Source: an optimization exercise on an open RTL-to-GDS flow (aim: small area and a short achievable clock period). Production flows keep margins and buffers that such runs may drop.
Where RTL was checked, it was by simulation tests only, not by an equivalence proof against the original.
Not every run is shown, and edits may drop behaviour that the tests do not exercise.
Only the layout flow was run in runs 1 and 2; the RTL was not checked for function there.
Power and IR drop assume default switching activity.

--- flow/flow/run.sh ---
#!/bin/bash
export BUFFER_PORTS_ARGS="-buffer_cell sky130_fd_sc_hd__buf_1"
bash standard.sh > standard.log 2>&1
--- flow/standard.sh ---
#!/bin/bash
# synth_recipe.tcl (not shown) runs the flow's synth.tcl, then flattens the netlist and writes it again
# the make line also repeats each setting of config.mk as NAME=value (left out here)
make -C /OpenROAD-flow-scripts/flow DESIGN_CONFIG=/design/flow/config.mk WORK_HOME=/design/flow/orfs CLKGATE_MAP_FILE= SYNTH_SCRIPT=/design/flow/synth_recipe.tcl "${@:-finish}"
--- flow/config.mk ---
export PLATFORM = sky130hd
export DESIGN_NAME = fpmul
export DESIGN_NICKNAME = fpmul
export VERILOG_FILES = /design/flow/design.v
export SDC_FILE = /design/flow/constraint.sdc
export NUM_CORES = 4
export LEC_CHECK = 0
export CAP_MARGIN = 20
export CORE_MARGIN = 2
export CORE_UTILIZATION = 40
export SETUP_SLACK_MARGIN = 3.5
export SLEW_MARGIN = 20
export SYNTH_HIERARCHICAL = 1
export SYNTH_MINIMUM_KEEP_SIZE = 0
--- flow/constraint.sdc ---
create_clock -name core_clock -period 8.0 [get_ports {clk}]
set_input_delay 1.6000 -clock core_clock [delete_from_list [all_inputs] [get_ports {clk}]]
set_output_delay 1.6000 -clock core_clock [all_outputs]
set_load 0.01 [all_outputs]
--- flow/design.v ---
module part2 (
	input  [22:0] xm,
	input  [25:1] x3,             
	input  [7:0]  s1, s2, s3, s4,  
	input  [7:0]  neg,            
	output [2:0]  lg, lp,          
	output [24:0] hp,              
	output [24:0] hs0, hs1,        
	output [12:0] ug, up           
);
	wire pp0_0 = ((s1[0] & xm[0]) | (s3[0] & xm[0])) ^ neg[0];
	wire pp0_1 = ((s1[0] & xm[1]) | (s2[0] & xm[0]) | (s3[0] & x3[1])) ^ neg[0];
	wire pp0_2 = ((s1[0] & xm[2]) | (s2[0] & xm[1]) | (s3[0] & x3[2]) | (s4[0] & xm[0])) ^ neg[0];
	wire pp0_3 = ((s1[0] & xm[3]) | (s2[0] & xm[2]) | (s3[0] & x3[3]) | (s4[0] & xm[1])) ^ neg[0];
	wire pp0_4 = ((s1[0] & xm[4]) | (s2[0] & xm[3]) | (s3[0] & x3[4]) | (s4[0] & xm[2])) ^ neg[0];
	wire pp0_5 = ((s1[0] & xm[5]) | (s2[0] & xm[4]) | (s3[0] & x3[5]) | (s4[0] & xm[3])) ^ neg[0];
	wire pp0_6 = ((s1[0] & xm[6]) | (s2[0] & xm[5]) | (s3[0] & x3[6]) | (s4[0] & xm[4])) ^ neg[0];
	wire pp0_7 = ((s1[0] & xm[7]) | (s2[0] & xm[6]) | (s3[0] & x3[7]) | (s4[0] & xm[5])) ^ neg[0];
	wire pp0_8 = ((s1[0] & xm[8]) | (s2[0] & xm[7]) | (s3[0] & x3[8]) | (s4[0] & xm[6])) ^ neg[0];
	wire pp0_9 = ((s1[0] & xm[9]) | (s2[0] & xm[8]) | (s3[0] & x3[9]) | (s4[0] & xm[7])) ^ neg[0];
	wire pp0_10 = ((s1[0] & xm[10]) | (s2[0] & xm[9]) | (s3[0] & x3[10]) | (s4[0] & xm[8])) ^ neg[0];
	wire pp0_11 = ((s1[0] & xm[11]) | (s2[0] & xm[10]) | (s3[0] & x3[11]) | (s4[0] & xm[9])) ^ neg[0];
	wire pp0_12 = ((s1[0] & xm[12]) | (s2[0] & xm[11]) | (s3[0] & x3[12]) | (s4[0] & xm[10])) ^ neg[0];
	wire pp0_13 = ((s1[0] & xm[13]) | (s2[0] & xm[12]) | (s3[0] & x3[13]) | (s4[0] & xm[11])) ^ neg[0];
	wire pp0_14 = ((s1[0] & xm[14]) | (s2[0] & xm[13]) | (s3[0] & x3[14]) | (s4[0] & xm[12])) ^ neg[0];
	wire pp0_15 = ((s1[0] & xm[15]) | (s2[0] & xm[14]) | (s3[0] & x3[15]) | (s4[0] & xm[13])) ^ neg[0];
	wire pp0_16 = ((s1[0] & xm[16]) | (s2[0] & xm[15]) | (s3[0] & x3[16]) | (s4[0] & xm[14])) ^ neg[0];
	wire pp0_17 = ((s1[0] & xm[17]) | (s2[0] & xm[16]) | (s3[0] & x3[17]) | (s4[0] & xm[15])) ^ neg[0];
	wire pp0_18 = ((s1[0] & xm[18]) | (s2[0] & xm[17]) | (s3[0] & x3[18]) | (s4[0] & xm[16])) ^ neg[0];
	wire pp0_19 = ((s1[0] & xm[19]) | (s2[0] & xm[18]) | (s3[0] & x3[19]) | (s4[0] & xm[17])) ^ neg[0];
	wire pp0_20 = ((s1[0] & xm[20]) | (s2[0] & xm[19]) | (s3[0] & x3[20]) | (s4[0] & xm[18])) ^ neg[0];
	wire pp0_21 = ((s1[0] & xm[21]) | (s2[0] & xm[20]) | (s3[0] & x3[21]) | (s4[0] & xm[19])) ^ neg[0];
	wire pp0_22 = ((s1[0] & xm[22]) | (s2[0] & xm[21]) | (s3[0] & x3[22]) | (s4[0] & xm[20])) ^ neg[0];
	wire pp0_23 = ((s1[0] & 1'b1) | (s2[0] & xm[22]) | (s3[0] & x3[23]) | (s4[0] & xm[21])) ^ neg[0];
	wire pp0_24 = ((s2[0] & 1'b1) | (s3[0] & x3[24]) | (s4[0] & xm[22])) ^ neg[0];
	wire pp0_25 = ((s3[0] & x3[25]) | (s4[0] & 1'b1)) ^ neg[0];
	wire nn0 = ~neg[0];
	wire pp1_0 = ((s1[1] & xm[0]) | (s3[1] & xm[0])) ^ neg[1];
	wire pp1_1 = ((s1[1] & xm[1]) | (s2[1] & xm[0]) | (s3[1] & x3[1])) ^ neg[1];
	wire pp1_2 = ((s1[1] & xm[2]) | (s2[1] & xm[1]) | (s3[1] & x3[2]) | (s4[1] & xm[0])) ^ neg[1];
	wire pp1_3 = ((s1[1] & xm[3]) | (s2[1] & xm[2]) | (s3[1] & x3[3]) | (s4[1] & xm[1])) ^ neg[1];
	wire pp1_4 = ((s1[1] & xm[4]) | (s2[1] & xm[3]) | (s3[1] & x3[4]) | (s4[1] & xm[2])) ^ neg[1];
	wire pp1_5 = ((s1[1] & xm[5]) | (s2[1] & xm[4]) | (s3[1] & x3[5]) | (s4[1] & xm[3])) ^ neg[1];
	wire pp1_6 = ((s1[1] & xm[6]) | (s2[1] & xm[5]) | (s3[1] & x3[6]) | (s4[1] & xm[4])) ^ neg[1];
	wire pp1_7 = ((s1[1] & xm[7]) | (s2[1] & xm[6]) | (s3[1] & x3[7]) | (s4[1] & xm[5])) ^ neg[1];
	wire pp1_8 = ((s1[1] & xm[8]) | (s2[1] & xm[7]) | (s3[1] & x3[8]) | (s4[1] & xm[6])) ^ neg[1];
	wire pp1_9 = ((s1[1] & xm[9]) | (s2[1] & xm[8]) | (s3[1] & x3[9]) | (s4[1] & xm[7])) ^ neg[1];
	wire pp1_10 = ((s1[1] & xm[10]) | (s2[1] & xm[9]) | (s3[1] & x3[10]) | (s4[1] & xm[8])) ^ neg[1];
	wire pp1_11 = ((s1[1] & xm[11]) | (s2[1] & xm[10]) | (s3[1] & x3[11]) | (s4[1] & xm[9])) ^ neg[1];
	wire pp1_12 = ((s1[1] & xm[12]) | (s2[1] & xm[11]) | (s3[1] & x3[12]) | (s4[1] & xm[10])) ^ neg[1];
	wire pp1_13 = ((s1[1] & xm[13]) | (s2[1] & xm[12]) | (s3[1] & x3[13]) | (s4[1] & xm[11])) ^ neg[1];
	wire pp1_14 = ((s1[1] & xm[14]) | (s2[1] & xm[13]) | (s3[1] & x3[14]) | (s4[1] & xm[12])) ^ neg[1];
	wire pp1_15 = ((s1[1] & xm[15]) | (s2[1] & xm[14]) | (s3[1] & x3[15]) | (s4[1] & xm[13])) ^ neg[1];
	wire pp1_16 = ((s1[1] & xm[16]) | (s2[1] & xm[15]) | (s3[1] & x3[16]) | (s4[1] & xm[14])) ^ neg[1];
	wire pp1_17 = ((s1[1] & xm[17]) | (s2[1] & xm[16]) | (s3[1] & x3[17]) | (s4[1] & xm[15])) ^ neg[1];
	wire pp1_18 = ((s1[1] & xm[18]) | (s2[1] & xm[17]) | (s3[1] & x3[18]) | (s4[1] & xm[16])) ^ neg[1];
	wire pp1_19 = ((s1[1] & xm[19]) | (s2[1] & xm[18]) | (s3[1] & x3[19]) | (s4[1] & xm[17])) ^ neg[1];
	wire pp1_20 = ((s1[1] & xm[20]) | (s2[1] & xm[19]) | (s3[1] & x3[20]) | (s4[1] & xm[18])) ^ neg[1];
	wire pp1_21 = ((s1[1] & xm[21]) | (s2[1] & xm[20]) | (s3[1] & x3[21]) | (s4[1] & xm[19])) ^ neg[1];
	wire pp1_22 = ((s1[1] & xm[22]) | (s2[1] & xm[21]) | (s3[1] & x3[22]) | (s4[1] & xm[20])) ^ neg[1];
	wire pp1_23 = ((s1[1] & 1'b1) | (s2[1] & xm[22]) | (s3[1] & x3[23]) | (s4[1] & xm[21])) ^ neg[1];
	wire pp1_24 = ((s2[1] & 1'b1) | (s3[1] & x3[24]) | (s4[1] & xm[22])) ^ neg[1];
	wire pp1_25 = ((s3[1] & x3[25]) | (s4[1] & 1'b1)) ^ neg[1];
	wire nn1 = ~neg[1];
	wire pp2_0 = ((s1[2] & xm[0]) | (s3[2] & xm[0])) ^ neg[2];
	wire pp2_1 = ((s1[2] & xm[1]) | (s2[2] & xm[0]) | (s3[2] & x3[1])) ^ neg[2];
	wire pp2_2 = ((s1[2] & xm[2]) | (s2[2] & xm[1]) | (s3[2] & x3[2]) | (s4[2] & xm[0])) ^ neg[2];
	wire pp2_3 = ((s1[2] & xm[3]) | (s2[2] & xm[2]) | (s3[2] & x3[3]) | (s4[2] & xm[1])) ^ neg[2];
	wire pp2_4 = ((s1[2] & xm[4]) | (s2[2] & xm[3]) | (s3[2] & x3[4]) | (s4[2] & xm[2])) ^ neg[2];
	wire pp2_5 = ((s1[2] & xm[5]) | (s2[2] & xm[4]) | (s3[2] & x3[5]) | (s4[2] & xm[3])) ^ neg[2];
	wire pp2_6 = ((s1[2] & xm[6]) | (s2[2] & xm[5]) | (s3[2] & x3[6]) | (s4[2] & xm[4])) ^ neg[2];
	wire pp2_7 = ((s1[2] & xm[7]) | (s2[2] & xm[6]) | (s3[2] & x3[7]) | (s4[2] & xm[5])) ^ neg[2];
	wire pp2_8 = ((s1[2] & xm[8]) | (s2[2] & xm[7]) | (s3[2] & x3[8]) | (s4[2] & xm[6])) ^ neg[2];
	wire pp2_9 = ((s1[2] & xm[9]) | (s2[2] & xm[8]) | (s3[2] & x3[9]) | (s4[2] & xm[7])) ^ neg[2];
	wire pp2_10 = ((s1[2] & xm[10]) | (s2[2] & xm[9]) | (s3[2] & x3[10]) | (s4[2] & xm[8])) ^ neg[2];
	wire pp2_11 = ((s1[2] & xm[11]) | (s2[2] & xm[10]) | (s3[2] & x3[11]) | (s4[2] & xm[9])) ^ neg[2];
	wire pp2_12 = ((s1[2] & xm[12]) | (s2[2] & xm[11]) | (s3[2] & x3[12]) | (s4[2] & xm[10])) ^ neg[2];
	wire pp2_13 = ((s1[2] & xm[13]) | (s2[2] & xm[12]) | (s3[2] & x3[13]) | (s4[2] & xm[11])) ^ neg[2];
	wire pp2_14 = ((s1[2] & xm[14]) | (s2[2] & xm[13]) | (s3[2] & x3[14]) | (s4[2] & xm[12])) ^ neg[2];
	wire pp2_15 = ((s1[2] & xm[15]) | (s2[2] & xm[14]) | (s3[2] & x3[15]) | (s4[2] & xm[13])) ^ neg[2];
	wire pp2_16 = ((s1[2] & xm[16]) | (s2[2] & xm[15]) | (s3[2] & x3[16]) | (s4[2] & xm[14])) ^ neg[2];
	wire pp2_17 = ((s1[2] & xm[17]) | (s2[2] & xm[16]) | (s3[2] & x3[17]) | (s4[2] & xm[15])) ^ neg[2];
	wire pp2_18 = ((s1[2] & xm[18]) | (s2[2] & xm[17]) | (s3[2] & x3[18]) | (s4[2] & xm[16])) ^ neg[2];
	wire pp2_19 = ((s1[2] & xm[19]) | (s2[2] & xm[18]) | (s3[2] & x3[19]) | (s4[2] & xm[17])) ^ neg[2];
	wire pp2_20 = ((s1[2] & xm[20]) | (s2[2] & xm[19]) | (s3[2] & x3[20]) | (s4[2] & xm[18])) ^ neg[2];
	wire pp2_21 = ((s1[2] & xm[21]) | (s2[2] & xm[20]) | (s3[2] & x3[21]) | (s4[2] & xm[19])) ^ neg[2];
	wire pp2_22 = ((s1[2] & xm[22]) | (s2[2] & xm[21]) | (s3[2] & x3[22]) | (s4[2] & xm[20])) ^ neg[2];
	wire pp2_23 = ((s1[2] & 1'b1) | (s2[2] & xm[22]) | (s3[2] & x3[23]) | (s4[2] & xm[21])) ^ neg[2];
	wire pp2_24 = ((s2[2] & 1'b1) | (s3[2] & x3[24]) | (s4[2] & xm[22])) ^ neg[2];
	wire pp2_25 = ((s3[2] & x3[25]) | (s4[2] & 1'b1)) ^ neg[2];
	wire nn2 = ~neg[2];
	wire pp3_0 = ((s1[3] & xm[0]) | (s3[3] & xm[0])) ^ neg[3];
	wire pp3_1 = ((s1[3] & xm[1]) | (s2[3] & xm[0]) | (s3[3] & x3[1])) ^ neg[3];
	wire pp3_2 = ((s1[3] & xm[2]) | (s2[3] & xm[1]) | (s3[3] & x3[2]) | (s4[3] & xm[0])) ^ neg[3];
	wire pp3_3 = ((s1[3] & xm[3]) | (s2[3] & xm[2]) | (s3[3] & x3[3]) | (s4[3] & xm[1])) ^ neg[3];
	wire pp3_4 = ((s1[3] & xm[4]) | (s2[3] & xm[3]) | (s3[3] & x3[4]) | (s4[3] & xm[2])) ^ neg[3];
	wire pp3_5 = ((s1[3] & xm[5]) | (s2[3] & xm[4]) | (s3[3] & x3[5]) | (s4[3] & xm[3])) ^ neg[3];
	wire pp3_6 = ((s1[3] & xm[6]) | (s2[3] & xm[5]) | (s3[3] & x3[6]) | (s4[3] & xm[4])) ^ neg[3];
	wire pp3_7 = ((s1[3] & xm[7]) | (s2[3] & xm[6]) | (s3[3] & x3[7]) | (s4[3] & xm[5])) ^ neg[3];
	wire pp3_8 = ((s1[3] & xm[8]) | (s2[3] & xm[7]) | (s3[3] & x3[8]) | (s4[3] & xm[6])) ^ neg[3];
	wire pp3_9 = ((s1[3] & xm[9]) | (s2[3] & xm[8]) | (s3[3] & x3[9]) | (s4[3] & xm[7])) ^ neg[3];
	wire pp3_10 = ((s1[3] & xm[10]) | (s2[3] & xm[9]) | (s3[3] & x3[10]) | (s4[3] & xm[8])) ^ neg[3];
	wire pp3_11 = ((s1[3] & xm[11]) | (s2[3] & xm[10]) | (s3[3] & x3[11]) | (s4[3] & xm[9])) ^ neg[3];
	wire pp3_12 = ((s1[3] & xm[12]) | (s2[3] & xm[11]) | (s3[3] & x3[12]) | (s4[3] & xm[10])) ^ neg[3];
	wire pp3_13 = ((s1[3] & xm[13]) | (s2[3] & xm[12]) | (s3[3] & x3[13]) | (s4[3] & xm[11])) ^ neg[3];
	wire pp3_14 = ((s1[3] & xm[14]) | (s2[3] & xm[13]) | (s3[3] & x3[14]) | (s4[3] & xm[12])) ^ neg[3];
	wire pp3_15 = ((s1[3] & xm[15]) | (s2[3] & xm[14]) | (s3[3] & x3[15]) | (s4[3] & xm[13])) ^ neg[3];
	wire pp3_16 = ((s1[3] & xm[16]) | (s2[3] & xm[15]) | (s3[3] & x3[16]) | (s4[3] & xm[14])) ^ neg[3];
	wire pp3_17 = ((s1[3] & xm[17]) | (s2[3] & xm[16]) | (s3[3] & x3[17]) | (s4[3] & xm[15])) ^ neg[3];
	wire pp3_18 = ((s1[3] & xm[18]) | (s2[3] & xm[17]) | (s3[3] & x3[18]) | (s4[3] & xm[16])) ^ neg[3];
	wire pp3_19 = ((s1[3] & xm[19]) | (s2[3] & xm[18]) | (s3[3] & x3[19]) | (s4[3] & xm[17])) ^ neg[3];
	wire pp3_20 = ((s1[3] & xm[20]) | (s2[3] & xm[19]) | (s3[3] & x3[20]) | (s4[3] & xm[18])) ^ neg[3];
	wire pp3_21 = ((s1[3] & xm[21]) | (s2[3] & xm[20]) | (s3[3] & x3[21]) | (s4[3] & xm[19])) ^ neg[3];
	wire pp3_22 = ((s1[3] & xm[22]) | (s2[3] & xm[21]) | (s3[3] & x3[22]) | (s4[3] & xm[20])) ^ neg[3];
	wire pp3_23 = ((s1[3] & 1'b1) | (s2[3] & xm[22]) | (s3[3] & x3[23]) | (s4[3] & xm[21])) ^ neg[3];
	wire pp3_24 = ((s2[3] & 1'b1) | (s3[3] & x3[24]) | (s4[3] & xm[22])) ^ neg[3];
	wire pp3_25 = ((s3[3] & x3[25]) | (s4[3] & 1'b1)) ^ neg[3];
	wire nn3 = ~neg[3];
	wire pp4_0 = ((s1[4] & xm[0]) | (s3[4] & xm[0])) ^ neg[4];
	wire pp4_1 = ((s1[4] & xm[1]) | (s2[4] & xm[0]) | (s3[4] & x3[1])) ^ neg[4];
	wire pp4_2 = ((s1[4] & xm[2]) | (s2[4] & xm[1]) | (s3[4] & x3[2]) | (s4[4] & xm[0])) ^ neg[4];
	wire pp4_3 = ((s1[4] & xm[3]) | (s2[4] & xm[2]) | (s3[4] & x3[3]) | (s4[4] & xm[1])) ^ neg[4];
	wire pp4_4 = ((s1[4] & xm[4]) | (s2[4] & xm[3]) | (s3[4] & x3[4]) | (s4[4] & xm[2])) ^ neg[4];
	wire pp4_5 = ((s1[4] & xm[5]) | (s2[4] & xm[4]) | (s3[4] & x3[5]) | (s4[4] & xm[3])) ^ neg[4];
	wire pp4_6 = ((s1[4] & xm[6]) | (s2[4] & xm[5]) | (s3[4] & x3[6]) | (s4[4] & xm[4])) ^ neg[4];
	wire pp4_7 = ((s1[4] & xm[7]) | (s2[4] & xm[6]) | (s3[4] & x3[7]) | (s4[4] & xm[5])) ^ neg[4];
	wire pp4_8 = ((s1[4] & xm[8]) | (s2[4] & xm[7]) | (s3[4] & x3[8]) | (s4[4] & xm[6])) ^ neg[4];
	wire pp4_9 = ((s1[4] & xm[9]) | (s2[4] & xm[8]) | (s3[4] & x3[9]) | (s4[4] & xm[7])) ^ neg[4];
	wire pp4_10 = ((s1[4] & xm[10]) | (s2[4] & xm[9]) | (s3[4] & x3[10]) | (s4[4] & xm[8])) ^ neg[4];
	wire pp4_11 = ((s1[4] & xm[11]) | (s2[4] & xm[10]) | (s3[4] & x3[11]) | (s4[4] & xm[9])) ^ neg[4];
	wire pp4_12 = ((s1[4] & xm[12]) | (s2[4] & xm[11]) | (s3[4] & x3[12]) | (s4[4] & xm[10])) ^ neg[4];
	wire pp4_13 = ((s1[4] & xm[13]) | (s2[4] & xm[12]) | (s3[4] & x3[13]) | (s4[4] & xm[11])) ^ neg[4];
	wire pp4_14 = ((s1[4] & xm[14]) | (s2[4] & xm[13]) | (s3[4] & x3[14]) | (s4[4] & xm[12])) ^ neg[4];
	wire pp4_15 = ((s1[4] & xm[15]) | (s2[4] & xm[14]) | (s3[4] & x3[15]) | (s4[4] & xm[13])) ^ neg[4];
	wire pp4_16 = ((s1[4] & xm[16]) | (s2[4] & xm[15]) | (s3[4] & x3[16]) | (s4[4] & xm[14])) ^ neg[4];
	wire pp4_17 = ((s1[4] & xm[17]) | (s2[4] & xm[16]) | (s3[4] & x3[17]) | (s4[4] & xm[15])) ^ neg[4];
	wire pp4_18 = ((s1[4] & xm[18]) | (s2[4] & xm[17]) | (s3[4] & x3[18]) | (s4[4] & xm[16])) ^ neg[4];
	wire pp4_19 = ((s1[4] & xm[19]) | (s2[4] & xm[18]) | (s3[4] & x3[19]) | (s4[4] & xm[17])) ^ neg[4];
	wire pp4_20 = ((s1[4] & xm[20]) | (s2[4] & xm[19]) | (s3[4] & x3[20]) | (s4[4] & xm[18])) ^ neg[4];
	wire pp4_21 = ((s1[4] & xm[21]) | (s2[4] & xm[20]) | (s3[4] & x3[21]) | (s4[4] & xm[19])) ^ neg[4];
	wire pp4_22 = ((s1[4] & xm[22]) | (s2[4] & xm[21]) | (s3[4] & x3[22]) | (s4[4] & xm[20])) ^ neg[4];
	wire pp4_23 = ((s1[4] & 1'b1) | (s2[4] & xm[22]) | (s3[4] & x3[23]) | (s4[4] & xm[21])) ^ neg[4];
	wire pp4_24 = ((s2[4] & 1'b1) | (s3[4] & x3[24]) | (s4[4] & xm[22])) ^ neg[4];
	wire pp4_25 = ((s3[4] & x3[25]) | (s4[4] & 1'b1)) ^ neg[4];
	wire nn4 = ~neg[4];
	wire pp5_0 = ((s1[5] & xm[0]) | (s3[5] & xm[0])) ^ neg[5];
	wire pp5_1 = ((s1[5] & xm[1]) | (s2[5] & xm[0]) | (s3[5] & x3[1])) ^ neg[5];
	wire pp5_2 = ((s1[5] & xm[2]) | (s2[5] & xm[1]) | (s3[5] & x3[2]) | (s4[5] & xm[0])) ^ neg[5];
	wire pp5_3 = ((s1[5] & xm[3]) | (s2[5] & xm[2]) | (s3[5] & x3[3]) | (s4[5] & xm[1])) ^ neg[5];
	wire pp5_4 = ((s1[5] & xm[4]) | (s2[5] & xm[3]) | (s3[5] & x3[4]) | (s4[5] & xm[2])) ^ neg[5];
	wire pp5_5 = ((s1[5] & xm[5]) | (s2[5] & xm[4]) | (s3[5] & x3[5]) | (s4[5] & xm[3])) ^ neg[5];
	wire pp5_6 = ((s1[5] & xm[6]) | (s2[5] & xm[5]) | (s3[5] & x3[6]) | (s4[5] & xm[4])) ^ neg[5];
	wire pp5_7 = ((s1[5] & xm[7]) | (s2[5] & xm[6]) | (s3[5] & x3[7]) | (s4[5] & xm[5])) ^ neg[5];
	wire pp5_8 = ((s1[5] & xm[8]) | (s2[5] & xm[7]) | (s3[5] & x3[8]) | (s4[5] & xm[6])) ^ neg[5];
	wire pp5_9 = ((s1[5] & xm[9]) | (s2[5] & xm[8]) | (s3[5] & x3[9]) | (s4[5] & xm[7])) ^ neg[5];
	wire pp5_10 = ((s1[5] & xm[10]) | (s2[5] & xm[9]) | (s3[5] & x3[10]) | (s4[5] & xm[8])) ^ neg[5];
	wire pp5_11 = ((s1[5] & xm[11]) | (s2[5] & xm[10]) | (s3[5] & x3[11]) | (s4[5] & xm[9])) ^ neg[5];
	wire pp5_12 = ((s1[5] & xm[12]) | (s2[5] & xm[11]) | (s3[5] & x3[12]) | (s4[5] & xm[10])) ^ neg[5];
	wire pp5_13 = ((s1[5] & xm[13]) | (s2[5] & xm[12]) | (s3[5] & x3[13]) | (s4[5] & xm[11])) ^ neg[5];
	wire pp5_14 = ((s1[5] & xm[14]) | (s2[5] & xm[13]) | (s3[5] & x3[14]) | (s4[5] & xm[12])) ^ neg[5];
	wire pp5_15 = ((s1[5] & xm[15]) | (s2[5] & xm[14]) | (s3[5] & x3[15]) | (s4[5] & xm[13])) ^ neg[5];
	wire pp5_16 = ((s1[5] & xm[16]) | (s2[5] & xm[15]) | (s3[5] & x3[16]) | (s4[5] & xm[14])) ^ neg[5];
	wire pp5_17 = ((s1[5] & xm[17]) | (s2[5] & xm[16]) | (s3[5] & x3[17]) | (s4[5] & xm[15])) ^ neg[5];
	wire pp5_18 = ((s1[5] & xm[18]) | (s2[5] & xm[17]) | (s3[5] & x3[18]) | (s4[5] & xm[16])) ^ neg[5];
	wire pp5_19 = ((s1[5] & xm[19]) | (s2[5] & xm[18]) | (s3[5] & x3[19]) | (s4[5] & xm[17])) ^ neg[5];
	wire pp5_20 = ((s1[5] & xm[20]) | (s2[5] & xm[19]) | (s3[5] & x3[20]) | (s4[5] & xm[18])) ^ neg[5];
	wire pp5_21 = ((s1[5] & xm[21]) | (s2[5] & xm[20]) | (s3[5] & x3[21]) | (s4[5] & xm[19])) ^ neg[5];
	wire pp5_22 = ((s1[5] & xm[22]) | (s2[5] & xm[21]) | (s3[5] & x3[22]) | (s4[5] & xm[20])) ^ neg[5];
	wire pp5_23 = ((s1[5] & 1'b1) | (s2[5] & xm[22]) | (s3[5] & x3[23]) | (s4[5] & xm[21])) ^ neg[5];
	wire pp5_24 = ((s2[5] & 1'b1) | (s3[5] & x3[24]) | (s4[5] & xm[22])) ^ neg[5];
	wire pp5_25 = ((s3[5] & x3[25]) | (s4[5] & 1'b1)) ^ neg[5];
	wire nn5 = ~neg[5];
	wire pp6_0 = ((s1[6] & xm[0]) | (s3[6] & xm[0])) ^ neg[6];
	wire pp6_1 = ((s1[6] & xm[1]) | (s2[6] & xm[0]) | (s3[6] & x3[1])) ^ neg[6];
	wire pp6_2 = ((s1[6] & xm[2]) | (s2[6] & xm[1]) | (s3[6] & x3[2]) | (s4[6] & xm[0])) ^ neg[6];
	wire pp6_3 = ((s1[6] & xm[3]) | (s2[6] & xm[2]) | (s3[6] & x3[3]) | (s4[6] & xm[1])) ^ neg[6];
	wire pp6_4 = ((s1[6] & xm[4]) | (s2[6] & xm[3]) | (s3[6] & x3[4]) | (s4[6] & xm[2])) ^ neg[6];
	wire pp6_5 = ((s1[6] & xm[5]) | (s2[6] & xm[4]) | (s3[6] & x3[5]) | (s4[6] & xm[3])) ^ neg[6];
	wire pp6_6 = ((s1[6] & xm[6]) | (s2[6] & xm[5]) | (s3[6] & x3[6]) | (s4[6] & xm[4])) ^ neg[6];
	wire pp6_7 = ((s1[6] & xm[7]) | (s2[6] & xm[6]) | (s3[6] & x3[7]) | (s4[6] & xm[5])) ^ neg[6];
	wire pp6_8 = ((s1[6] & xm[8]) | (s2[6] & xm[7]) | (s3[6] & x3[8]) | (s4[6] & xm[6])) ^ neg[6];
	wire pp6_9 = ((s1[6] & xm[9]) | (s2[6] & xm[8]) | (s3[6] & x3[9]) | (s4[6] & xm[7])) ^ neg[6];
	wire pp6_10 = ((s1[6] & xm[10]) | (s2[6] & xm[9]) | (s3[6] & x3[10]) | (s4[6] & xm[8])) ^ neg[6];
	wire pp6_11 = ((s1[6] & xm[11]) | (s2[6] & xm[10]) | (s3[6] & x3[11]) | (s4[6] & xm[9])) ^ neg[6];
	wire pp6_12 = ((s1[6] & xm[12]) | (s2[6] & xm[11]) | (s3[6] & x3[12]) | (s4[6] & xm[10])) ^ neg[6];
	wire pp6_13 = ((s1[6] & xm[13]) | (s2[6] & xm[12]) | (s3[6] & x3[13]) | (s4[6] & xm[11])) ^ neg[6];
	wire pp6_14 = ((s1[6] & xm[14]) | (s2[6] & xm[13]) | (s3[6] & x3[14]) | (s4[6] & xm[12])) ^ neg[6];
	wire pp6_15 = ((s1[6] & xm[15]) | (s2[6] & xm[14]) | (s3[6] & x3[15]) | (s4[6] & xm[13])) ^ neg[6];
	wire pp6_16 = ((s1[6] & xm[16]) | (s2[6] & xm[15]) | (s3[6] & x3[16]) | (s4[6] & xm[14])) ^ neg[6];
	wire pp6_17 = ((s1[6] & xm[17]) | (s2[6] & xm[16]) | (s3[6] & x3[17]) | (s4[6] & xm[15])) ^ neg[6];
	wire pp6_18 = ((s1[6] & xm[18]) | (s2[6] & xm[17]) | (s3[6] & x3[18]) | (s4[6] & xm[16])) ^ neg[6];
	wire pp6_19 = ((s1[6] & xm[19]) | (s2[6] & xm[18]) | (s3[6] & x3[19]) | (s4[6] & xm[17])) ^ neg[6];
	wire pp6_20 = ((s1[6] & xm[20]) | (s2[6] & xm[19]) | (s3[6] & x3[20]) | (s4[6] & xm[18])) ^ neg[6];
	wire pp6_21 = ((s1[6] & xm[21]) | (s2[6] & xm[20]) | (s3[6] & x3[21]) | (s4[6] & xm[19])) ^ neg[6];
	wire pp6_22 = ((s1[6] & xm[22]) | (s2[6] & xm[21]) | (s3[6] & x3[22]) | (s4[6] & xm[20])) ^ neg[6];
	wire pp6_23 = ((s1[6] & 1'b1) | (s2[6] & xm[22]) | (s3[6] & x3[23]) | (s4[6] & xm[21])) ^ neg[6];
	wire pp6_24 = ((s2[6] & 1'b1) | (s3[6] & x3[24]) | (s4[6] & xm[22])) ^ neg[6];
	wire pp6_25 = ((s3[6] & x3[25]) | (s4[6] & 1'b1)) ^ neg[6];
	wire nn6 = ~neg[6];
	wire pp7_0 = ((s1[7] & xm[0]) | (s3[7] & xm[0])) ^ neg[7];
	wire pp7_1 = ((s1[7] & xm[1]) | (s2[7] & xm[0]) | (s3[7] & x3[1])) ^ neg[7];
	wire pp7_2 = ((s1[7] & xm[2]) | (s2[7] & xm[1]) | (s3[7] & x3[2]) | (s4[7] & xm[0])) ^ neg[7];
	wire pp7_3 = ((s1[7] & xm[3]) | (s2[7] & xm[2]) | (s3[7] & x3[3]) | (s4[7] & xm[1])) ^ neg[7];
	wire pp7_4 = ((s1[7] & xm[4]) | (s2[7] & xm[3]) | (s3[7] & x3[4]) | (s4[7] & xm[2])) ^ neg[7];
	wire pp7_5 = ((s1[7] & xm[5]) | (s2[7] & xm[4]) | (s3[7] & x3[5]) | (s4[7] & xm[3])) ^ neg[7];
	wire pp7_6 = ((s1[7] & xm[6]) | (s2[7] & xm[5]) | (s3[7] & x3[6]) | (s4[7] & xm[4])) ^ neg[7];
	wire pp7_7 = ((s1[7] & xm[7]) | (s2[7] & xm[6]) | (s3[7] & x3[7]) | (s4[7] & xm[5])) ^ neg[7];
	wire pp7_8 = ((s1[7] & xm[8]) | (s2[7] & xm[7]) | (s3[7] & x3[8]) | (s4[7] & xm[6])) ^ neg[7];
	wire pp7_9 = ((s1[7] & xm[9]) | (s2[7] & xm[8]) | (s3[7] & x3[9]) | (s4[7] & xm[7])) ^ neg[7];
	wire pp7_10 = ((s1[7] & xm[10]) | (s2[7] & xm[9]) | (s3[7] & x3[10]) | (s4[7] & xm[8])) ^ neg[7];
	wire pp7_11 = ((s1[7] & xm[11]) | (s2[7] & xm[10]) | (s3[7] & x3[11]) | (s4[7] & xm[9])) ^ neg[7];
	wire pp7_12 = ((s1[7] & xm[12]) | (s2[7] & xm[11]) | (s3[7] & x3[12]) | (s4[7] & xm[10])) ^ neg[7];
	wire pp7_13 = ((s1[7] & xm[13]) | (s2[7] & xm[12]) | (s3[7] & x3[13]) | (s4[7] & xm[11])) ^ neg[7];
	wire pp7_14 = ((s1[7] & xm[14]) | (s2[7] & xm[13]) | (s3[7] & x3[14]) | (s4[7] & xm[12])) ^ neg[7];
	wire pp7_15 = ((s1[7] & xm[15]) | (s2[7] & xm[14]) | (s3[7] & x3[15]) | (s4[7] & xm[13])) ^ neg[7];
	wire pp7_16 = ((s1[7] & xm[16]) | (s2[7] & xm[15]) | (s3[7] & x3[16]) | (s4[7] & xm[14])) ^ neg[7];
	wire pp7_17 = ((s1[7] & xm[17]) | (s2[7] & xm[16]) | (s3[7] & x3[17]) | (s4[7] & xm[15])) ^ neg[7];
	wire pp7_18 = ((s1[7] & xm[18]) | (s2[7] & xm[17]) | (s3[7] & x3[18]) | (s4[7] & xm[16])) ^ neg[7];
	wire pp7_19 = ((s1[7] & xm[19]) | (s2[7] & xm[18]) | (s3[7] & x3[19]) | (s4[7] & xm[17])) ^ neg[7];
	wire pp7_20 = ((s1[7] & xm[20]) | (s2[7] & xm[19]) | (s3[7] & x3[20]) | (s4[7] & xm[18])) ^ neg[7];
	wire pp7_21 = ((s1[7] & xm[21]) | (s2[7] & xm[20]) | (s3[7] & x3[21]) | (s4[7] & xm[19])) ^ neg[7];
	wire pp7_22 = ((s1[7] & xm[22]) | (s2[7] & xm[21]) | (s3[7] & x3[22]) | (s4[7] & xm[20])) ^ neg[7];
	wire pp7_23 = ((s1[7] & 1'b1) | (s2[7] & xm[22]) | (s3[7] & x3[23]) | (s4[7] & xm[21])) ^ neg[7];
	wire pp7_24 = ((s2[7] & 1'b1) | (s3[7] & x3[24]) | (s4[7] & xm[22])) ^ neg[7];
	wire pp7_25 = ((s3[7] & x3[25]) | (s4[7] & 1'b1)) ^ neg[7];
	wire nn7 = ~neg[7];
	wire ws1, wk2;
	ha uws1 (.a(neg[1]), .b(pp0_3), .s(ws1), .k(wk2));
	wire ws3, wk4;
	ha uws3 (.a(pp0_4), .b(pp1_1), .s(ws3), .k(wk4));
	wire ws5, wk6;
	ha uws5 (.a(pp0_5), .b(pp1_2), .s(ws5), .k(wk6));
	wire ws7, wk8;
	fa uws7 (.a(neg[2]), .b(pp0_6), .c(pp1_3), .s(ws7), .k(wk8));
	wire ws9, wk10;
	ha uws9 (.a(pp2_0), .b(wk6), .s(ws9), .k(wk10));
	wire ws11, wk12;
	fa uws11 (.a(pp0_7), .b(pp1_4), .c(pp2_1), .s(ws11), .k(wk12));
	wire ws13, wk14;
	ha uws13 (.a(wk10), .b(wk8), .s(ws13), .k(wk14));
	wire ws15, wk16;
	fa uws15 (.a(pp0_8), .b(pp1_5), .c(pp2_2), .s(ws15), .k(wk16));
	wire ws17, wk18;
	ha uws17 (.a(wk12), .b(ws15), .s(ws17), .k(wk18));
	wire ws19, wk20;
	fa uws19 (.a(neg[3]), .b(pp0_9), .c(pp1_6), .s(ws19), .k(wk20));
	wire ws21, wk22;
	fa uws21 (.a(pp2_3), .b(pp3_0), .c(wk16), .s(ws21), .k(wk22));
	wire ws23, wk24;
	ha uws23 (.a(ws19), .b(wk18), .s(ws23), .k(wk24));
	wire ws25, wk26;
	fa uws25 (.a(pp0_10), .b(pp1_7), .c(pp2_4), .s(ws25), .k(wk26));
	wire ws27, wk28;
	fa uws27 (.a(pp3_1), .b(wk20), .c(ws25), .s(ws27), .k(wk28));
	wire ws29, wk30;
	ha uws29 (.a(wk22), .b(wk24), .s(ws29), .k(wk30));
	wire ws31, wk32;
	fa uws31 (.a(pp0_11), .b(pp1_8), .c(pp2_5), .s(ws31), .k(wk32));
	wire ws33, wk34;
	fa uws33 (.a(pp3_2), .b(wk26), .c(ws31), .s(ws33), .k(wk34));
	wire ws35, wk36;
	ha uws35 (.a(wk28), .b(ws33), .s(ws35), .k(wk36));
	wire ws37, wk38;
	fa uws37 (.a(neg[4]), .b(pp0_12), .c(pp1_9), .s(ws37), .k(wk38));
	wire ws39, wk40;
	fa uws39 (.a(pp2_6), .b(pp3_3), .c(pp4_0), .s(ws39), .k(wk40));
	wire ws41, wk42;
	fa uws41 (.a(wk32), .b(ws37), .c(ws39), .s(ws41), .k(wk42));
	wire ws43, wk44;
	ha uws43 (.a(wk34), .b(ws41), .s(ws43), .k(wk44));
	wire ws45, wk46;
	fa uws45 (.a(pp0_13), .b(pp1_10), .c(pp2_7), .s(ws45), .k(wk46));
	wire ws47, wk48;
	fa uws47 (.a(pp3_4), .b(pp4_1), .c(wk38), .s(ws47), .k(wk48));
	wire ws49, wk50;
	fa uws49 (.a(wk40), .b(ws45), .c(wk42), .s(ws49), .k(wk50));
	wire ws51, wk52;
	ha uws51 (.a(ws47), .b(wk44), .s(ws51), .k(wk52));
	wire ws53, wk54;
	fa uws53 (.a(pp0_14), .b(pp1_11), .c(pp2_8), .s(ws53), .k(wk54));
	wire ws55, wk56;
	fa uws55 (.a(pp3_5), .b(pp4_2), .c(wk46), .s(ws55), .k(wk56));
	wire ws57, wk58;
	fa uws57 (.a(ws53), .b(wk48), .c(ws55), .s(ws57), .k(wk58));
	wire ws59, wk60;
	ha uws59 (.a(wk50), .b(wk52), .s(ws59), .k(wk60));
	wire ws61, wk62;
	fa uws61 (.a(neg[5]), .b(pp0_15), .c(pp1_12), .s(ws61), .k(wk62));
	wire ws63, wk64;
	fa uws63 (.a(pp2_9), .b(pp3_6), .c(pp4_3), .s(ws63), .k(wk64));
	wire ws65, wk66;
	fa uws65 (.a(pp5_0), .b(wk54), .c(ws61), .s(ws65), .k(wk66));
	wire ws67, wk68;
	fa uws67 (.a(ws63), .b(wk56), .c(ws65), .s(ws67), .k(wk68));
	wire ws69, wk70;
	ha uws69 (.a(wk58), .b(ws67), .s(ws69), .k(wk70));
	wire ws71, wk72;
	fa uws71 (.a(pp0_16), .b(pp1_13), .c(pp2_10), .s(ws71), .k(wk72));
	wire ws73, wk74;
	fa uws73 (.a(pp3_7), .b(pp4_4), .c(pp5_1), .s(ws73), .k(wk74));
	wire ws75, wk76;
	fa uws75 (.a(wk62), .b(wk64), .c(ws71), .s(ws75), .k(wk76));
	wire ws77, wk78;
	fa uws77 (.a(ws73), .b(wk66), .c(ws75), .s(ws77), .k(wk78));
	wire ws79, wk80;
	ha uws79 (.a(wk68), .b(ws77), .s(ws79), .k(wk80));
	wire ws81, wk82;
	fa uws81 (.a(pp0_17), .b(pp1_14), .c(pp2_11), .s(ws81), .k(wk82));
	wire ws83, wk84;
	fa uws83 (.a(pp3_8), .b(pp4_5), .c(pp5_2), .s(ws83), .k(wk84));
	wire ws85, wk86;
	fa uws85 (.a(wk72), .b(wk74), .c(ws81), .s(ws85), .k(wk86));
	wire ws87, wk88;
	fa uws87 (.a(ws83), .b(wk76), .c(ws85), .s(ws87), .k(wk88));
	wire ws89, wk90;
	ha uws89 (.a(wk78), .b(ws87), .s(ws89), .k(wk90));
	wire ws91, wk92;
	fa uws91 (.a(neg[6]), .b(pp0_18), .c(pp1_15), .s(ws91), .k(wk92));
	wire ws93, wk94;
	fa uws93 (.a(pp2_12), .b(pp3_9), .c(pp4_6), .s(ws93), .k(wk94));
	wire ws95, wk96;
	fa uws95 (.a(pp5_3), .b(pp6_0), .c(wk82), .s(ws95), .k(wk96));
	wire ws97, wk98;
	fa uws97 (.a(wk84), .b(ws91), .c(ws93), .s(ws97), .k(wk98));
	wire ws99, wk100;
	fa uws99 (.a(wk86), .b(ws95), .c(ws97), .s(ws99), .k(wk100));
	wire ws101, wk102;
	ha uws101 (.a(wk88), .b(ws99), .s(ws101), .k(wk102));
	wire ws103, wk104;
	fa uws103 (.a(pp0_19), .b(pp1_16), .c(pp2_13), .s(ws103), .k(wk104));
	wire ws105, wk106;
	fa uws105 (.a(pp3_10), .b(pp4_7), .c(pp5_4), .s(ws105), .k(wk106));
	wire ws107, wk108;
	fa uws107 (.a(pp6_1), .b(wk92), .c(wk94), .s(ws107), .k(wk108));
	wire ws109, wk110;
	fa uws109 (.a(ws103), .b(ws105), .c(wk96), .s(ws109), .k(wk110));
	wire ws111, wk112;
	fa uws111 (.a(wk98), .b(ws107), .c(ws109), .s(ws111), .k(wk112));
	wire ws113, wk114;
	ha uws113 (.a(wk100), .b(wk102), .s(ws113), .k(wk114));
	wire ws115, wk116;
	fa uws115 (.a(pp0_20), .b(pp1_17), .c(pp2_14), .s(ws115), .k(wk116));
	wire ws117, wk118;
	fa uws117 (.a(pp3_11), .b(pp4_8), .c(pp5_5), .s(ws117), .k(wk118));
	wire ws119, wk120;
	fa uws119 (.a(pp6_2), .b(wk104), .c(wk106), .s(ws119), .k(wk120));
	wire ws121, wk122;
	fa uws121 (.a(ws115), .b(ws117), .c(wk108), .s(ws121), .k(wk122));
	wire ws123, wk124;
	fa uws123 (.a(ws119), .b(wk110), .c(ws121), .s(ws123), .k(wk124));
	wire ws125, wk126;
	ha uws125 (.a(wk112), .b(ws123), .s(ws125), .k(wk126));
	wire ws127, wk128;
	fa uws127 (.a(neg[7]), .b(pp0_21), .c(pp1_18), .s(ws127), .k(wk128));
	wire ws129, wk130;
	fa uws129 (.a(pp2_15), .b(pp3_12), .c(pp4_9), .s(ws129), .k(wk130));
	wire ws131, wk132;
	fa uws131 (.a(pp5_6), .b(pp6_3), .c(pp7_0), .s(ws131), .k(wk132));
	wire ws133, wk134;
	fa uws133 (.a(wk116), .b(wk118), .c(ws127), .s(ws133), .k(wk134));
	wire ws135, wk136;
	fa uws135 (.a(ws129), .b(ws131), .c(wk120), .s(ws135), .k(wk136));
	wire ws137, wk138;
	fa uws137 (.a(ws133), .b(wk122), .c(ws135), .s(ws137), .k(wk138));
	wire ws139, wk140;
	ha uws139 (.a(wk124), .b(ws137), .s(ws139), .k(wk140));
	wire ws141, wk142;
	fa uws141 (.a(pp0_22), .b(pp1_19), .c(pp2_16), .s(ws141), .k(wk142));
	wire ws143, wk144;
	fa uws143 (.a(pp3_13), .b(pp4_10), .c(pp5_7), .s(ws143), .k(wk144));
	wire ws145, wk146;
	fa uws145 (.a(pp6_4), .b(pp7_1), .c(wk128), .s(ws145), .k(wk146));
	wire ws147, wk148;
	fa uws147 (.a(wk130), .b(wk132), .c(ws141), .s(ws147), .k(wk148));
	wire ws149, wk150;
	fa uws149 (.a(ws143), .b(wk134), .c(ws145), .s(ws149), .k(wk150));
	wire ws151, wk152;
	fa uws151 (.a(ws147), .b(wk136), .c(ws149), .s(ws151), .k(wk152));
	wire ws153, wk154;
	ha uws153 (.a(wk138), .b(ws151), .s(ws153), .k(wk154));
	wire ws155, wk156;
	fa uws155 (.a(pp0_23), .b(pp1_20), .c(pp2_17), .s(ws155), .k(wk156));
	wire ws157, wk158;
	fa uws157 (.a(pp3_14), .b(pp4_11), .c(pp5_8), .s(ws157), .k(wk158));
	wire ws159, wk160;
	fa uws159 (.a(pp6_5), .b(pp7_2), .c(wk142), .s(ws159), .k(wk160));
	wire ws161, wk162;
	fa uws161 (.a(wk144), .b(ws155), .c(ws157), .s(ws161), .k(wk162));
	wire ws163, wk164;
	fa uws163 (.a(wk146), .b(wk148), .c(ws159), .s(ws163), .k(wk164));
	wire ws165, wk166;
	fa uws165 (.a(ws161), .b(wk150), .c(ws163), .s(ws165), .k(wk166));
	wire ws167, wk168;
	ha uws167 (.a(wk152), .b(ws165), .s(ws167), .k(wk168));
	wire ws169, wk170;
	fa uws169 (.a(xm[0]), .b(pp0_24), .c(pp1_21), .s(ws169), .k(wk170));
	wire ws171, wk172;
	fa uws171 (.a(pp2_18), .b(pp3_15), .c(pp4_12), .s(ws171), .k(wk172));
	wire ws173, wk174;
	fa uws173 (.a(pp5_9), .b(pp6_6), .c(pp7_3), .s(ws173), .k(wk174));
	wire ws175, wk176;
	fa uws175 (.a(wk156), .b(wk158), .c(ws169), .s(ws175), .k(wk176));
	wire ws177, wk178;
	fa uws177 (.a(ws171), .b(ws173), .c(wk160), .s(ws177), .k(wk178));
	wire ws179, wk180;
	fa uws179 (.a(wk162), .b(ws175), .c(ws177), .s(ws179), .k(wk180));
	wire ws181, wk182;
	fa uws181 (.a(wk164), .b(wk166), .c(ws179), .s(ws181), .k(wk182));
	wire ws183, wk184;
	fa uws183 (.a(xm[1]), .b(pp0_25), .c(pp1_22), .s(ws183), .k(wk184));
	wire ws185, wk186;
	fa uws185 (.a(pp2_19), .b(pp3_16), .c(pp4_13), .s(ws185), .k(wk186));
	wire ws187, wk188;
	fa uws187 (.a(pp5_10), .b(pp6_7), .c(pp7_4), .s(ws187), .k(wk188));
	wire ws189, wk190;
	fa uws189 (.a(wk170), .b(wk172), .c(wk174), .s(ws189), .k(wk190));
	wire ws191, wk192;
	fa uws191 (.a(ws183), .b(ws185), .c(ws187), .s(ws191), .k(wk192));
	wire ws193, wk194;
	fa uws193 (.a(wk176), .b(ws189), .c(ws191), .s(ws193), .k(wk194));
	wire ws195, wk196;
	fa uws195 (.a(wk178), .b(ws193), .c(wk180), .s(ws195), .k(wk196));
	wire ws197 = ~(xm[2] ^ nn0);
	wire wk198 = xm[2] | nn0;
	wire ws199, wk200;
	fa uws199 (.a(pp1_23), .b(pp2_20), .c(pp3_17), .s(ws199), .k(wk200));
	wire ws201, wk202;
	fa uws201 (.a(pp4_14), .b(pp5_11), .c(pp6_8), .s(ws201), .k(wk202));
	wire ws203, wk204;
	fa uws203 (.a(pp7_5), .b(ws197), .c(wk184), .s(ws203), .k(wk204));
	wire ws205, wk206;
	fa uws205 (.a(wk186), .b(wk188), .c(ws199), .s(ws205), .k(wk206));
	wire ws207, wk208;
	fa uws207 (.a(ws201), .b(wk190), .c(wk192), .s(ws207), .k(wk208));
	wire ws209, wk210;
	fa uws209 (.a(ws203), .b(ws205), .c(ws207), .s(ws209), .k(wk210));
	wire ws211, wk212;
	ha uws211 (.a(wk194), .b(ws209), .s(ws211), .k(wk212));
	wire ws213 = ~(xm[3] ^ wk198);
	wire wk214 = xm[3] | wk198;
	wire ws215, wk216;
	fa uws215 (.a(pp1_24), .b(pp2_21), .c(pp3_18), .s(ws215), .k(wk216));
	wire ws217, wk218;
	fa uws217 (.a(pp4_15), .b(pp5_12), .c(pp6_9), .s(ws217), .k(wk218));
	wire ws219, wk220;
	fa uws219 (.a(pp7_6), .b(ws213), .c(wk200), .s(ws219), .k(wk220));
	wire ws221, wk222;
	fa uws221 (.a(wk202), .b(ws215), .c(ws217), .s(ws221), .k(wk222));
	wire ws223, wk224;
	fa uws223 (.a(wk204), .b(wk206), .c(ws219), .s(ws223), .k(wk224));
	wire ws225, wk226;
	fa uws225 (.a(ws221), .b(wk208), .c(ws223), .s(ws225), .k(wk226));
	wire ws227, wk228;
	ha uws227 (.a(wk210), .b(ws225), .s(ws227), .k(wk228));
	wire ws229 = ~(xm[4] ^ pp1_25);
	wire wk230 = xm[4] | pp1_25;
	wire ws231, wk232;
	fa uws231 (.a(pp2_22), .b(pp3_19), .c(pp4_16), .s(ws231), .k(wk232));
	wire ws233, wk234;
	fa uws233 (.a(pp5_13), .b(pp6_10), .c(pp7_7), .s(ws233), .k(wk234));
	wire ws235, wk236;
	fa uws235 (.a(wk214), .b(ws229), .c(wk216), .s(ws235), .k(wk236));
	wire ws237, wk238;
	fa uws237 (.a(wk218), .b(ws231), .c(ws233), .s(ws237), .k(wk238));
	wire ws239, wk240;
	fa uws239 (.a(wk220), .b(wk222), .c(ws235), .s(ws239), .k(wk240));
	wire ws241, wk242;
	fa uws241 (.a(ws237), .b(wk224), .c(ws239), .s(ws241), .k(wk242));
	wire ws243, wk244;
	ha uws243 (.a(wk226), .b(ws241), .s(ws243), .k(wk244));
	wire ws245, wk246;
	fa uws245 (.a(xm[5]), .b(nn1), .c(pp2_23), .s(ws245), .k(wk246));
	wire ws247, wk248;
	fa uws247 (.a(pp3_20), .b(pp4_17), .c(pp5_14), .s(ws247), .k(wk248));
	wire ws249, wk250;
	fa uws249 (.a(pp6_11), .b(pp7_8), .c(wk230), .s(ws249), .k(wk250));
	wire ws251, wk252;
	fa uws251 (.a(wk232), .b(wk234), .c(ws245), .s(ws251), .k(wk252));
	wire ws253, wk254;
	fa uws253 (.a(ws247), .b(ws249), .c(wk236), .s(ws253), .k(wk254));
	wire ws255, wk256;
	fa uws255 (.a(wk238), .b(ws251), .c(ws253), .s(ws255), .k(wk256));
	wire ws257, wk258;
	fa uws257 (.a(wk240), .b(wk242), .c(ws255), .s(ws257), .k(wk258));
	wire ws259 = ~(xm[6] ^ pp2_24);
	wire wk260 = xm[6] | pp2_24;
	wire ws261, wk262;
	fa uws261 (.a(pp3_21), .b(pp4_18), .c(pp5_15), .s(ws261), .k(wk262));
	wire ws263, wk264;
	fa uws263 (.a(pp6_12), .b(pp7_9), .c(ws259), .s(ws263), .k(wk264));
	wire ws265, wk266;
	fa uws265 (.a(wk246), .b(wk248), .c(ws261), .s(ws265), .k(wk266));
	wire ws267, wk268;
	fa uws267 (.a(wk250), .b(ws263), .c(wk252), .s(ws267), .k(wk268));
	wire ws269, wk270;
	fa uws269 (.a(ws265), .b(wk254), .c(ws267), .s(ws269), .k(wk270));
	wire ws271, wk272;
	ha uws271 (.a(wk256), .b(ws269), .s(ws271), .k(wk272));
	wire ws273 = ~(xm[7] ^ pp2_25);
	wire wk274 = xm[7] | pp2_25;
	wire ws275, wk276;
	fa uws275 (.a(pp3_22), .b(pp4_19), .c(pp5_16), .s(ws275), .k(wk276));
	wire ws277, wk278;
	fa uws277 (.a(pp6_13), .b(pp7_10), .c(wk260), .s(ws277), .k(wk278));
	wire ws279, wk280;
	fa uws279 (.a(ws273), .b(wk262), .c(ws275), .s(ws279), .k(wk280));
	wire ws281, wk282;
	fa uws281 (.a(ws277), .b(wk264), .c(wk266), .s(ws281), .k(wk282));
	wire ws283, wk284;
	fa uws283 (.a(ws279), .b(wk268), .c(ws281), .s(ws283), .k(wk284));
	wire ws285, wk286;
	ha uws285 (.a(wk270), .b(ws283), .s(ws285), .k(wk286));
	wire ws287, wk288;
	fa uws287 (.a(xm[8]), .b(nn2), .c(pp3_23), .s(ws287), .k(wk288));
	wire ws289, wk290;
	fa uws289 (.a(pp4_20), .b(pp5_17), .c(pp6_14), .s(ws289), .k(wk290));
	wire ws291, wk292;
	fa uws291 (.a(pp7_11), .b(wk274), .c(wk276), .s(ws291), .k(wk292));
	wire ws293, wk294;
	fa uws293 (.a(ws287), .b(ws289), .c(wk278), .s(ws293), .k(wk294));
	wire ws295, wk296;
	fa uws295 (.a(wk280), .b(ws291), .c(ws293), .s(ws295), .k(wk296));
	wire ws297, wk298;
	fa uws297 (.a(wk282), .b(ws295), .c(wk284), .s(ws297), .k(wk298));
	wire ws299 = ~(xm[9] ^ pp3_24);
	wire wk300 = xm[9] | pp3_24;
	wire ws301, wk302;
	fa uws301 (.a(pp4_21), .b(pp5_18), .c(pp6_15), .s(ws301), .k(wk302));
	wire ws303, wk304;
	fa uws303 (.a(pp7_12), .b(ws299), .c(wk288), .s(ws303), .k(wk304));
	wire ws305, wk306;
	fa uws305 (.a(wk290), .b(ws301), .c(wk292), .s(ws305), .k(wk306));
	wire ws307, wk308;
	fa uws307 (.a(ws303), .b(wk294), .c(ws305), .s(ws307), .k(wk308));
	wire ws309, wk310;
	ha uws309 (.a(wk296), .b(ws307), .s(ws309), .k(wk310));
	wire ws311 = ~(xm[10] ^ pp3_25);
	wire wk312 = xm[10] | pp3_25;
	wire ws313, wk314;
	fa uws313 (.a(pp4_22), .b(pp5_19), .c(pp6_16), .s(ws313), .k(wk314));
	wire ws315, wk316;
	fa uws315 (.a(pp7_13), .b(wk300), .c(ws311), .s(ws315), .k(wk316));
	wire ws317, wk318;
	fa uws317 (.a(wk302), .b(ws313), .c(ws315), .s(ws317), .k(wk318));
	wire ws319, wk320;
	fa uws319 (.a(wk304), .b(ws317), .c(wk306), .s(ws319), .k(wk320));
	wire ws321, wk322;
	ha uws321 (.a(wk308), .b(ws319), .s(ws321), .k(wk322));
	wire ws323, wk324;
	fa uws323 (.a(xm[11]), .b(nn3), .c(pp4_23), .s(ws323), .k(wk324));
	wire ws325, wk326;
	fa uws325 (.a(pp5_20), .b(pp6_17), .c(pp7_14), .s(ws325), .k(wk326));
	wire ws327, wk328;
	fa uws327 (.a(wk312), .b(wk314), .c(ws323), .s(ws327), .k(wk328));
	wire ws329, wk330;
	fa uws329 (.a(ws325), .b(wk316), .c(ws327), .s(ws329), .k(wk330));
	wire ws331, wk332;
	fa uws331 (.a(wk318), .b(ws329), .c(wk320), .s(ws331), .k(wk332));
	wire ws333 = ~(xm[12] ^ pp4_24);
	wire wk334 = xm[12] | pp4_24;
	wire ws335, wk336;
	fa uws335 (.a(pp5_21), .b(pp6_18), .c(pp7_15), .s(ws335), .k(wk336));
	wire ws337, wk338;
	fa uws337 (.a(ws333), .b(wk324), .c(wk326), .s(ws337), .k(wk338));
	wire ws339, wk340;
	fa uws339 (.a(ws335), .b(wk328), .c(ws337), .s(ws339), .k(wk340));
	wire ws341, wk342;
	ha uws341 (.a(wk330), .b(ws339), .s(ws341), .k(wk342));
	wire ws343 = ~(xm[13] ^ pp4_25);
	wire wk344 = xm[13] | pp4_25;
	wire ws345, wk346;
	fa uws345 (.a(pp5_22), .b(pp6_19), .c(pp7_16), .s(ws345), .k(wk346));
	wire ws347, wk348;
	fa uws347 (.a(wk334), .b(ws343), .c(wk336), .s(ws347), .k(wk348));
	wire ws349, wk350;
	fa uws349 (.a(ws345), .b(wk338), .c(ws347), .s(ws349), .k(wk350));
	wire ws351, wk352;
	ha uws351 (.a(wk340), .b(ws349), .s(ws351), .k(wk352));
	wire ws353, wk354;
	fa uws353 (.a(xm[14]), .b(nn4), .c(pp5_23), .s(ws353), .k(wk354));
	wire ws355, wk356;
	fa uws355 (.a(pp6_20), .b(pp7_17), .c(wk344), .s(ws355), .k(wk356));
	wire ws357, wk358;
	fa uws357 (.a(wk346), .b(ws353), .c(ws355), .s(ws357), .k(wk358));
	wire ws359, wk360;
	fa uws359 (.a(wk348), .b(ws357), .c(wk350), .s(ws359), .k(wk360));
	wire ws361 = ~(xm[15] ^ pp5_24);
	wire wk362 = xm[15] | pp5_24;
	wire ws363, wk364;
	fa uws363 (.a(pp6_21), .b(pp7_18), .c(ws361), .s(ws363), .k(wk364));
	wire ws365, wk366;
	fa uws365 (.a(wk354), .b(wk356), .c(ws363), .s(ws365), .k(wk366));
	wire ws367, wk368;
	ha uws367 (.a(wk358), .b(ws365), .s(ws367), .k(wk368));
	wire ws369 = ~(xm[16] ^ pp5_25);
	wire wk370 = xm[16] | pp5_25;
	wire ws371, wk372;
	fa uws371 (.a(pp6_22), .b(pp7_19), .c(wk362), .s(ws371), .k(wk372));
	wire ws373, wk374;
	fa uws373 (.a(ws369), .b(ws371), .c(wk364), .s(ws373), .k(wk374));
	wire ws375, wk376;
	ha uws375 (.a(wk366), .b(ws373), .s(ws375), .k(wk376));
	wire ws377, wk378;
	fa uws377 (.a(xm[17]), .b(nn5), .c(pp6_23), .s(ws377), .k(wk378));
	wire ws379, wk380;
	fa uws379 (.a(pp7_20), .b(wk370), .c(ws377), .s(ws379), .k(wk380));
	wire ws381, wk382;
	fa uws381 (.a(wk372), .b(ws379), .c(wk374), .s(ws381), .k(wk382));
	wire ws383 = ~(xm[18] ^ pp6_24);
	wire wk384 = xm[18] | pp6_24;
	wire ws385, wk386;
	fa uws385 (.a(pp7_21), .b(ws383), .c(wk378), .s(ws385), .k(wk386));
	wire ws387, wk388;
	ha uws387 (.a(wk380), .b(ws385), .s(ws387), .k(wk388));
	wire ws389 = ~(xm[19] ^ pp6_25);
	wire wk390 = xm[19] | pp6_25;
	wire ws391, wk392;
	fa uws391 (.a(pp7_22), .b(wk384), .c(ws389), .s(ws391), .k(wk392));
	wire ws393, wk394;
	ha uws393 (.a(ws391), .b(wk386), .s(ws393), .k(wk394));
	wire ws395, wk396;
	fa uws395 (.a(xm[20]), .b(nn6), .c(pp7_23), .s(ws395), .k(wk396));
	wire ws397, wk398;
	fa uws397 (.a(wk390), .b(ws395), .c(wk392), .s(ws397), .k(wk398));
	wire ws399 = ~(xm[21] ^ pp7_24);
	wire wk400 = xm[21] | pp7_24;
	wire ws401, wk402;
	ha uws401 (.a(ws399), .b(wk396), .s(ws401), .k(wk402));
	wire ws403 = ~(xm[22] ^ pp7_25);
	wire wk404 = xm[22] | pp7_25;
	wire ws405, wk406;
	ha uws405 (.a(wk400), .b(ws403), .s(ws405), .k(wk406));
	wire ws407 = ~(nn7 ^ wk404);
	wire wk408 = nn7 | wk404;
	wire [47:0] ra = {wk406, ws405, ws401, wk394, wk388, ws387, wk376, wk368, ws367, wk352, wk342, ws341, wk322, wk310, ws309, wk286, wk272, ws271, wk244, wk228, wk212, ws211, wk182, wk168, wk154, wk140, wk126, wk114, ws111, wk90, wk80, wk70, wk60, ws57, ws49, wk36, wk30, ws27, ws21, wk14, ws11, ws7, wk4, wk2, pp1_0, pp0_2, pp0_1, neg[0]};
	wire [47:0] rb = {ws407, wk402, wk398, ws397, ws393, wk382, ws381, ws375, wk360, ws359, ws351, wk332, ws331, ws321, wk298, ws297, ws285, wk258, ws257, ws243, ws227, wk196, ws195, ws181, ws167, ws153, ws139, ws125, ws113, ws101, ws89, ws79, ws69, ws59, ws51, ws43, ws35, ws29, ws23, ws17, ws13, ws9, ws5, ws3, ws1, 1'b0, 1'b0, pp0_0};
	wire [12:0] l0 = {1'b0, ra[11:0]} + {1'b0, rb[11:0]};
	assign lg[0] = l0[12];
	assign lp[0] = &(ra[11:0] ^ rb[11:0]);
	wire [6:0] l1 = {1'b0, ra[17:12]} + {1'b0, rb[17:12]};
	assign lg[1] = l1[6];
	assign lp[1] = &(ra[17:12] ^ rb[17:12]);
	wire [5:0] l2 = {1'b0, ra[22:18]} + {1'b0, rb[22:18]};
	assign lg[2] = l2[5];
	assign lp[2] = &(ra[22:18] ^ rb[22:18]);
	wire [24:0] hg = ra[47:23] & rb[47:23];
	assign hp = ra[47:23] ^ rb[47:23];
	assign hs0[1] = hp[1] ^ hg[0];
	assign hs1[1] = hp[1] ^ (hg[0] | hp[0]);
	assign ug[0] = hg[1] | (hp[1] & hg[0]);
	assign up[0] = hp[1] & hp[0];
	assign hs0[0] = 1'b0;
	assign hs1[0] = 1'b0;
	assign hs0[3] = hp[3] ^ hg[2];
	assign hs1[3] = hp[3] ^ (hg[2] | hp[2]);
	assign ug[1] = hg[3] | (hp[3] & hg[2]);
	assign up[1] = hp[3] & hp[2];
	assign hs0[2] = 1'b0;
	assign hs1[2] = 1'b0;
	assign hs0[5] = hp[5] ^ hg[4];
	assign hs1[5] = hp[5] ^ (hg[4] | hp[4]);
	assign ug[2] = hg[5] | (hp[5] & hg[4]);
	assign up[2] = hp[5] & hp[4];
	assign hs0[4] = 1'b0;
	assign hs1[4] = 1'b0;
	assign hs0[7] = hp[7] ^ hg[6];
	assign hs1[7] = hp[7] ^ (hg[6] | hp[6]);
	assign ug[3] = hg[7] | (hp[7] & hg[6]);
	assign up[3] = hp[7] & hp[6];
	assign hs0[6] = 1'b0;
	assign hs1[6] = 1'b0;
	assign hs0[9] = hp[9] ^ hg[8];
	assign hs1[9] = hp[9] ^ (hg[8] | hp[8]);
	assign ug[4] = hg[9] | (hp[9] & hg[8]);
	assign up[4] = hp[9] & hp[8];
	assign hs0[8] = 1'b0;
	assign hs1[8] = 1'b0;
	assign hs0[11] = hp[11] ^ hg[10];
	assign hs1[11] = hp[11] ^ (hg[10] | hp[10]);
	assign ug[5] = hg[11] | (hp[11] & hg[10]);
	assign up[5] = hp[11] & hp[10];
	assign hs0[10] = 1'b0;
	assign hs1[10] = 1'b0;
	assign hs0[13] = hp[13] ^ hg[12];
	assign hs1[13] = hp[13] ^ (hg[12] | hp[12]);
	assign ug[6] = hg[13] | (hp[13] & hg[12]);
	assign up[6] = hp[13] & hp[12];
	assign hs0[12] = 1'b0;
	assign hs1[12] = 1'b0;
	assign hs0[15] = hp[15] ^ hg[14];
	assign hs1[15] = hp[15] ^ (hg[14] | hp[14]);
	assign ug[7] = hg[15] | (hp[15] & hg[14]);
	assign up[7] = hp[15] & hp[14];
	assign hs0[14] = 1'b0;
	assign hs1[14] = 1'b0;
	assign hs0[17] = hp[17] ^ hg[16];
	assign hs1[17] = hp[17] ^ (hg[16] | hp[16]);
	assign ug[8] = hg[17] | (hp[17] & hg[16]);
	assign up[8] = hp[17] & hp[16];
	assign hs0[16] = 1'b0;
	assign hs1[16] = 1'b0;
	assign hs0[19] = hp[19] ^ hg[18];
	assign hs1[19] = hp[19] ^ (hg[18] | hp[18]);
	assign ug[9] = hg[19] | (hp[19] & hg[18]);
	assign up[9] = hp[19] & hp[18];
	assign hs0[18] = 1'b0;
	assign hs1[18] = 1'b0;
	assign hs0[21] = hp[21] ^ hg[20];
	assign hs1[21] = hp[21] ^ (hg[20] | hp[20]);
	assign ug[10] = hg[21] | (hp[21] & hg[20]);
	assign up[10] = hp[21] & hp[20];
	assign hs0[20] = 1'b0;
	assign hs1[20] = 1'b0;
	assign hs0[23] = hp[23] ^ hg[22];
	assign hs1[23] = hp[23] ^ (hg[22] | hp[22]);
	assign ug[11] = hg[23] | (hp[23] & hg[22]);
	assign up[11] = hp[23] & hp[22];
	assign hs0[22] = 1'b0;
	assign hs1[22] = 1'b0;
	assign ug[12] = hg[24];
	assign up[12] = hp[24];
	assign hs0[24] = 1'b0;
	assign hs1[24] = 1'b0;
endmodule
module fa (input a, b, c, output s, k);
	assign s = a ^ b ^ c;
	assign k = (a & b) | (a & c) | (b & c);
endmodule
module ha (input a, b, output s, k);
	assign s = a ^ b;
	assign k = a & b;
endmodule
module fpmul (
	input             clk,
	input      [31:0] X,
	input      [31:0] Y,
	output     [31:0] result,
	output reg        zero,
	output reg        underflow,
	output reg        overflow,
	output reg        nan
);
	wire [24:0] yb = {1'b1, Y[22:0], 1'b0};   
	wire [7:0]  s1_d, s2_d, s3_d, s4_d, neg_d;
	genvar i;
	generate for (i = 0; i < 8; i = i + 1) begin : enc
		wire [2:0] c = yb[3*i+3] ? ~yb[3*i+2:3*i] : yb[3*i+2:3*i];   
		assign s1_d[i]  = ~c[2] & (c[1] ^ c[0]);
		assign s2_d[i]  = (~c[2] & c[1] & c[0]) | (c[2] & ~c[1] & ~c[0]);
		assign s3_d[i]  = c[2] & (c[1] ^ c[0]);
		assign s4_d[i]  = c[2] & c[1] & c[0];
		assign neg_d[i] = yb[3*i+3] & ~(&yb[3*i+2:3*i]);
	end endgenerate
	wire [23:0] mx = {1'b1, X[22:0]};
	wire [24:1] x3p = {1'b0, mx[23:1]} ^ mx[23:0];   
	wire [24:1] x3g = {1'b0, mx[23:1]} & mx[23:0];
	wire xg0_1 = x3g[2] | (x3p[2] & x3g[1]);
	wire xp0_1 = x3p[2] & x3p[1];
	wire xg0_3 = x3g[4] | (x3p[4] & x3g[3]);
	wire xp0_3 = x3p[4] & x3p[3];
	wire xg0_5 = x3g[6] | (x3p[6] & x3g[5]);
	wire xp0_5 = x3p[6] & x3p[5];
	wire xg0_7 = x3g[8] | (x3p[8] & x3g[7]);
	wire xp0_7 = x3p[8] & x3p[7];
	wire xg0_9 = x3g[10] | (x3p[10] & x3g[9]);
	wire xp0_9 = x3p[10] & x3p[9];
	wire xg0_11 = x3g[12] | (x3p[12] & x3g[11]);
	wire xp0_11 = x3p[12] & x3p[11];
	wire xg0_13 = x3g[14] | (x3p[14] & x3g[13]);
	wire xp0_13 = x3p[14] & x3p[13];
	wire xg0_15 = x3g[16] | (x3p[16] & x3g[15]);
	wire xp0_15 = x3p[16] & x3p[15];
	wire xg0_17 = x3g[18] | (x3p[18] & x3g[17]);
	wire xp0_17 = x3p[18] & x3p[17];
	wire xg0_19 = x3g[20] | (x3p[20] & x3g[19]);
	wire xp0_19 = x3p[20] & x3p[19];
	wire xg0_21 = x3g[22] | (x3p[22] & x3g[21]);
	wire xp0_21 = x3p[22] & x3p[21];
	wire xg0_23 = x3g[24] | (x3p[24] & x3g[23]);
	wire xp0_23 = x3p[24] & x3p[23];
	wire xg1_2 = x3g[3] | (x3p[3] & xg0_1);
	wire xp1_2 = x3p[3] & xp0_1;
	wire xg1_3 = xg0_3 | (xp0_3 & xg0_1);
	wire xp1_3 = xp0_3 & xp0_1;
	wire xg1_6 = x3g[7] | (x3p[7] & xg0_5);
	wire xp1_6 = x3p[7] & xp0_5;
	wire xg1_7 = xg0_7 | (xp0_7 & xg0_5);
	wire xp1_7 = xp0_7 & xp0_5;
	wire xg1_10 = x3g[11] | (x3p[11] & xg0_9);
	wire xp1_10 = x3p[11] & xp0_9;
	wire xg1_11 = xg0_11 | (xp0_11 & xg0_9);
	wire xp1_11 = xp0_11 & xp0_9;
	wire xg1_14 = x3g[15] | (x3p[15] & xg0_13);
	wire xp1_14 = x3p[15] & xp0_13;
	wire xg1_15 = xg0_15 | (xp0_15 & xg0_13);
	wire xp1_15 = xp0_15 & xp0_13;
	wire xg1_18 = x3g[19] | (x3p[19] & xg0_17);
	wire xp1_18 = x3p[19] & xp0_17;
	wire xg1_19 = xg0_19 | (xp0_19 & xg0_17);
	wire xp1_19 = xp0_19 & xp0_17;
	wire xg1_22 = x3g[23] | (x3p[23] & xg0_21);
	wire xp1_22 = x3p[23] & xp0_21;
	wire xg1_23 = xg0_23 | (xp0_23 & xg0_21);
	wire xp1_23 = xp0_23 & xp0_21;
	wire xg2_4 = x3g[5] | (x3p[5] & xg1_3);
	wire xp2_4 = x3p[5] & xp1_3;
	wire xg2_5 = xg0_5 | (xp0_5 & xg1_3);
	wire xp2_5 = xp0_5 & xp1_3;
	wire xg2_6 = xg1_6 | (xp1_6 & xg1_3);
	wire xp2_6 = xp1_6 & xp1_3;
	wire xg2_7 = xg1_7 | (xp1_7 & xg1_3);
	wire xp2_7 = xp1_7 & xp1_3;
	wire xg2_12 = x3g[13] | (x3p[13] & xg1_11);
	wire xp2_12 = x3p[13] & xp1_11;
	wire xg2_13 = xg0_13 | (xp0_13 & xg1_11);
	wire xp2_13 = xp0_13 & xp1_11;
	wire xg2_14 = xg1_14 | (xp1_14 & xg1_11);
	wire xp2_14 = xp1_14 & xp1_11;
	wire xg2_15 = xg1_15 | (xp1_15 & xg1_11);
	wire xp2_15 = xp1_15 & xp1_11;
	wire xg2_20 = x3g[21] | (x3p[21] & xg1_19);
	wire xp2_20 = x3p[21] & xp1_19;
	wire xg2_21 = xg0_21 | (xp0_21 & xg1_19);
	wire xp2_21 = xp0_21 & xp1_19;
	wire xg2_22 = xg1_22 | (xp1_22 & xg1_19);
	wire xp2_22 = xp1_22 & xp1_19;
	wire xg2_23 = xg1_23 | (xp1_23 & xg1_19);
	wire xp2_23 = xp1_23 & xp1_19;
	wire xg3_8 = x3g[9] | (x3p[9] & xg2_7);
	wire xp3_8 = x3p[9] & xp2_7;
	wire xg3_9 = xg0_9 | (xp0_9 & xg2_7);
	wire xp3_9 = xp0_9 & xp2_7;
	wire xg3_10 = xg1_10 | (xp1_10 & xg2_7);
	wire xp3_10 = xp1_10 & xp2_7;
	wire xg3_11 = xg1_11 | (xp1_11 & xg2_7);
	wire xp3_11 = xp1_11 & xp2_7;
	wire xg3_12 = xg2_12 | (xp2_12 & xg2_7);
	wire xp3_12 = xp2_12 & xp2_7;
	wire xg3_13 = xg2_13 | (xp2_13 & xg2_7);
	wire xp3_13 = xp2_13 & xp2_7;
	wire xg3_14 = xg2_14 | (xp2_14 & xg2_7);
	wire xp3_14 = xp2_14 & xp2_7;
	wire xg3_15 = xg2_15 | (xp2_15 & xg2_7);
	wire xp3_15 = xp2_15 & xp2_7;
	wire xg4_16 = x3g[17] | (x3p[17] & xg3_15);
	wire xp4_16 = x3p[17] & xp3_15;
	wire xg4_17 = xg0_17 | (xp0_17 & xg3_15);
	wire xp4_17 = xp0_17 & xp3_15;
	wire xg4_18 = xg1_18 | (xp1_18 & xg3_15);
	wire xp4_18 = xp1_18 & xp3_15;
	wire xg4_19 = xg1_19 | (xp1_19 & xg3_15);
	wire xp4_19 = xp1_19 & xp3_15;
	wire xg4_20 = xg2_20 | (xp2_20 & xg3_15);
	wire xp4_20 = xp2_20 & xp3_15;
	wire xg4_21 = xg2_21 | (xp2_21 & xg3_15);
	wire xp4_21 = xp2_21 & xp3_15;
	wire xg4_22 = xg2_22 | (xp2_22 & xg3_15);
	wire xp4_22 = xp2_22 & xp3_15;
	wire xg4_23 = xg2_23 | (xp2_23 & xg3_15);
	wire xp4_23 = xp2_23 & xp3_15;
	wire [25:0] x3_d;   
	assign x3_d[0] = mx[0];
	assign x3_d[1] = x3p[1];
	assign x3_d[2] = x3p[2] ^ x3g[1];
	assign x3_d[3] = x3p[3] ^ xg0_1;
	assign x3_d[4] = x3p[4] ^ xg1_2;
	assign x3_d[5] = x3p[5] ^ xg1_3;
	assign x3_d[6] = x3p[6] ^ xg2_4;
	assign x3_d[7] = x3p[7] ^ xg2_5;
	assign x3_d[8] = x3p[8] ^ xg2_6;
	assign x3_d[9] = x3p[9] ^ xg2_7;
	assign x3_d[10] = x3p[10] ^ xg3_8;
	assign x3_d[11] = x3p[11] ^ xg3_9;
	assign x3_d[12] = x3p[12] ^ xg3_10;
	assign x3_d[13] = x3p[13] ^ xg3_11;
	assign x3_d[14] = x3p[14] ^ xg3_12;
	assign x3_d[15] = x3p[15] ^ xg3_13;
	assign x3_d[16] = x3p[16] ^ xg3_14;
	assign x3_d[17] = x3p[17] ^ xg3_15;
	assign x3_d[18] = x3p[18] ^ xg4_16;
	assign x3_d[19] = x3p[19] ^ xg4_17;
	assign x3_d[20] = x3p[20] ^ xg4_18;
	assign x3_d[21] = x3p[21] ^ xg4_19;
	assign x3_d[22] = x3p[22] ^ xg4_20;
	assign x3_d[23] = x3p[23] ^ xg4_21;
	assign x3_d[24] = x3p[24] ^ xg4_22;
	assign x3_d[25] = xg4_23;
	wire [8:0] esum_d = {1'b0, X[30:23]} + {1'b0, Y[30:23]};
	wire       zero_d = (X[30:0] == 31'd0) | (Y[30:0] == 31'd0);
	reg  [22:0] xm_q;
	reg  [25:1] x3_q;
	reg  [7:0]  s1_q, s2_q, s3_q, s4_q, neg_q;
	reg  [8:0]  esum_q;
	reg         zero_q, sign_q;
	always @(posedge clk) begin
		xm_q   <= X[22:0];
		x3_q   <= x3_d[25:1];
		s1_q   <= s1_d;
		s2_q   <= s2_d;
		s3_q   <= s3_d;
		s4_q   <= s4_d;
		neg_q  <= neg_d;
		esum_q <= esum_d;
		zero_q <= zero_d;
		sign_q <= X[31] ^ Y[31];
	end
	wire [2:0]  lg_d, lp_d;
	wire [24:0] hp_d, hs0_d, hs1_d;
	wire [12:0] ug_d, up_d;
	part2 core (.xm(xm_q), .x3(x3_q), .s1(s1_q), .s2(s2_q), .s3(s3_q), .s4(s4_q), .neg(neg_q),
		.lg(lg_d), .lp(lp_d), .hp(hp_d), .hs0(hs0_d), .hs1(hs1_d), .ug(ug_d), .up(up_d));
	wire       uf_d  = ~zero_q & (esum_q < 9'd127);
	wire       nan_d = ~zero_q & (esum_q == 9'd382);
	wire       of_d  = ~zero_q & (esum_q > 9'd382);
	wire [8:0] e0_d  = esum_q - 9'd127;
	wire [8:0] e1_d  = esum_q - 9'd126;
	reg  [2:0]  lg_q, lp_q;
	reg  [24:0] hp_q, hs0_q, hs1_q;
	reg  [12:0] ug_q, up_q;
	reg  [7:0]  e0_q, e1_q;
	reg         sign_r;
	always @(posedge clk) begin
		lg_q      <= lg_d;
		lp_q      <= lp_d;
		hp_q      <= hp_d;
		hs0_q     <= hs0_d;
		hs1_q     <= hs1_d;
		ug_q      <= ug_d;
		up_q      <= up_d;
		e0_q      <= e0_d[7:0];
		e1_q      <= e1_d[7:0];
		sign_r    <= sign_q & ~zero_q & ~(esum_q < 9'd127);
		zero      <= zero_q;
		underflow <= uf_d;
		overflow  <= of_d;
		nan       <= nan_d;
	end
	wire g0_1 = lg_q[1] | (lp_q[1] & lg_q[0]);
	wire g0_3 = ug_q[0] | (up_q[0] & lg_q[2]);
	wire p0_3 = up_q[0] & lp_q[2];
	wire g0_5 = ug_q[2] | (up_q[2] & ug_q[1]);
	wire p0_5 = up_q[2] & up_q[1];
	wire g0_7 = ug_q[4] | (up_q[4] & ug_q[3]);
	wire p0_7 = up_q[4] & up_q[3];
	wire g0_9 = ug_q[6] | (up_q[6] & ug_q[5]);
	wire p0_9 = up_q[6] & up_q[5];
	wire g0_11 = ug_q[8] | (up_q[8] & ug_q[7]);
	wire p0_11 = up_q[8] & up_q[7];
	wire g0_13 = ug_q[10] | (up_q[10] & ug_q[9]);
	wire p0_13 = up_q[10] & up_q[9];
	wire g0_15 = ug_q[12] | (up_q[12] & ug_q[11]);
	wire p0_15 = up_q[12] & up_q[11];
	wire g1_2 = lg_q[2] | (lp_q[2] & g0_1);
	wire p1_2 = lp_q[2] & 1'b0;
	wire g1_3 = g0_3 | (p0_3 & g0_1);
	wire p1_3 = p0_3 & 1'b0;
	wire g1_6 = ug_q[3] | (up_q[3] & g0_5);
	wire p1_6 = up_q[3] & p0_5;
	wire g1_7 = g0_7 | (p0_7 & g0_5);
	wire p1_7 = p0_7 & p0_5;
	wire g1_10 = ug_q[7] | (up_q[7] & g0_9);
	wire p1_10 = up_q[7] & p0_9;
	wire g1_11 = g0_11 | (p0_11 & g0_9);
	wire p1_11 = p0_11 & p0_9;
	wire g1_14 = ug_q[11] | (up_q[11] & g0_13);
	wire p1_14 = up_q[11] & p0_13;
	wire g1_15 = g0_15 | (p0_15 & g0_13);
	wire p1_15 = p0_15 & p0_13;
	wire g2_4 = ug_q[1] | (up_q[1] & g1_3);
	wire p2_4 = up_q[1] & p1_3;
	wire g2_5 = g0_5 | (p0_5 & g1_3);
	wire p2_5 = p0_5 & p1_3;
	wire g2_6 = g1_6 | (p1_6 & g1_3);
	wire p2_6 = p1_6 & p1_3;
	wire g2_7 = g1_7 | (p1_7 & g1_3);
	wire p2_7 = p1_7 & p1_3;
	wire g2_12 = ug_q[9] | (up_q[9] & g1_11);
	wire p2_12 = up_q[9] & p1_11;
	wire g2_13 = g0_13 | (p0_13 & g1_11);
	wire p2_13 = p0_13 & p1_11;
	wire g2_14 = g1_14 | (p1_14 & g1_11);
	wire p2_14 = p1_14 & p1_11;
	wire g2_15 = g1_15 | (p1_15 & g1_11);
	wire p2_15 = p1_15 & p1_11;
	wire g3_8 = ug_q[5] | (up_q[5] & g2_7);
	wire p3_8 = up_q[5] & p2_7;
	wire g3_9 = g0_9 | (p0_9 & g2_7);
	wire p3_9 = p0_9 & p2_7;
	wire g3_10 = g1_10 | (p1_10 & g2_7);
	wire p3_10 = p1_10 & p2_7;
	wire g3_11 = g1_11 | (p1_11 & g2_7);
	wire p3_11 = p1_11 & p2_7;
	wire g3_12 = g2_12 | (p2_12 & g2_7);
	wire p3_12 = p2_12 & p2_7;
	wire g3_13 = g2_13 | (p2_13 & g2_7);
	wire p3_13 = p2_13 & p2_7;
	wire g3_14 = g2_14 | (p2_14 & g2_7);
	wire p3_14 = p2_14 & p2_7;
	wire g3_15 = g2_15 | (p2_15 & g2_7);
	wire p3_15 = p2_15 & p2_7;
	wire [24:0] sum;
	assign sum[0] = hp_q[0] ^ g1_2;
	assign sum[1] = g1_2 ? hs1_q[1] : hs0_q[1];
	assign sum[2] = hp_q[2] ^ g1_3;
	assign sum[3] = g1_3 ? hs1_q[3] : hs0_q[3];
	assign sum[4] = hp_q[4] ^ g2_4;
	assign sum[5] = g2_4 ? hs1_q[5] : hs0_q[5];
	assign sum[6] = hp_q[6] ^ g2_5;
	assign sum[7] = g2_5 ? hs1_q[7] : hs0_q[7];
	assign sum[8] = hp_q[8] ^ g2_6;
	assign sum[9] = g2_6 ? hs1_q[9] : hs0_q[9];
	assign sum[10] = hp_q[10] ^ g2_7;
	assign sum[11] = g2_7 ? hs1_q[11] : hs0_q[11];
	assign sum[12] = hp_q[12] ^ g3_8;
	assign sum[13] = g3_8 ? hs1_q[13] : hs0_q[13];
	assign sum[14] = hp_q[14] ^ g3_9;
	assign sum[15] = g3_9 ? hs1_q[15] : hs0_q[15];
	assign sum[16] = hp_q[16] ^ g3_10;
	assign sum[17] = g3_10 ? hs1_q[17] : hs0_q[17];
	assign sum[18] = hp_q[18] ^ g3_11;
	assign sum[19] = g3_11 ? hs1_q[19] : hs0_q[19];
	assign sum[20] = hp_q[20] ^ g3_12;
	assign sum[21] = g3_12 ? hs1_q[21] : hs0_q[21];
	assign sum[22] = hp_q[22] ^ g3_13;
	assign sum[23] = g3_13 ? hs1_q[23] : hs0_q[23];
	assign sum[24] = hp_q[24] ^ g3_14;
	wire [24:0] t = sum[24:0];   
	wire        kill = zero | underflow | overflow | nan;
	wire        c47 = g3_14;   
	wire [22:0] mant;
	nsel #(.W(7)) n2 (.c(c47), .p(hp_q[24]), .kill(kill), .t(t[23:16]), .o(mant[22:16]));
	nsel #(.W(8)) n1 (.c(c47), .p(hp_q[24]), .kill(kill), .t(t[16:8]),  .o(mant[15:8]));
	nsel #(.W(8)) n0 (.c(c47), .p(hp_q[24]), .kill(kill), .t(t[8:0]),   .o(mant[7:0]));
	esel ne (.c(c47), .p(hp_q[24]), .kill(kill), .ff(overflow | nan), .e0(e0_q), .e1(e1_q), .o(result[30:23]));
	assign result[31]    = sign_r;
	assign result[22:1]  = mant[22:1];
	assign result[0]     = underflow | mant[0];
endmodule
module nsel #(parameter W = 8) (
	input          c, p, kill,
	input  [W:0]   t,
	output [W-1:0] o
);
	wire s = c ^ p;
	assign o = kill ? {W{1'b0}} : (s ? t[W:1] : t[W-1:0]);
endmodule
module esel (
	input        c, p, kill, ff,
	input  [7:0] e0, e1,
	output [7:0] o
);
	wire s = c ^ p;
	assign o = ff ? 8'hFF : kill ? 8'h00 : (s ? e1 : e0);
endmodule
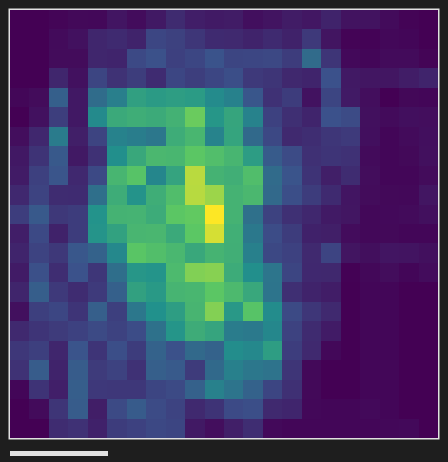
Run 1: wiring heat map
The bar under the picture is 50 um long. 22 x 22 tiles, from dark purple (low) to yellow (high), scaled to the fullest tile. Values are wire area over tile area, all layers added.
mean over tiles: 0.20
tiles over half the peak: 17%
fullest tile: 0.89
vias: 14700
Total Routing Usage GR: 0.240

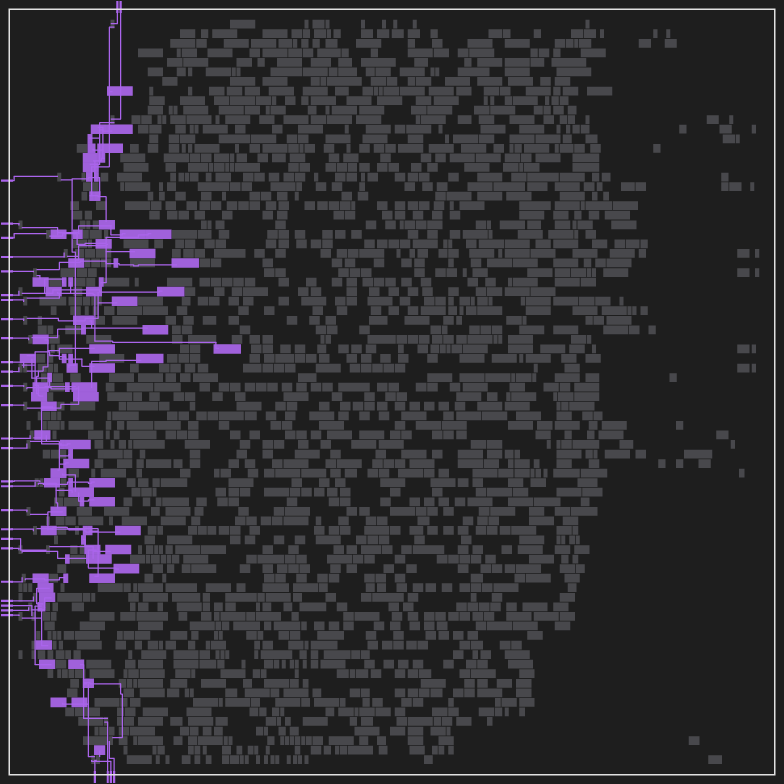
Run 1: wires at chosen ports, followed through buffers
[`X`] purple | bits: 32 | direction: input | edge: 26 west, 4 south, 2 north | end cells: 88 | buffers: 32 | wire: 1340 um
Port-buffer cells: 100
I/O Pins: 101

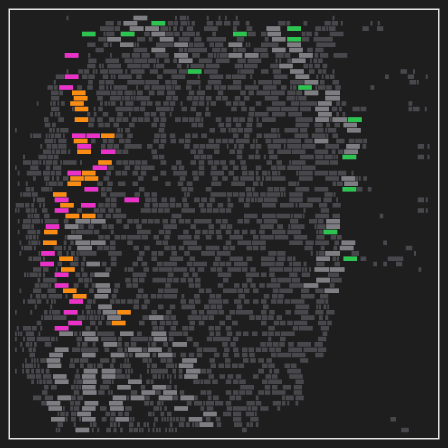
Run 1: register map, names as in the netlist
Other sequential cells in the stronger gray, the rest of the logic in the fainter gray.
[`hp_q`] green | flops: 13
[`xm_q`] magenta | flops: 23
[`x3_q`] orange | flops: 25
not colored: 125
register area: 3760 um^2
Seq. pwr: 1.67 mW
Final Util: 0.442
Seq/total area: 0.188

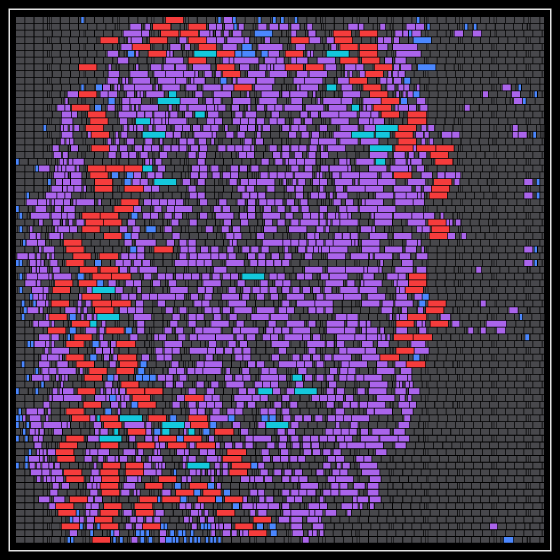
Run 1: cells colored by class
Fill, decap, tap and diode cells in gray.
[flip-flops] red | cells: 186 | share of their area: 20%
[other buffers and delay cells] blue | cells: 162 | share of their area: 4.7%
[clock drivers and dummy loads] cyan | cells: 32 | share of their area: 3.0%
[all other logic] purple | cells: 1455 | share of their area: 73%

==> impl_metrics.ini, run 1 <==
[status]
status = finished clean

[die]
dieArea_um2 = 47300
die_x_um = 218
core_area_um2 = 45200
initial_utilization = 0.404
die_h_um = 218
rows = 78

[timing]
finalCriticalPeriod_ns = 4.50
fin_skew_ns = 0.0117
holdWs_ns = 0.445
hold_viol = 0
slew_headroom = 0.415
setup_ws_ns = 3.50
fmax_ghz = 0.222
rsz0062_at_grt = true
maxSlewViolCount = 0
post-route-period-util = 0.562
finalSetupTns_ns = 0
finalSetupViolCount = 0
worstMarginPinSlew_ns = 0.878

[place]
dp_cells = 2390
placed_area_um2 = 19000
place_congestion = 0.947
dp_hpwl_mm = 39.1
post-place-ws_ns = 2.97

[hold_path]
hold_path_depth = 0
worstHoldPathType = reg -> reg
min-delay-start = zero_q
hold_path_end = zero

[yosys]
syn-cell-area_um2 = 18200
yosysWarnings = 7
synth_cells = 1831
synth_nets = 2222
syn-mean-instance-area_um2 = 9.96

[clock_tree]
cts_root_buf = clkbuf_16
clk_pin_slew_ns = 0.08
cts_tree = done
clk_path_buf_depth = 2
clkSinkCount = 186
cts_made_buffers = 17
cts_hold_buf = 0
clock_latency_ns = 0.47
cts_max_level = 4

[routing]
drc_errors = 0
first_iter_violations = 1602
drt_pass1_iterations = 7
ant_nets = 0
wl_per_cell_um = 23.0
via_per_inst = 6.02
wl_mm = 55.9

[power]
pwr-share-comb = 0.749
p_seq_frac = 0.167
internal_power_mw = 5.43
p_total_mw = 10.0
power_leakage_nw = 7.98
vdd_ir_drop_max_v = 0.000301
switching_power_mw = 4.57
power_density_nw_per_um2 = 501
power_frac_clock = 0.083
netSwitchingFraction = 0.457

[finish]
layoutNonFillerInstCount = 2435
fill_cells = 4356
antennaDiodeCount = 0
syn_to_final_growth_pct = 9.36
drive_gt1_frac = 0.0981
multi_input_area_um2 = 13500
design_area_um2 = 20000
nNetsFinal = 2213

[global_routing]
overflow = 0
antenna_found_initial = 0
grt_pass1_wl_mm = 87.6
grt_pass1_vias = 15100
grt_max_degree = 35

[worst_setup_path]
crit_type = reg -> out
rr_endpoint = hs0_q[7]
crit_path_end_kind = output port
worstPathArrival_ns = 2.90
ff2ff_path_depth = 10
regToRegSetupSlack_ns = 3.54
reg2reg_from = x3_q[12]
critPathRequiredTime_ns = 6.40
cp-start-kind = flop
crit_fanout = 8

[run]
drv_cap = 0
## run 1: sequential cells by signal (all words and copies together) (netlist names), 2 cells and up
register  cells
e0_q          8
e1_q          8
esum_q        9
hp_q         13
hs0_q        12
hs1_q        12
lg_q          3
lp_q          2
neg_q         8
s1_q          8
s2_q          8
s3_q          8
s4_q          8
ug_q         12
up_q         12
x3_q         25
xm_q         23
## run 1: placed cells by master (no fill, tap or decap), types with 28 or more instances in the layout
cell type,n
xnor2_1,249
a221oi_1,172
fa_1,168
a22o_1,167
dfxtp_1,158
ha_1,156
inv_1,119
buf_1,92
buf_4,56
nand2_1,41
a21oi_1,40
o21ai_0,33
nand2b_1,32
dfxtp_2,28
## run 1: cell type report
| cell class | count | share of cell area |
|---|---|---|
| well taps | 600 | 0.0376 |
| clock inverters | 14 | 0.00759 |
| inverters | 119 | 0.0224 |
| clock buffers | 18 | 0.0215 |
| multi-input cells | 1336 | 0.677 |
| flip-flops and latches | 186 | 0.188 |
| repair buffers | 162 | 0.0456 |
## run 1: timing repair
| item | in CTS | in global routing |
|---|---|---|
| setup buffers | 9 | 4 |
| pin swaps | 11 | 12 |
| setup endpoints to repair | 44 | 38 |
| gates cloned | 0 | 0 |
| resized for setup | 41 | 34 |
## run 1: worst max-delay path by stage
stage / slack (ns) / to / start / cells after the start
5_1_grt: 3.36 / result[0] / up_q[2] / 13
4_1_cts: 3.47 / result[0] / up_q[0] / 13
6_report: 3.50 / result[0] / lg_q[2] / 13
3_5_place_dp: 2.97 / result[0] / lp_q[1] / 12
3_3_place_gp: 3.00 / result[0] / lp_q[1] / 12
2_1_floorplan: 3.73 / hs0_q[7] / xm_q[17] / 11
## run 1: power groups by stage
stage	Combinational, mW	Clock, mW	Sequential, mW
floorplan	5.60	0	1.49
global placement	7.19	0	1.65
detailed placement	7.38	0	1.65
CTS	7.56	0.849	1.64
global route	8.65	0.888	1.68
finish	7.49	0.833	1.67
## run 1: per-layer routing
metal | wire (um) | share of wire | up-vias | track usage
met4 | 2020 | 0.036 | 0 | 0.0932
met3 | 6500 | 0.12 | 173 | 0.0789
met2 | 24400 | 0.44 | 831 | 0.373
li1 | - | - | 6517 | -
met1 | 23000 | 0.41 | 7135 | 0.308
met5 | 0 | 0 | - | 0
## run 1: worst max-delay path, cell delays in order, from the launching register on
cell      delay (ns)
dfxtp_2         0.33
a21oi_2         0.17
o21ai_4         0.11
a31oi_2         0.20
a21oi_2         0.12
a21o_1          0.23
a21oi_4         0.18
o21bai_4        0.08
buf_8           0.15
xnor2_4         0.14
buf_12          0.15
mux2i_4         0.19
or2_4           0.23
buf_6           0.12
==> inputs of run 2 (changes only) <==
--- a/flow/config.mk
+++ b/flow/config.mk
@@ -9,5 +9,5 @@
 export CORE_MARGIN = 2
 export CORE_UTILIZATION = 40
-export SETUP_SLACK_MARGIN = 3.5
+export SETUP_SLACK_MARGIN = 4
 export SLEW_MARGIN = 20
 export SYNTH_HIERARCHICAL = 1
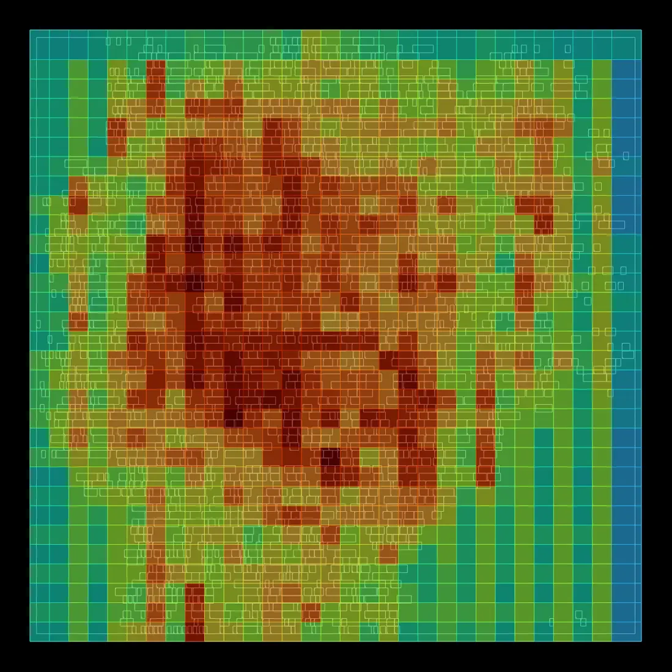
Run 2: routing congestion map
met3 usage: 0.0749
Total Routing Usage GR: 0.254

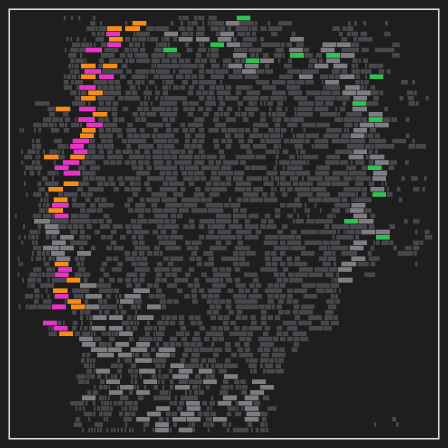
Run 2: register map, names as in the netlist
Other sequential cells in the stronger gray, the rest of the logic in the fainter gray.
[`x3_q`] orange | flops: 25
[`xm_q`] magenta | flops: 23
[`hp_q`] green | flops: 13 | where: north-east

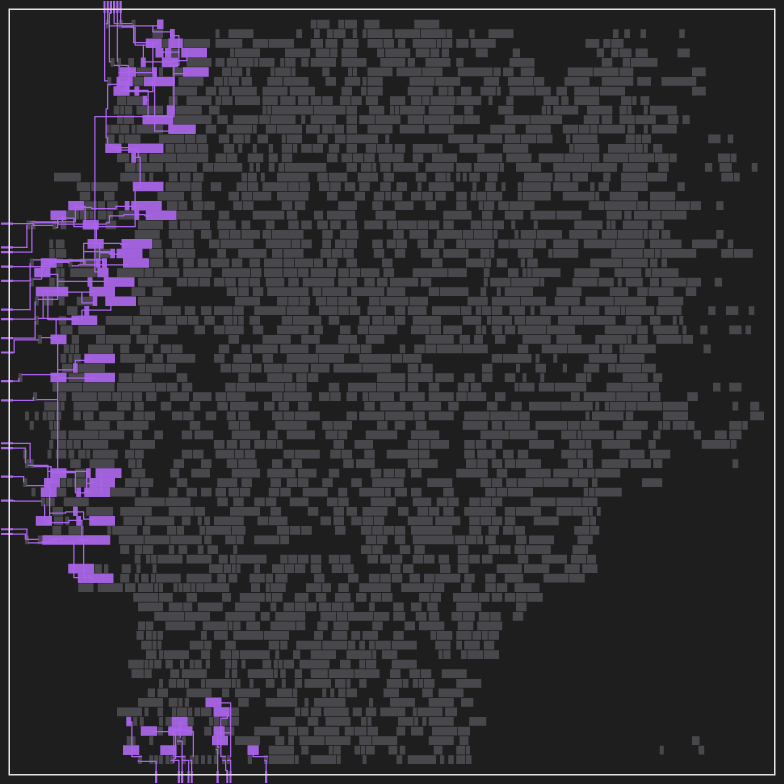
Run 2: wires at chosen ports, followed through buffers
[`X`] purple | bits: 32 | direction: input | edge: 17 west, 9 south, 6 north | end cells: 88 | buffers: 32 | wire: 1310 um

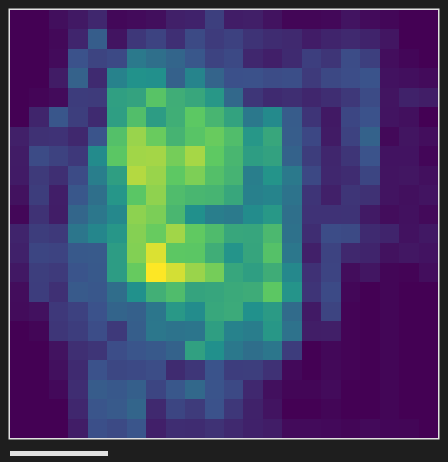
Run 2: wiring heat map
The bar under the picture is 50 um long. 22 x 22 tiles, from dark purple (low) to yellow (high), scaled to the fullest tile. Values are wire area over tile area, all layers added.
emptiest ninth of the die: south-east
densest ninth of the die: center
tiles over half the peak: 19%
mean over tiles: 0.24
WL per Instance: 25.5 um
drt total wl: 63.8 mm
vias: 15300

==> impl_metrics.ini, run 2 <==
[status]
status = finished clean

[clock_tree]
cts_hold_buf = 0
cts_max_level = 4
clkSinkCount = 186
cts_made_buffers = 17
clk_path_buf_depth = 2
cts_tree = done
cts_root_buf = clkbuf_16
clock_latency_ns = 0.47
clk_pin_slew_ns = 0.07

[hold_path]
worstHoldPathType = reg -> reg
hold_path_end = zero
min-delay-start = zero_q
hold_path_depth = 0

[finish]
drive_gt1_frac = 0.238
top_register = x3_q
reg_top3 = x3_q x25, xm_q x23, hp_q x13
layoutNonFillerInstCount = 2506
final_common_cell = xnor2_1
most-common-layout-cells = 241 x xnor2_1, 166 x a22o_1, 136 x dfxtp_1
utilization = 0.495
syn_to_final_growth_pct = 22.5
largest_reg_flops = 25
antennaDiodeCount = 0
nNetsFinal = 2285

[global_routing]
antenna_found_initial = 0
grt_pass1_wl_mm = 91.2
overflow = 0
grt_max_degree = 35
grt_pass1_vias = 14900

[worst_setup_path]
ff2ff_path_depth = 11
critPathRequiredTime_ns = 6.40
reg2reg_from = xm_q[12]
crit_type = reg -> out
crit_fanout = 8
rr_endpoint = hs0_q[7]
regToRegSetupSlack_ns = 3.82
worstPathArrival_ns = 2.93
cp-start-kind = flop
crit_path_end_kind = output port

[routing]
via_per_inst = 6.11
ant_nets = 0
drt_pass1_iterations = 7
first_iter_violations = 1709
drc_errors = 0

[timing]
hold_viol = 0
maxSlewViolCount = 0
holdWs_ns = 0.443
fin_skew_ns = 0.0130
finalSetupViolCount = 0
finalCriticalPeriod_ns = 4.53
slew_headroom = 0.424
finalSetupTns_ns = 0
rsz0062_at_grt = true
worstMarginPinSlew_ns = 0.863
fmax_ghz = 0.221
post-route-period-util = 0.566

[die]
dieArea_um2 = 47300
die_h_um = 218
die_x_um = 218
rows = 78
initial_utilization = 0.404
ios = 101
core_area_um2 = 45200

[place]
dp_hpwl_mm = 39.7
dp_cells = 2397
portBuffers = 100
place_congestion = 0.931

[yosys]
synth_nets = 2222
syn-cell-area_um2 = 18200
synth_cells = 1831
yosysWarnings = 7
syn-mean-instance-area_um2 = 9.96

[power]
internal_power_mw = 6.78
p_seq_frac = 0.137
netSwitchingFraction = 0.442
switching_power_mw = 5.38
power_leakage_nw = 8.88
power_frac_clock = 0.074
vdd_ir_drop_max_v = 0.000514
pwr-share-comb = 0.789
power_density_nw_per_um2 = 544

[run]
drv_cap = 0
[run 2: how the worst max path moves through the flow]
stage                 start    endpoint  slack [ns]  cells after the start
detailed placement  lg_q[0]   result[0]        3.01                     11
finish              up_q[2]  result[29]        3.47                     14
CTS                 lg_q[0]  result[27]        3.44                     14
floorplan           up_q[2]   result[0]        3.97                     10
global route        lp_q[1]   result[9]        3.34                     14
global placement    lp_q[1]   result[0]        3.04                     11
[run 2: power groups by stage]
stage               clock network [mW]  registers, mW  logic [mW]
floorplan                            0           1.49        5.64
global placement                     0           1.63        7.36
detailed placement                   0           1.64        7.56
CTS                              0.912           1.63        8.06
global route                     0.948           1.68        10.8
finish                           0.895           1.67        9.60
[run 2: layout make-up]
class | count | area, um^2
Clock buffer | 19 | 453
Fill cell | 4049 | 22800
Sequential cell | 186 | 3850
Inverter | 119 | 447
Clock inverter | 12 | 165
Multi-Input combinational cell | 1336 | 14400
Timing Repair Buffer | 234 | 2240
Tap cell | 600 | 751
[run 2: metal layers]
metal  vias up  share of wire  wire length, um  track usage
met5         -              0                0            0
met4         0          0.048             3050        0.105
met3       239           0.13             8150       0.0749
met2       961           0.43            27200        0.379
met1      7430           0.40            25400        0.342
li1       6684              -                -            -
[run 2: critical path, cell delays in order (launching register included)]
cell and delay (ns):
dfxtp_2 0.35, a21oi_2 0.14, o21ai_2 0.11, a31oi_4 0.23, a21oi_4 0.09, a21o_1 0.21
a21oi_4 0.16, o21bai_4 0.09, buf_12 0.14, buf_12 0.14, xnor2_4 0.17, buf_12 0.18
mux2i_4 0.22, o21bai_1 0.07, buf_2 0.16
[run 2: metrics by stage]
step | cell area, um^2 | worst slack [ns] | total power [mW]
after floorplan | 18600 | 3.97 | 7.13
final | 22300 | 3.47 | 12.2
after global placement | 19200 | 3.04 | 8.99
after CTS | 20900 | 3.44 | 10.6
after global routing | 22300 | 3.34 | 13.4
after detailed placement | 19200 | 3.01 | 9.20
[run 2: repair_timing]
item,in CTS,in global routing
buffers inserted,24,35
setup endpoints to repair,72,60
pin swaps,42,75
cloned,5,14
resized for setup,184,171
==> inputs of run 3 (changes only) <==
--- a/flow/design.v
+++ b/flow/design.v
@@ -1027,28 +1027,9 @@
 	wire [24:0] t = sum[24:0];   
 	wire        kill = zero | underflow | overflow | nan;
-	wire        c47 = g3_14;   
-	wire [22:0] mant;
-	nsel #(.W(7)) n2 (.c(c47), .p(hp_q[24]), .kill(kill), .t(t[23:16]), .o(mant[22:16]));
-	nsel #(.W(8)) n1 (.c(c47), .p(hp_q[24]), .kill(kill), .t(t[16:8]),  .o(mant[15:8]));
-	nsel #(.W(8)) n0 (.c(c47), .p(hp_q[24]), .kill(kill), .t(t[8:0]),   .o(mant[7:0]));
-	esel ne (.c(c47), .p(hp_q[24]), .kill(kill), .ff(overflow | nan), .e0(e0_q), .e1(e1_q), .o(result[30:23]));
+	wire [22:0] mant = t[24] ? t[23:1] : t[22:0];
+	wire [7:0]  ex   = t[24] ? e1_q : e0_q;
 	assign result[31]    = sign_r;
-	assign result[22:1]  = mant[22:1];
-	assign result[0]     = underflow | mant[0];
-endmodule
-module nsel #(parameter W = 8) (
-	input          c, p, kill,
-	input  [W:0]   t,
-	output [W-1:0] o
-);
-	wire s = c ^ p;
-	assign o = kill ? {W{1'b0}} : (s ? t[W:1] : t[W-1:0]);
-endmodule
-module esel (
-	input        c, p, kill, ff,
-	input  [7:0] e0, e1,
-	output [7:0] o
-);
-	wire s = c ^ p;
-	assign o = ff ? 8'hFF : kill ? 8'h00 : (s ? e1 : e0);
+	assign result[30:23] = (overflow | nan) ? 8'hFF : kill ? 8'h00 : ex;
+	assign result[22:1]  = kill ? 22'd0 : mant[22:1];
+	assign result[0]     = underflow | (~kill & mant[0]);
 endmodule
--- a/flow/config.mk
+++ b/flow/config.mk
@@ -8,6 +8,7 @@
 export CAP_MARGIN = 20
 export CORE_MARGIN = 2
-export CORE_UTILIZATION = 40
-export SETUP_SLACK_MARGIN = 4
+export CORE_UTILIZATION = 55
+export CTS_BUF_LIST = sky130_fd_sc_hd__clkbuf_8
+export SETUP_SLACK_MARGIN = 3.5
 export SLEW_MARGIN = 20
 export SYNTH_HIERARCHICAL = 1
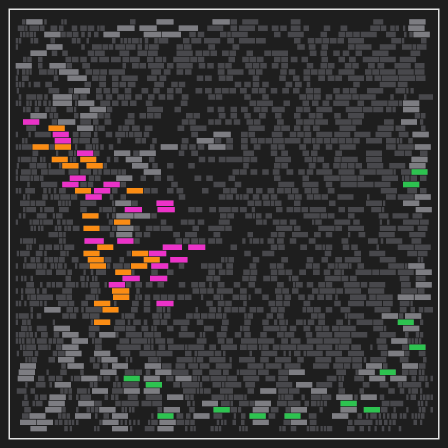
Run 3: register map, names as in the netlist
Other sequential cells in the stronger gray, the rest of the logic in the fainter gray.
[`x3_q`] orange | flops: 25 | where: west
[`xm_q`] magenta | flops: 23 | where: west
[`hp_q`] green | flops: 13
not colored: 125

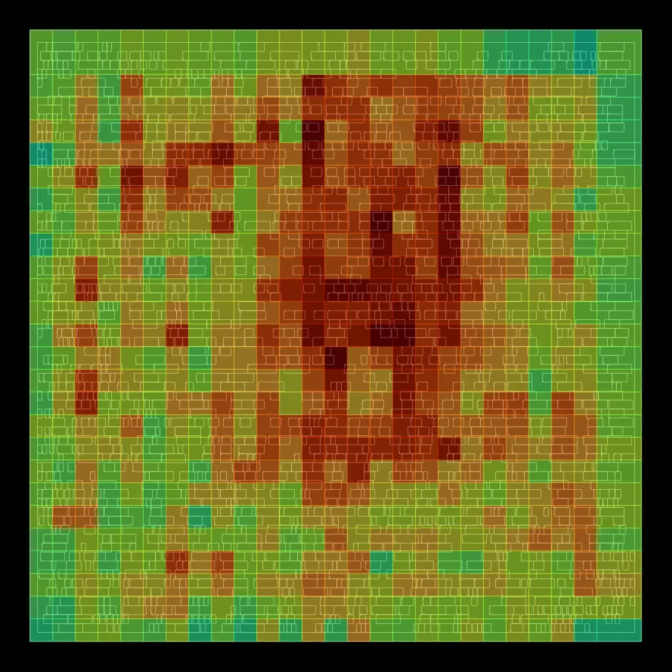
Run 3: routing congestion map
GRT busiest layer: met2
Total Routing Usage GR: 0.341
met3 usage: 0.104

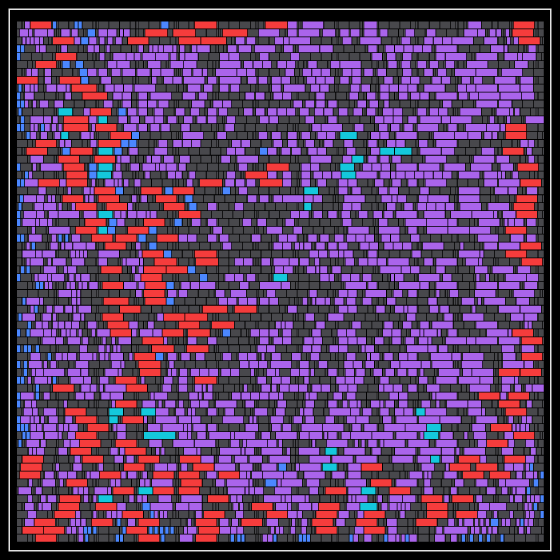
Run 3: cells colored by class
Fill, decap, tap and diode cells in gray.
[clock drivers and dummy loads] cyan | cells: 31 | share of their area: 2.2%
[other buffers and delay cells] blue | cells: 138 | share of their area: 3.6%
[all other logic] purple | cells: 1489 | share of their area: 74%
[flip-flops] red | cells: 186 | share of their area: 20%
Seq/total area: 0.197
Final Util: 0.590
Core Box Area: 32600 um^2
post-route cell area: 19200 um^2
row cnt: 66

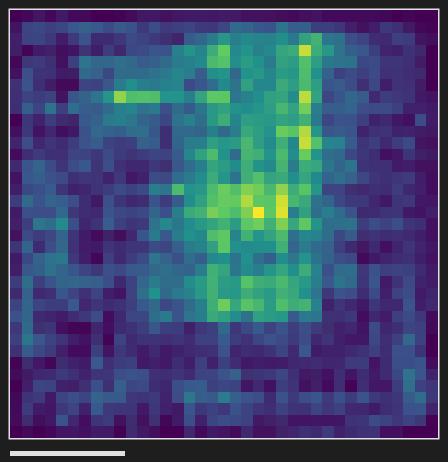
Run 3: wiring heat map
The bar under the picture is 50 um long. 37 x 37 tiles, from dark purple (low) to yellow (high), scaled to the fullest tile. Values are wire area over tile area, all layers added.
nearly empty tiles: 2.7%
fullest tile: 1.1
tiles over half the peak: 14%
mean over tiles: 0.29
densest ninth of the die: center

==> impl_metrics.ini, run 3 <==
[worst_setup_path]
cp-start-kind = flop
crit_type = reg -> reg
reg2reg_from = s4_q[3]
crit_path_end_kind = flop
regToRegSetupSlack_ns = 3.57
crit_fanout = 24
critPathRequiredTime_ns = 8.39
worstPathArrival_ns = 4.81
ff2ff_path_depth = 10
rr_endpoint = hs0_q[7]

[finish]
reg_top3 = x3_q x25, xm_q x23, hp_q x13
syn_to_final_growth_pct = 5.59
top_register = x3_q
drive_gt1_frac = 0.0721
fill_cells = 2890
antennaDiodeCount = 0
most-common-layout-cells = 248 x xnor2_1, 170 x fa_1, 170 x a221oi_1
largest_reg_flops = 25
final_common_cell = xnor2_1
nNetsFinal = 2223

[clock_tree]
cts_hold_buf = 0
clk_path_buf_depth = 2
cts_made_buffers = 17
cts_max_level = 4
cts_root_buf = clkbuf_8
clk_pin_slew_ns = 0.12
clock_latency_ns = 0.51
cts_tree = done

[yosys]
synth_nets = 2262
syn-cell-area_um2 = 18200
synth_cells = 1871
yosysWarnings = 7
syn-mean-instance-area_um2 = 9.74

[global_routing]
grt_pass1_vias = 14500
grt_max_degree = 29
use_met2 = 0.490
antenna_found_initial = 0
grtUsageMet1 = 0.483
grt_pass1_wl_mm = 88.0

[power]
vdd_ir_drop_max_v = 0.000573
power_leakage_nw = 7.70

[die]
die_x_um = 186
dieArea_um2 = 34600
ios = 101
initial_utilization = 0.559
die_h_um = 186

[status]
status = finished clean

[place]
place_congestion = 0.993
dp_hpwl_mm = 40.7
placed_area_um2 = 18700
portBuffers = 100

[routing]
drc_errors = 0
vias = 15000
via_per_inst = 6.58
first_iter_violations = 1796
drt_pass1_iterations = 9
wl_per_cell_um = 25.3

[timing]
fin_skew_ns = 0.0310
finalSetupTns_ns = 0
rsz0062_at_grt = true
hold_viol = 0
finalCriticalPeriod_ns = 4.43
slew_headroom = 0.496
holdWs_ns = 0.422
post-route-period-util = 0.553
worstMarginPinSlew_ns = 0.755
maxSlewViolCount = 0

[hold_path]
hold_path_end = zero
min-delay-start = zero_q
hold_path_depth = 0
worstHoldPathType = reg -> reg

[run]
drv_cap = 0
run 3: cell types whose count changed in the layout (fill, tap and decap cells not counted), moves of 29 or more:
| cell | change |
|---|---|
| clkbuf_16 | -31 |
| fa_2 | -59 |
| a221oi_1 | +64 |
| nand3_1 | +29 |
| fa_1 | +59 |
| a221oi_2 | -62 |
run 3: how the worst max path moves through the flow:
stage	from	endpoint	slack, ns	depth (start not counted)
final	s4_q[3]	hs0_q[7]	3.57	10
after global routing	xm_q[12]	hs0_q[7]	3.45	10
after CTS	s2_q[6]	hs0_q[7]	3.43	9
after detailed placement	s3_q[2]	hs0_q[7]	3.11	10
after global placement	s4_q[2]	hs0_q[7]	3.15	10
after floorplan	xm_q[17]	hs0_q[7]	3.73	11
run 3: timing repair:
action	CTS	global route
pin swaps	1	0
setup buffers	2	0
cloned	1	0
endpoints found under the setup margin	47	48
gates resized for setup	30	27
run 3: final cells by class:
type | count | area, um^2 | area share
Sequential cell | 186 | 3780 | 0.197
Tap cell | 442 | 553 | 0.0287
Clock buffer | 18 | 248 | 0.0129
Timing Repair Buffer | 138 | 666 | 0.0346
Multi-Input combinational cell | 1365 | 13400 | 0.695
Inverter | 124 | 465 | 0.0242
Clock inverter | 13 | 160 | 0.00832
run 3: worst max-delay path: stages, from the launching register on:
cell	delay [ns]
dfxtp_2	0.76
a22o_1	0.24
a221oi_1	0.05
xnor2_1	0.19
fa_1	0.53
fa_1	0.50
fa_1	0.44
fa_1	0.43
fa_1	0.50
ha_1	0.21
fa_1	0.42
run 3: metal layers:
metal | wire, um | up-vias | share of wire
met5 | 0 | - | 0
met4 | 2270 | 0 | 0.039
met3 | 6480 | 171 | 0.11
met2 | 24000 | 909 | 0.42
met1 | 25100 | 7334 | 0.43
li1 | - | 6625 | -
run 3: per-stage QoR:
| step | total power [mW] | std cells | setup WS, ns |
|---|---|---|---|
| floorplan | 7.05 | 1871 | 3.73 |
| global placement | 8.70 | 2252 | 3.15 |
| detailed placement | 8.93 | 2252 | 3.11 |
| CTS | 9.67 | 2286 | 3.43 |
| global route | 10.8 | 2286 | 3.45 |
| finish | 9.56 | 2286 | 3.57 |
run 3: where the power goes:
part           switching [mW]  leakage [nW]  internal, mW
clock                   0.397         0.198         0.268
sequential              0.337          1.57          1.38
combinational            3.76          5.94          3.42
total                    4.49          7.70          5.07
==> inputs of run 4 (changes only) <==
--- a/flow/config.mk
+++ b/flow/config.mk
@@ -8,5 +8,5 @@
 export CAP_MARGIN = 20
 export CORE_MARGIN = 2
-export CORE_UTILIZATION = 55
+export CORE_UTILIZATION = 40
 export CTS_BUF_LIST = sky130_fd_sc_hd__clkbuf_8
 export SETUP_SLACK_MARGIN = 3.5
@@ -14,2 +14,3 @@
 export SYNTH_HIERARCHICAL = 1
 export SYNTH_MINIMUM_KEEP_SIZE = 0
+export TNS_END_PERCENT = 30
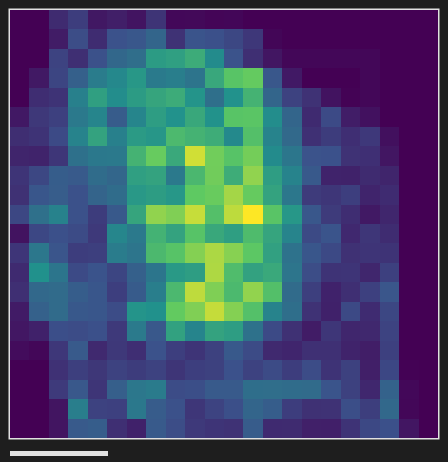
Run 4: wiring heat map
The bar under the picture is 50 um long. 22 x 22 tiles, from dark purple (low) to yellow (high), scaled to the fullest tile. Values are wire area over tile area, all layers added.
densest ninth of the die: center
mean over tiles: 0.20
emptiest ninth of the die: north-east

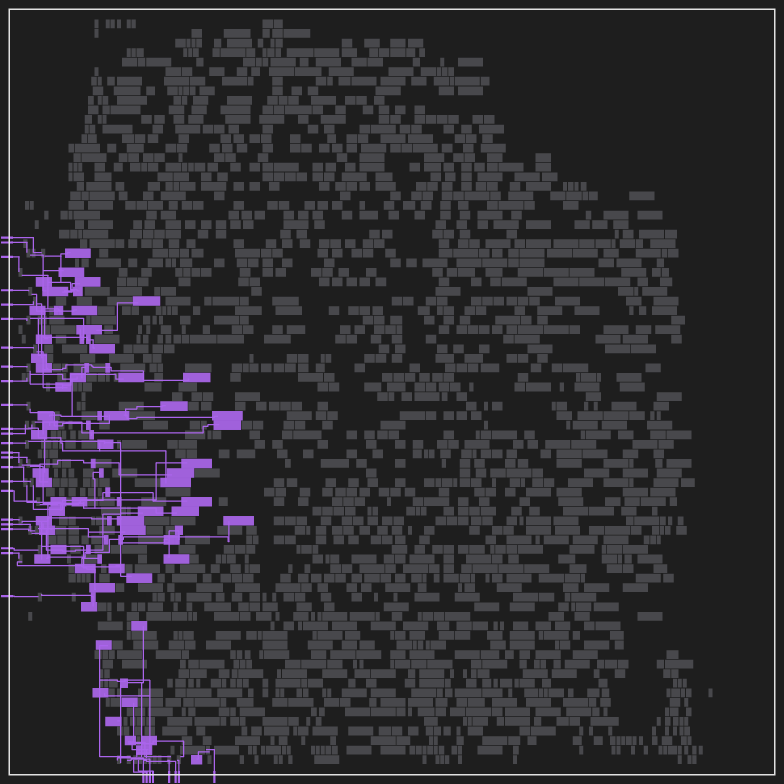
Run 4: wires at chosen ports, followed through buffers
[`X`] purple | bits: 32 | direction: input | edge: 24 west, 8 south | end cells: 85 | buffers: 32 | wire: 1640 um

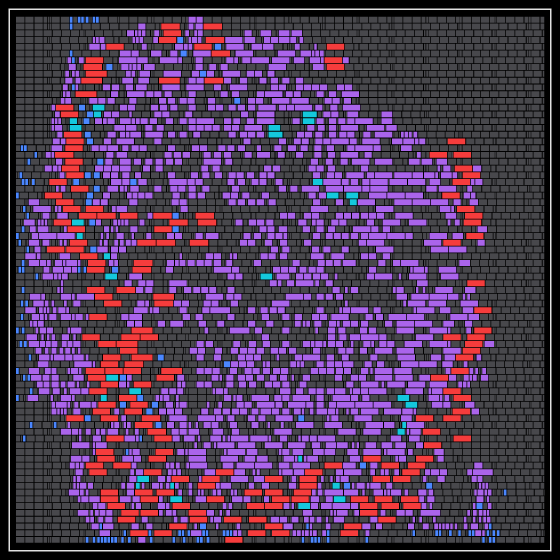
Run 4: cells colored by class
Fill, decap, tap and diode cells in gray.
[other buffers and delay cells] blue | cells: 139 | share of their area: 3.6%
[all other logic] purple | cells: 1489 | share of their area: 74%
[clock drivers and dummy loads] cyan | cells: 32 | share of their area: 2.0%
[flip-flops] red | cells: 186 | share of their area: 20%
Final Util: 0.430
post-route cell area: 19400 um^2
Core Box Area: 45200 um^2
Seq/total area: 0.195
row cnt: 78

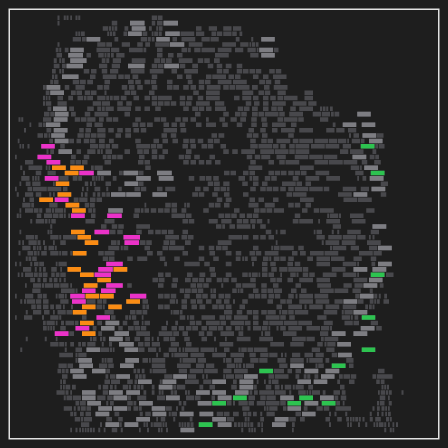
Run 4: register map, names as in the netlist
Other sequential cells in the stronger gray, the rest of the logic in the fainter gray.
[`xm_q`] magenta | flops: 23
[`x3_q`] orange | flops: 25
[`hp_q`] green | flops: 13
not colored: 125

==> impl_metrics.ini, run 4 <==
[status]
status = finished clean

[die]
die_x_um = 217
die_h_um = 217
dieArea_um2 = 47300
ios = 101
initial_utilization = 0.403

[worst_setup_path]
cp-start-kind = flop
path_cells = a22o_1 > a221oi_1 > xnor2_1 > fa_1 > fa_1 > fa_1 > fa_1 > fa_1 > ha_1 > fa_1
cp_num_buf_inv = 0
crit_top_cell = fa_1
reg2reg_from = xm_q[12]
crit_family = adder cells
cp_num_cells = 10
ff2ff_path_depth = 10
worstPathArrival_ns = 4.85
critPathRequiredTime_ns = 8.40
crit_path_end_kind = flop
slowest_delay_ns = 0.50
critPathSlowestCell = dfxtp_2
regToRegSetupSlack_ns = 3.55

[clock_tree]
cts_hold_buf = 0
clk_pin_slew_ns = 0.10
clk_path_buf_depth = 2
cts_tree = done
cts_max_level = 4
cts_root_buf = clkbuf_8

[routing]
vias = 14900
drc_errors = 0
wl_per_cell_um = 23.7
first_iter_violations = 1759
drt_pass1_iterations = 5
via_per_inst = 6.08

[yosys]
syn-mean-instance-area_um2 = 9.74
synth_cells = 1871
syn-cell-area_um2 = 18200
yosysWarnings = 7
synth_nets = 2262

[timing]
finalSetupTns_ns = 0
fin_skew_ns = 0.0258
setup_ws_ns = 3.55
post-route-period-util = 0.556
worstMarginPinSlew_ns = 0.733
maxSlewViolCount = 0
rsz0062_at_grt = true
hold_viol = 0
slew_headroom = 0.511
finalCriticalPeriod_ns = 4.45

[power]
power_frac_clock = 0.063
netSwitchingFraction = 0.471
pwr-share-comb = 0.756
switching_power_mw = 4.48
p_total_mw = 9.51
p_seq_frac = 0.180
internal_power_mw = 5.03
power_leakage_nw = 7.67
vdd_ir_drop_max_v = 0.000393

[place]
portBuffers = 100
post-place-ws_ns = 3.17
place_congestion = 0.946
dp_cells = 2410
dp_hpwl_mm = 41.8

[finish]
largest_reg_flops = 25
top_register = x3_q
layoutNonFillerInstCount = 2446
syn_to_final_growth_pct = 6.47
drive_gt1_frac = 0.0758
antennaDiodeCount = 0
most-common-layout-cells = 247 x xnor2_1, 168 x fa_1, 167 x a22o_1
nNetsFinal = 2224

[hold_path]
hold_path_depth = 0
min-delay-start = zero_q
hold_path_end = zero
worstHoldPathType = reg -> reg

[global_routing]
grtUsageTotal = 0.246
grt_max_degree = 28
grt_pass1_vias = 14600
antenna_found_initial = 0

[run]
drv_cap = 0
[run 4: cell types whose count changed in the layout (fill, tap and decap cells not counted), moves of 2 or more]
cell	before	now
a221oi_1	170	166
a221oi_2	5	9
clkinv_2	0	4
buf_4	37	39
clkinv_4	2	0
fa_1	170	168
fa_2	0	2
inv_6	3	5
[run 4: layout make-up]
class                   count  area, um^2
repair buffers            139         668
inverters                 124         465
flip-flops and latches    186        3790
clock buffers              17         234
well taps                 600         751
fillers                  4360       25800
clock inverters            15         130
multi-input cells        1365       13400
[run 4: how the worst max path moves through the flow]
stage                        start        end  slack (ns)
after global placement     s3_q[2]   hs0_q[7]        3.17
after floorplan           xm_q[17]   hs0_q[7]        3.73
final                     xm_q[12]   hs0_q[3]        3.55
after detailed placement   s3_q[2]   hs0_q[7]        3.17
after CTS                  lp_q[1]  result[6]        3.50
after global routing      neg_q[3]  hs0_q[13]        3.41
[run 4: what timing repair did]
action                     in CTS  in global routing
setup buffers                   3                  0
resized for setup              32                 27
setup endpoints to repair      52                 30
pin swaps                       1                  1
gates cloned                    1                  0
[run 4: layer usage]
metal,up-vias,GRT usage,share of wire
met5,-,0,0
met4,0,0.0900,0.030
met3,125,0.0597,0.091
met2,742,0.372,0.44
met1,7377,0.341,0.44
li1,6617,-,-
[run 4: through the flow]
| step | hold slack, ns | cell area [um^2] |
|---|---|---|
| after floorplan | 0.374 | 18200 |
| after global placement | 0.428 | 18900 |
| after detailed placement | 0.437 | 18900 |
| after CTS | 0.444 | 19300 |
| after global routing | 0.453 | 19400 |
| final | 0.448 | 19400 |
[run 4: power by group through the flow]
stage               Clock (mW)  Combinational [mW]  Sequential (mW)
global placement             0                7.03             1.71
finish                   0.603                7.20             1.71
detailed placement           0                7.27             1.71
global route             0.655                8.43             1.73
floorplan                    0                5.56             1.49
CTS                      0.624                7.36             1.69

==> static timing again, ports no longer ideal <==
How much do the figures lean on ideal ports? The routed layouts below were timed once more, with nothing changed but the port constraints.
Step 1 (the two cells are an assumption about what drives the block):
set clk [get_ports {clk}]
set_driving_cell -lib_cell sky130_fd_sc_hd__clkbuf_16 $clk
set_driving_cell -lib_cell sky130_fd_sc_hd__buf_2 [delete_from_list [all_inputs] $clk]
Step 2 moves the port delays by t, midway between the first and last clock arrival at a register: inputs arrive t later, outputs are due t later. That takes back most of the time a late clock gives input paths.
a / b / c = ideal ports / drivers / drivers and shift; a / b = the first two.
run | t (ns) | setup WS [ns] | worst register clock-pin slew, ns
run 1 | 0.514 | 3.505 / 3.451 / 3.540 | 0.08 / 0.08
run 2 | 0.516 | 3.475 / 3.425 / 3.818 | 0.08 / 0.08
run 3 | 0.553 | 3.575 / 3.574 / 3.575 | 0.12 / 0.12
run 4 | 0.568 | 3.553 / 3.553 / 3.553 | 0.12 / 0.12
After both steps every run listed still meets setup and hold.
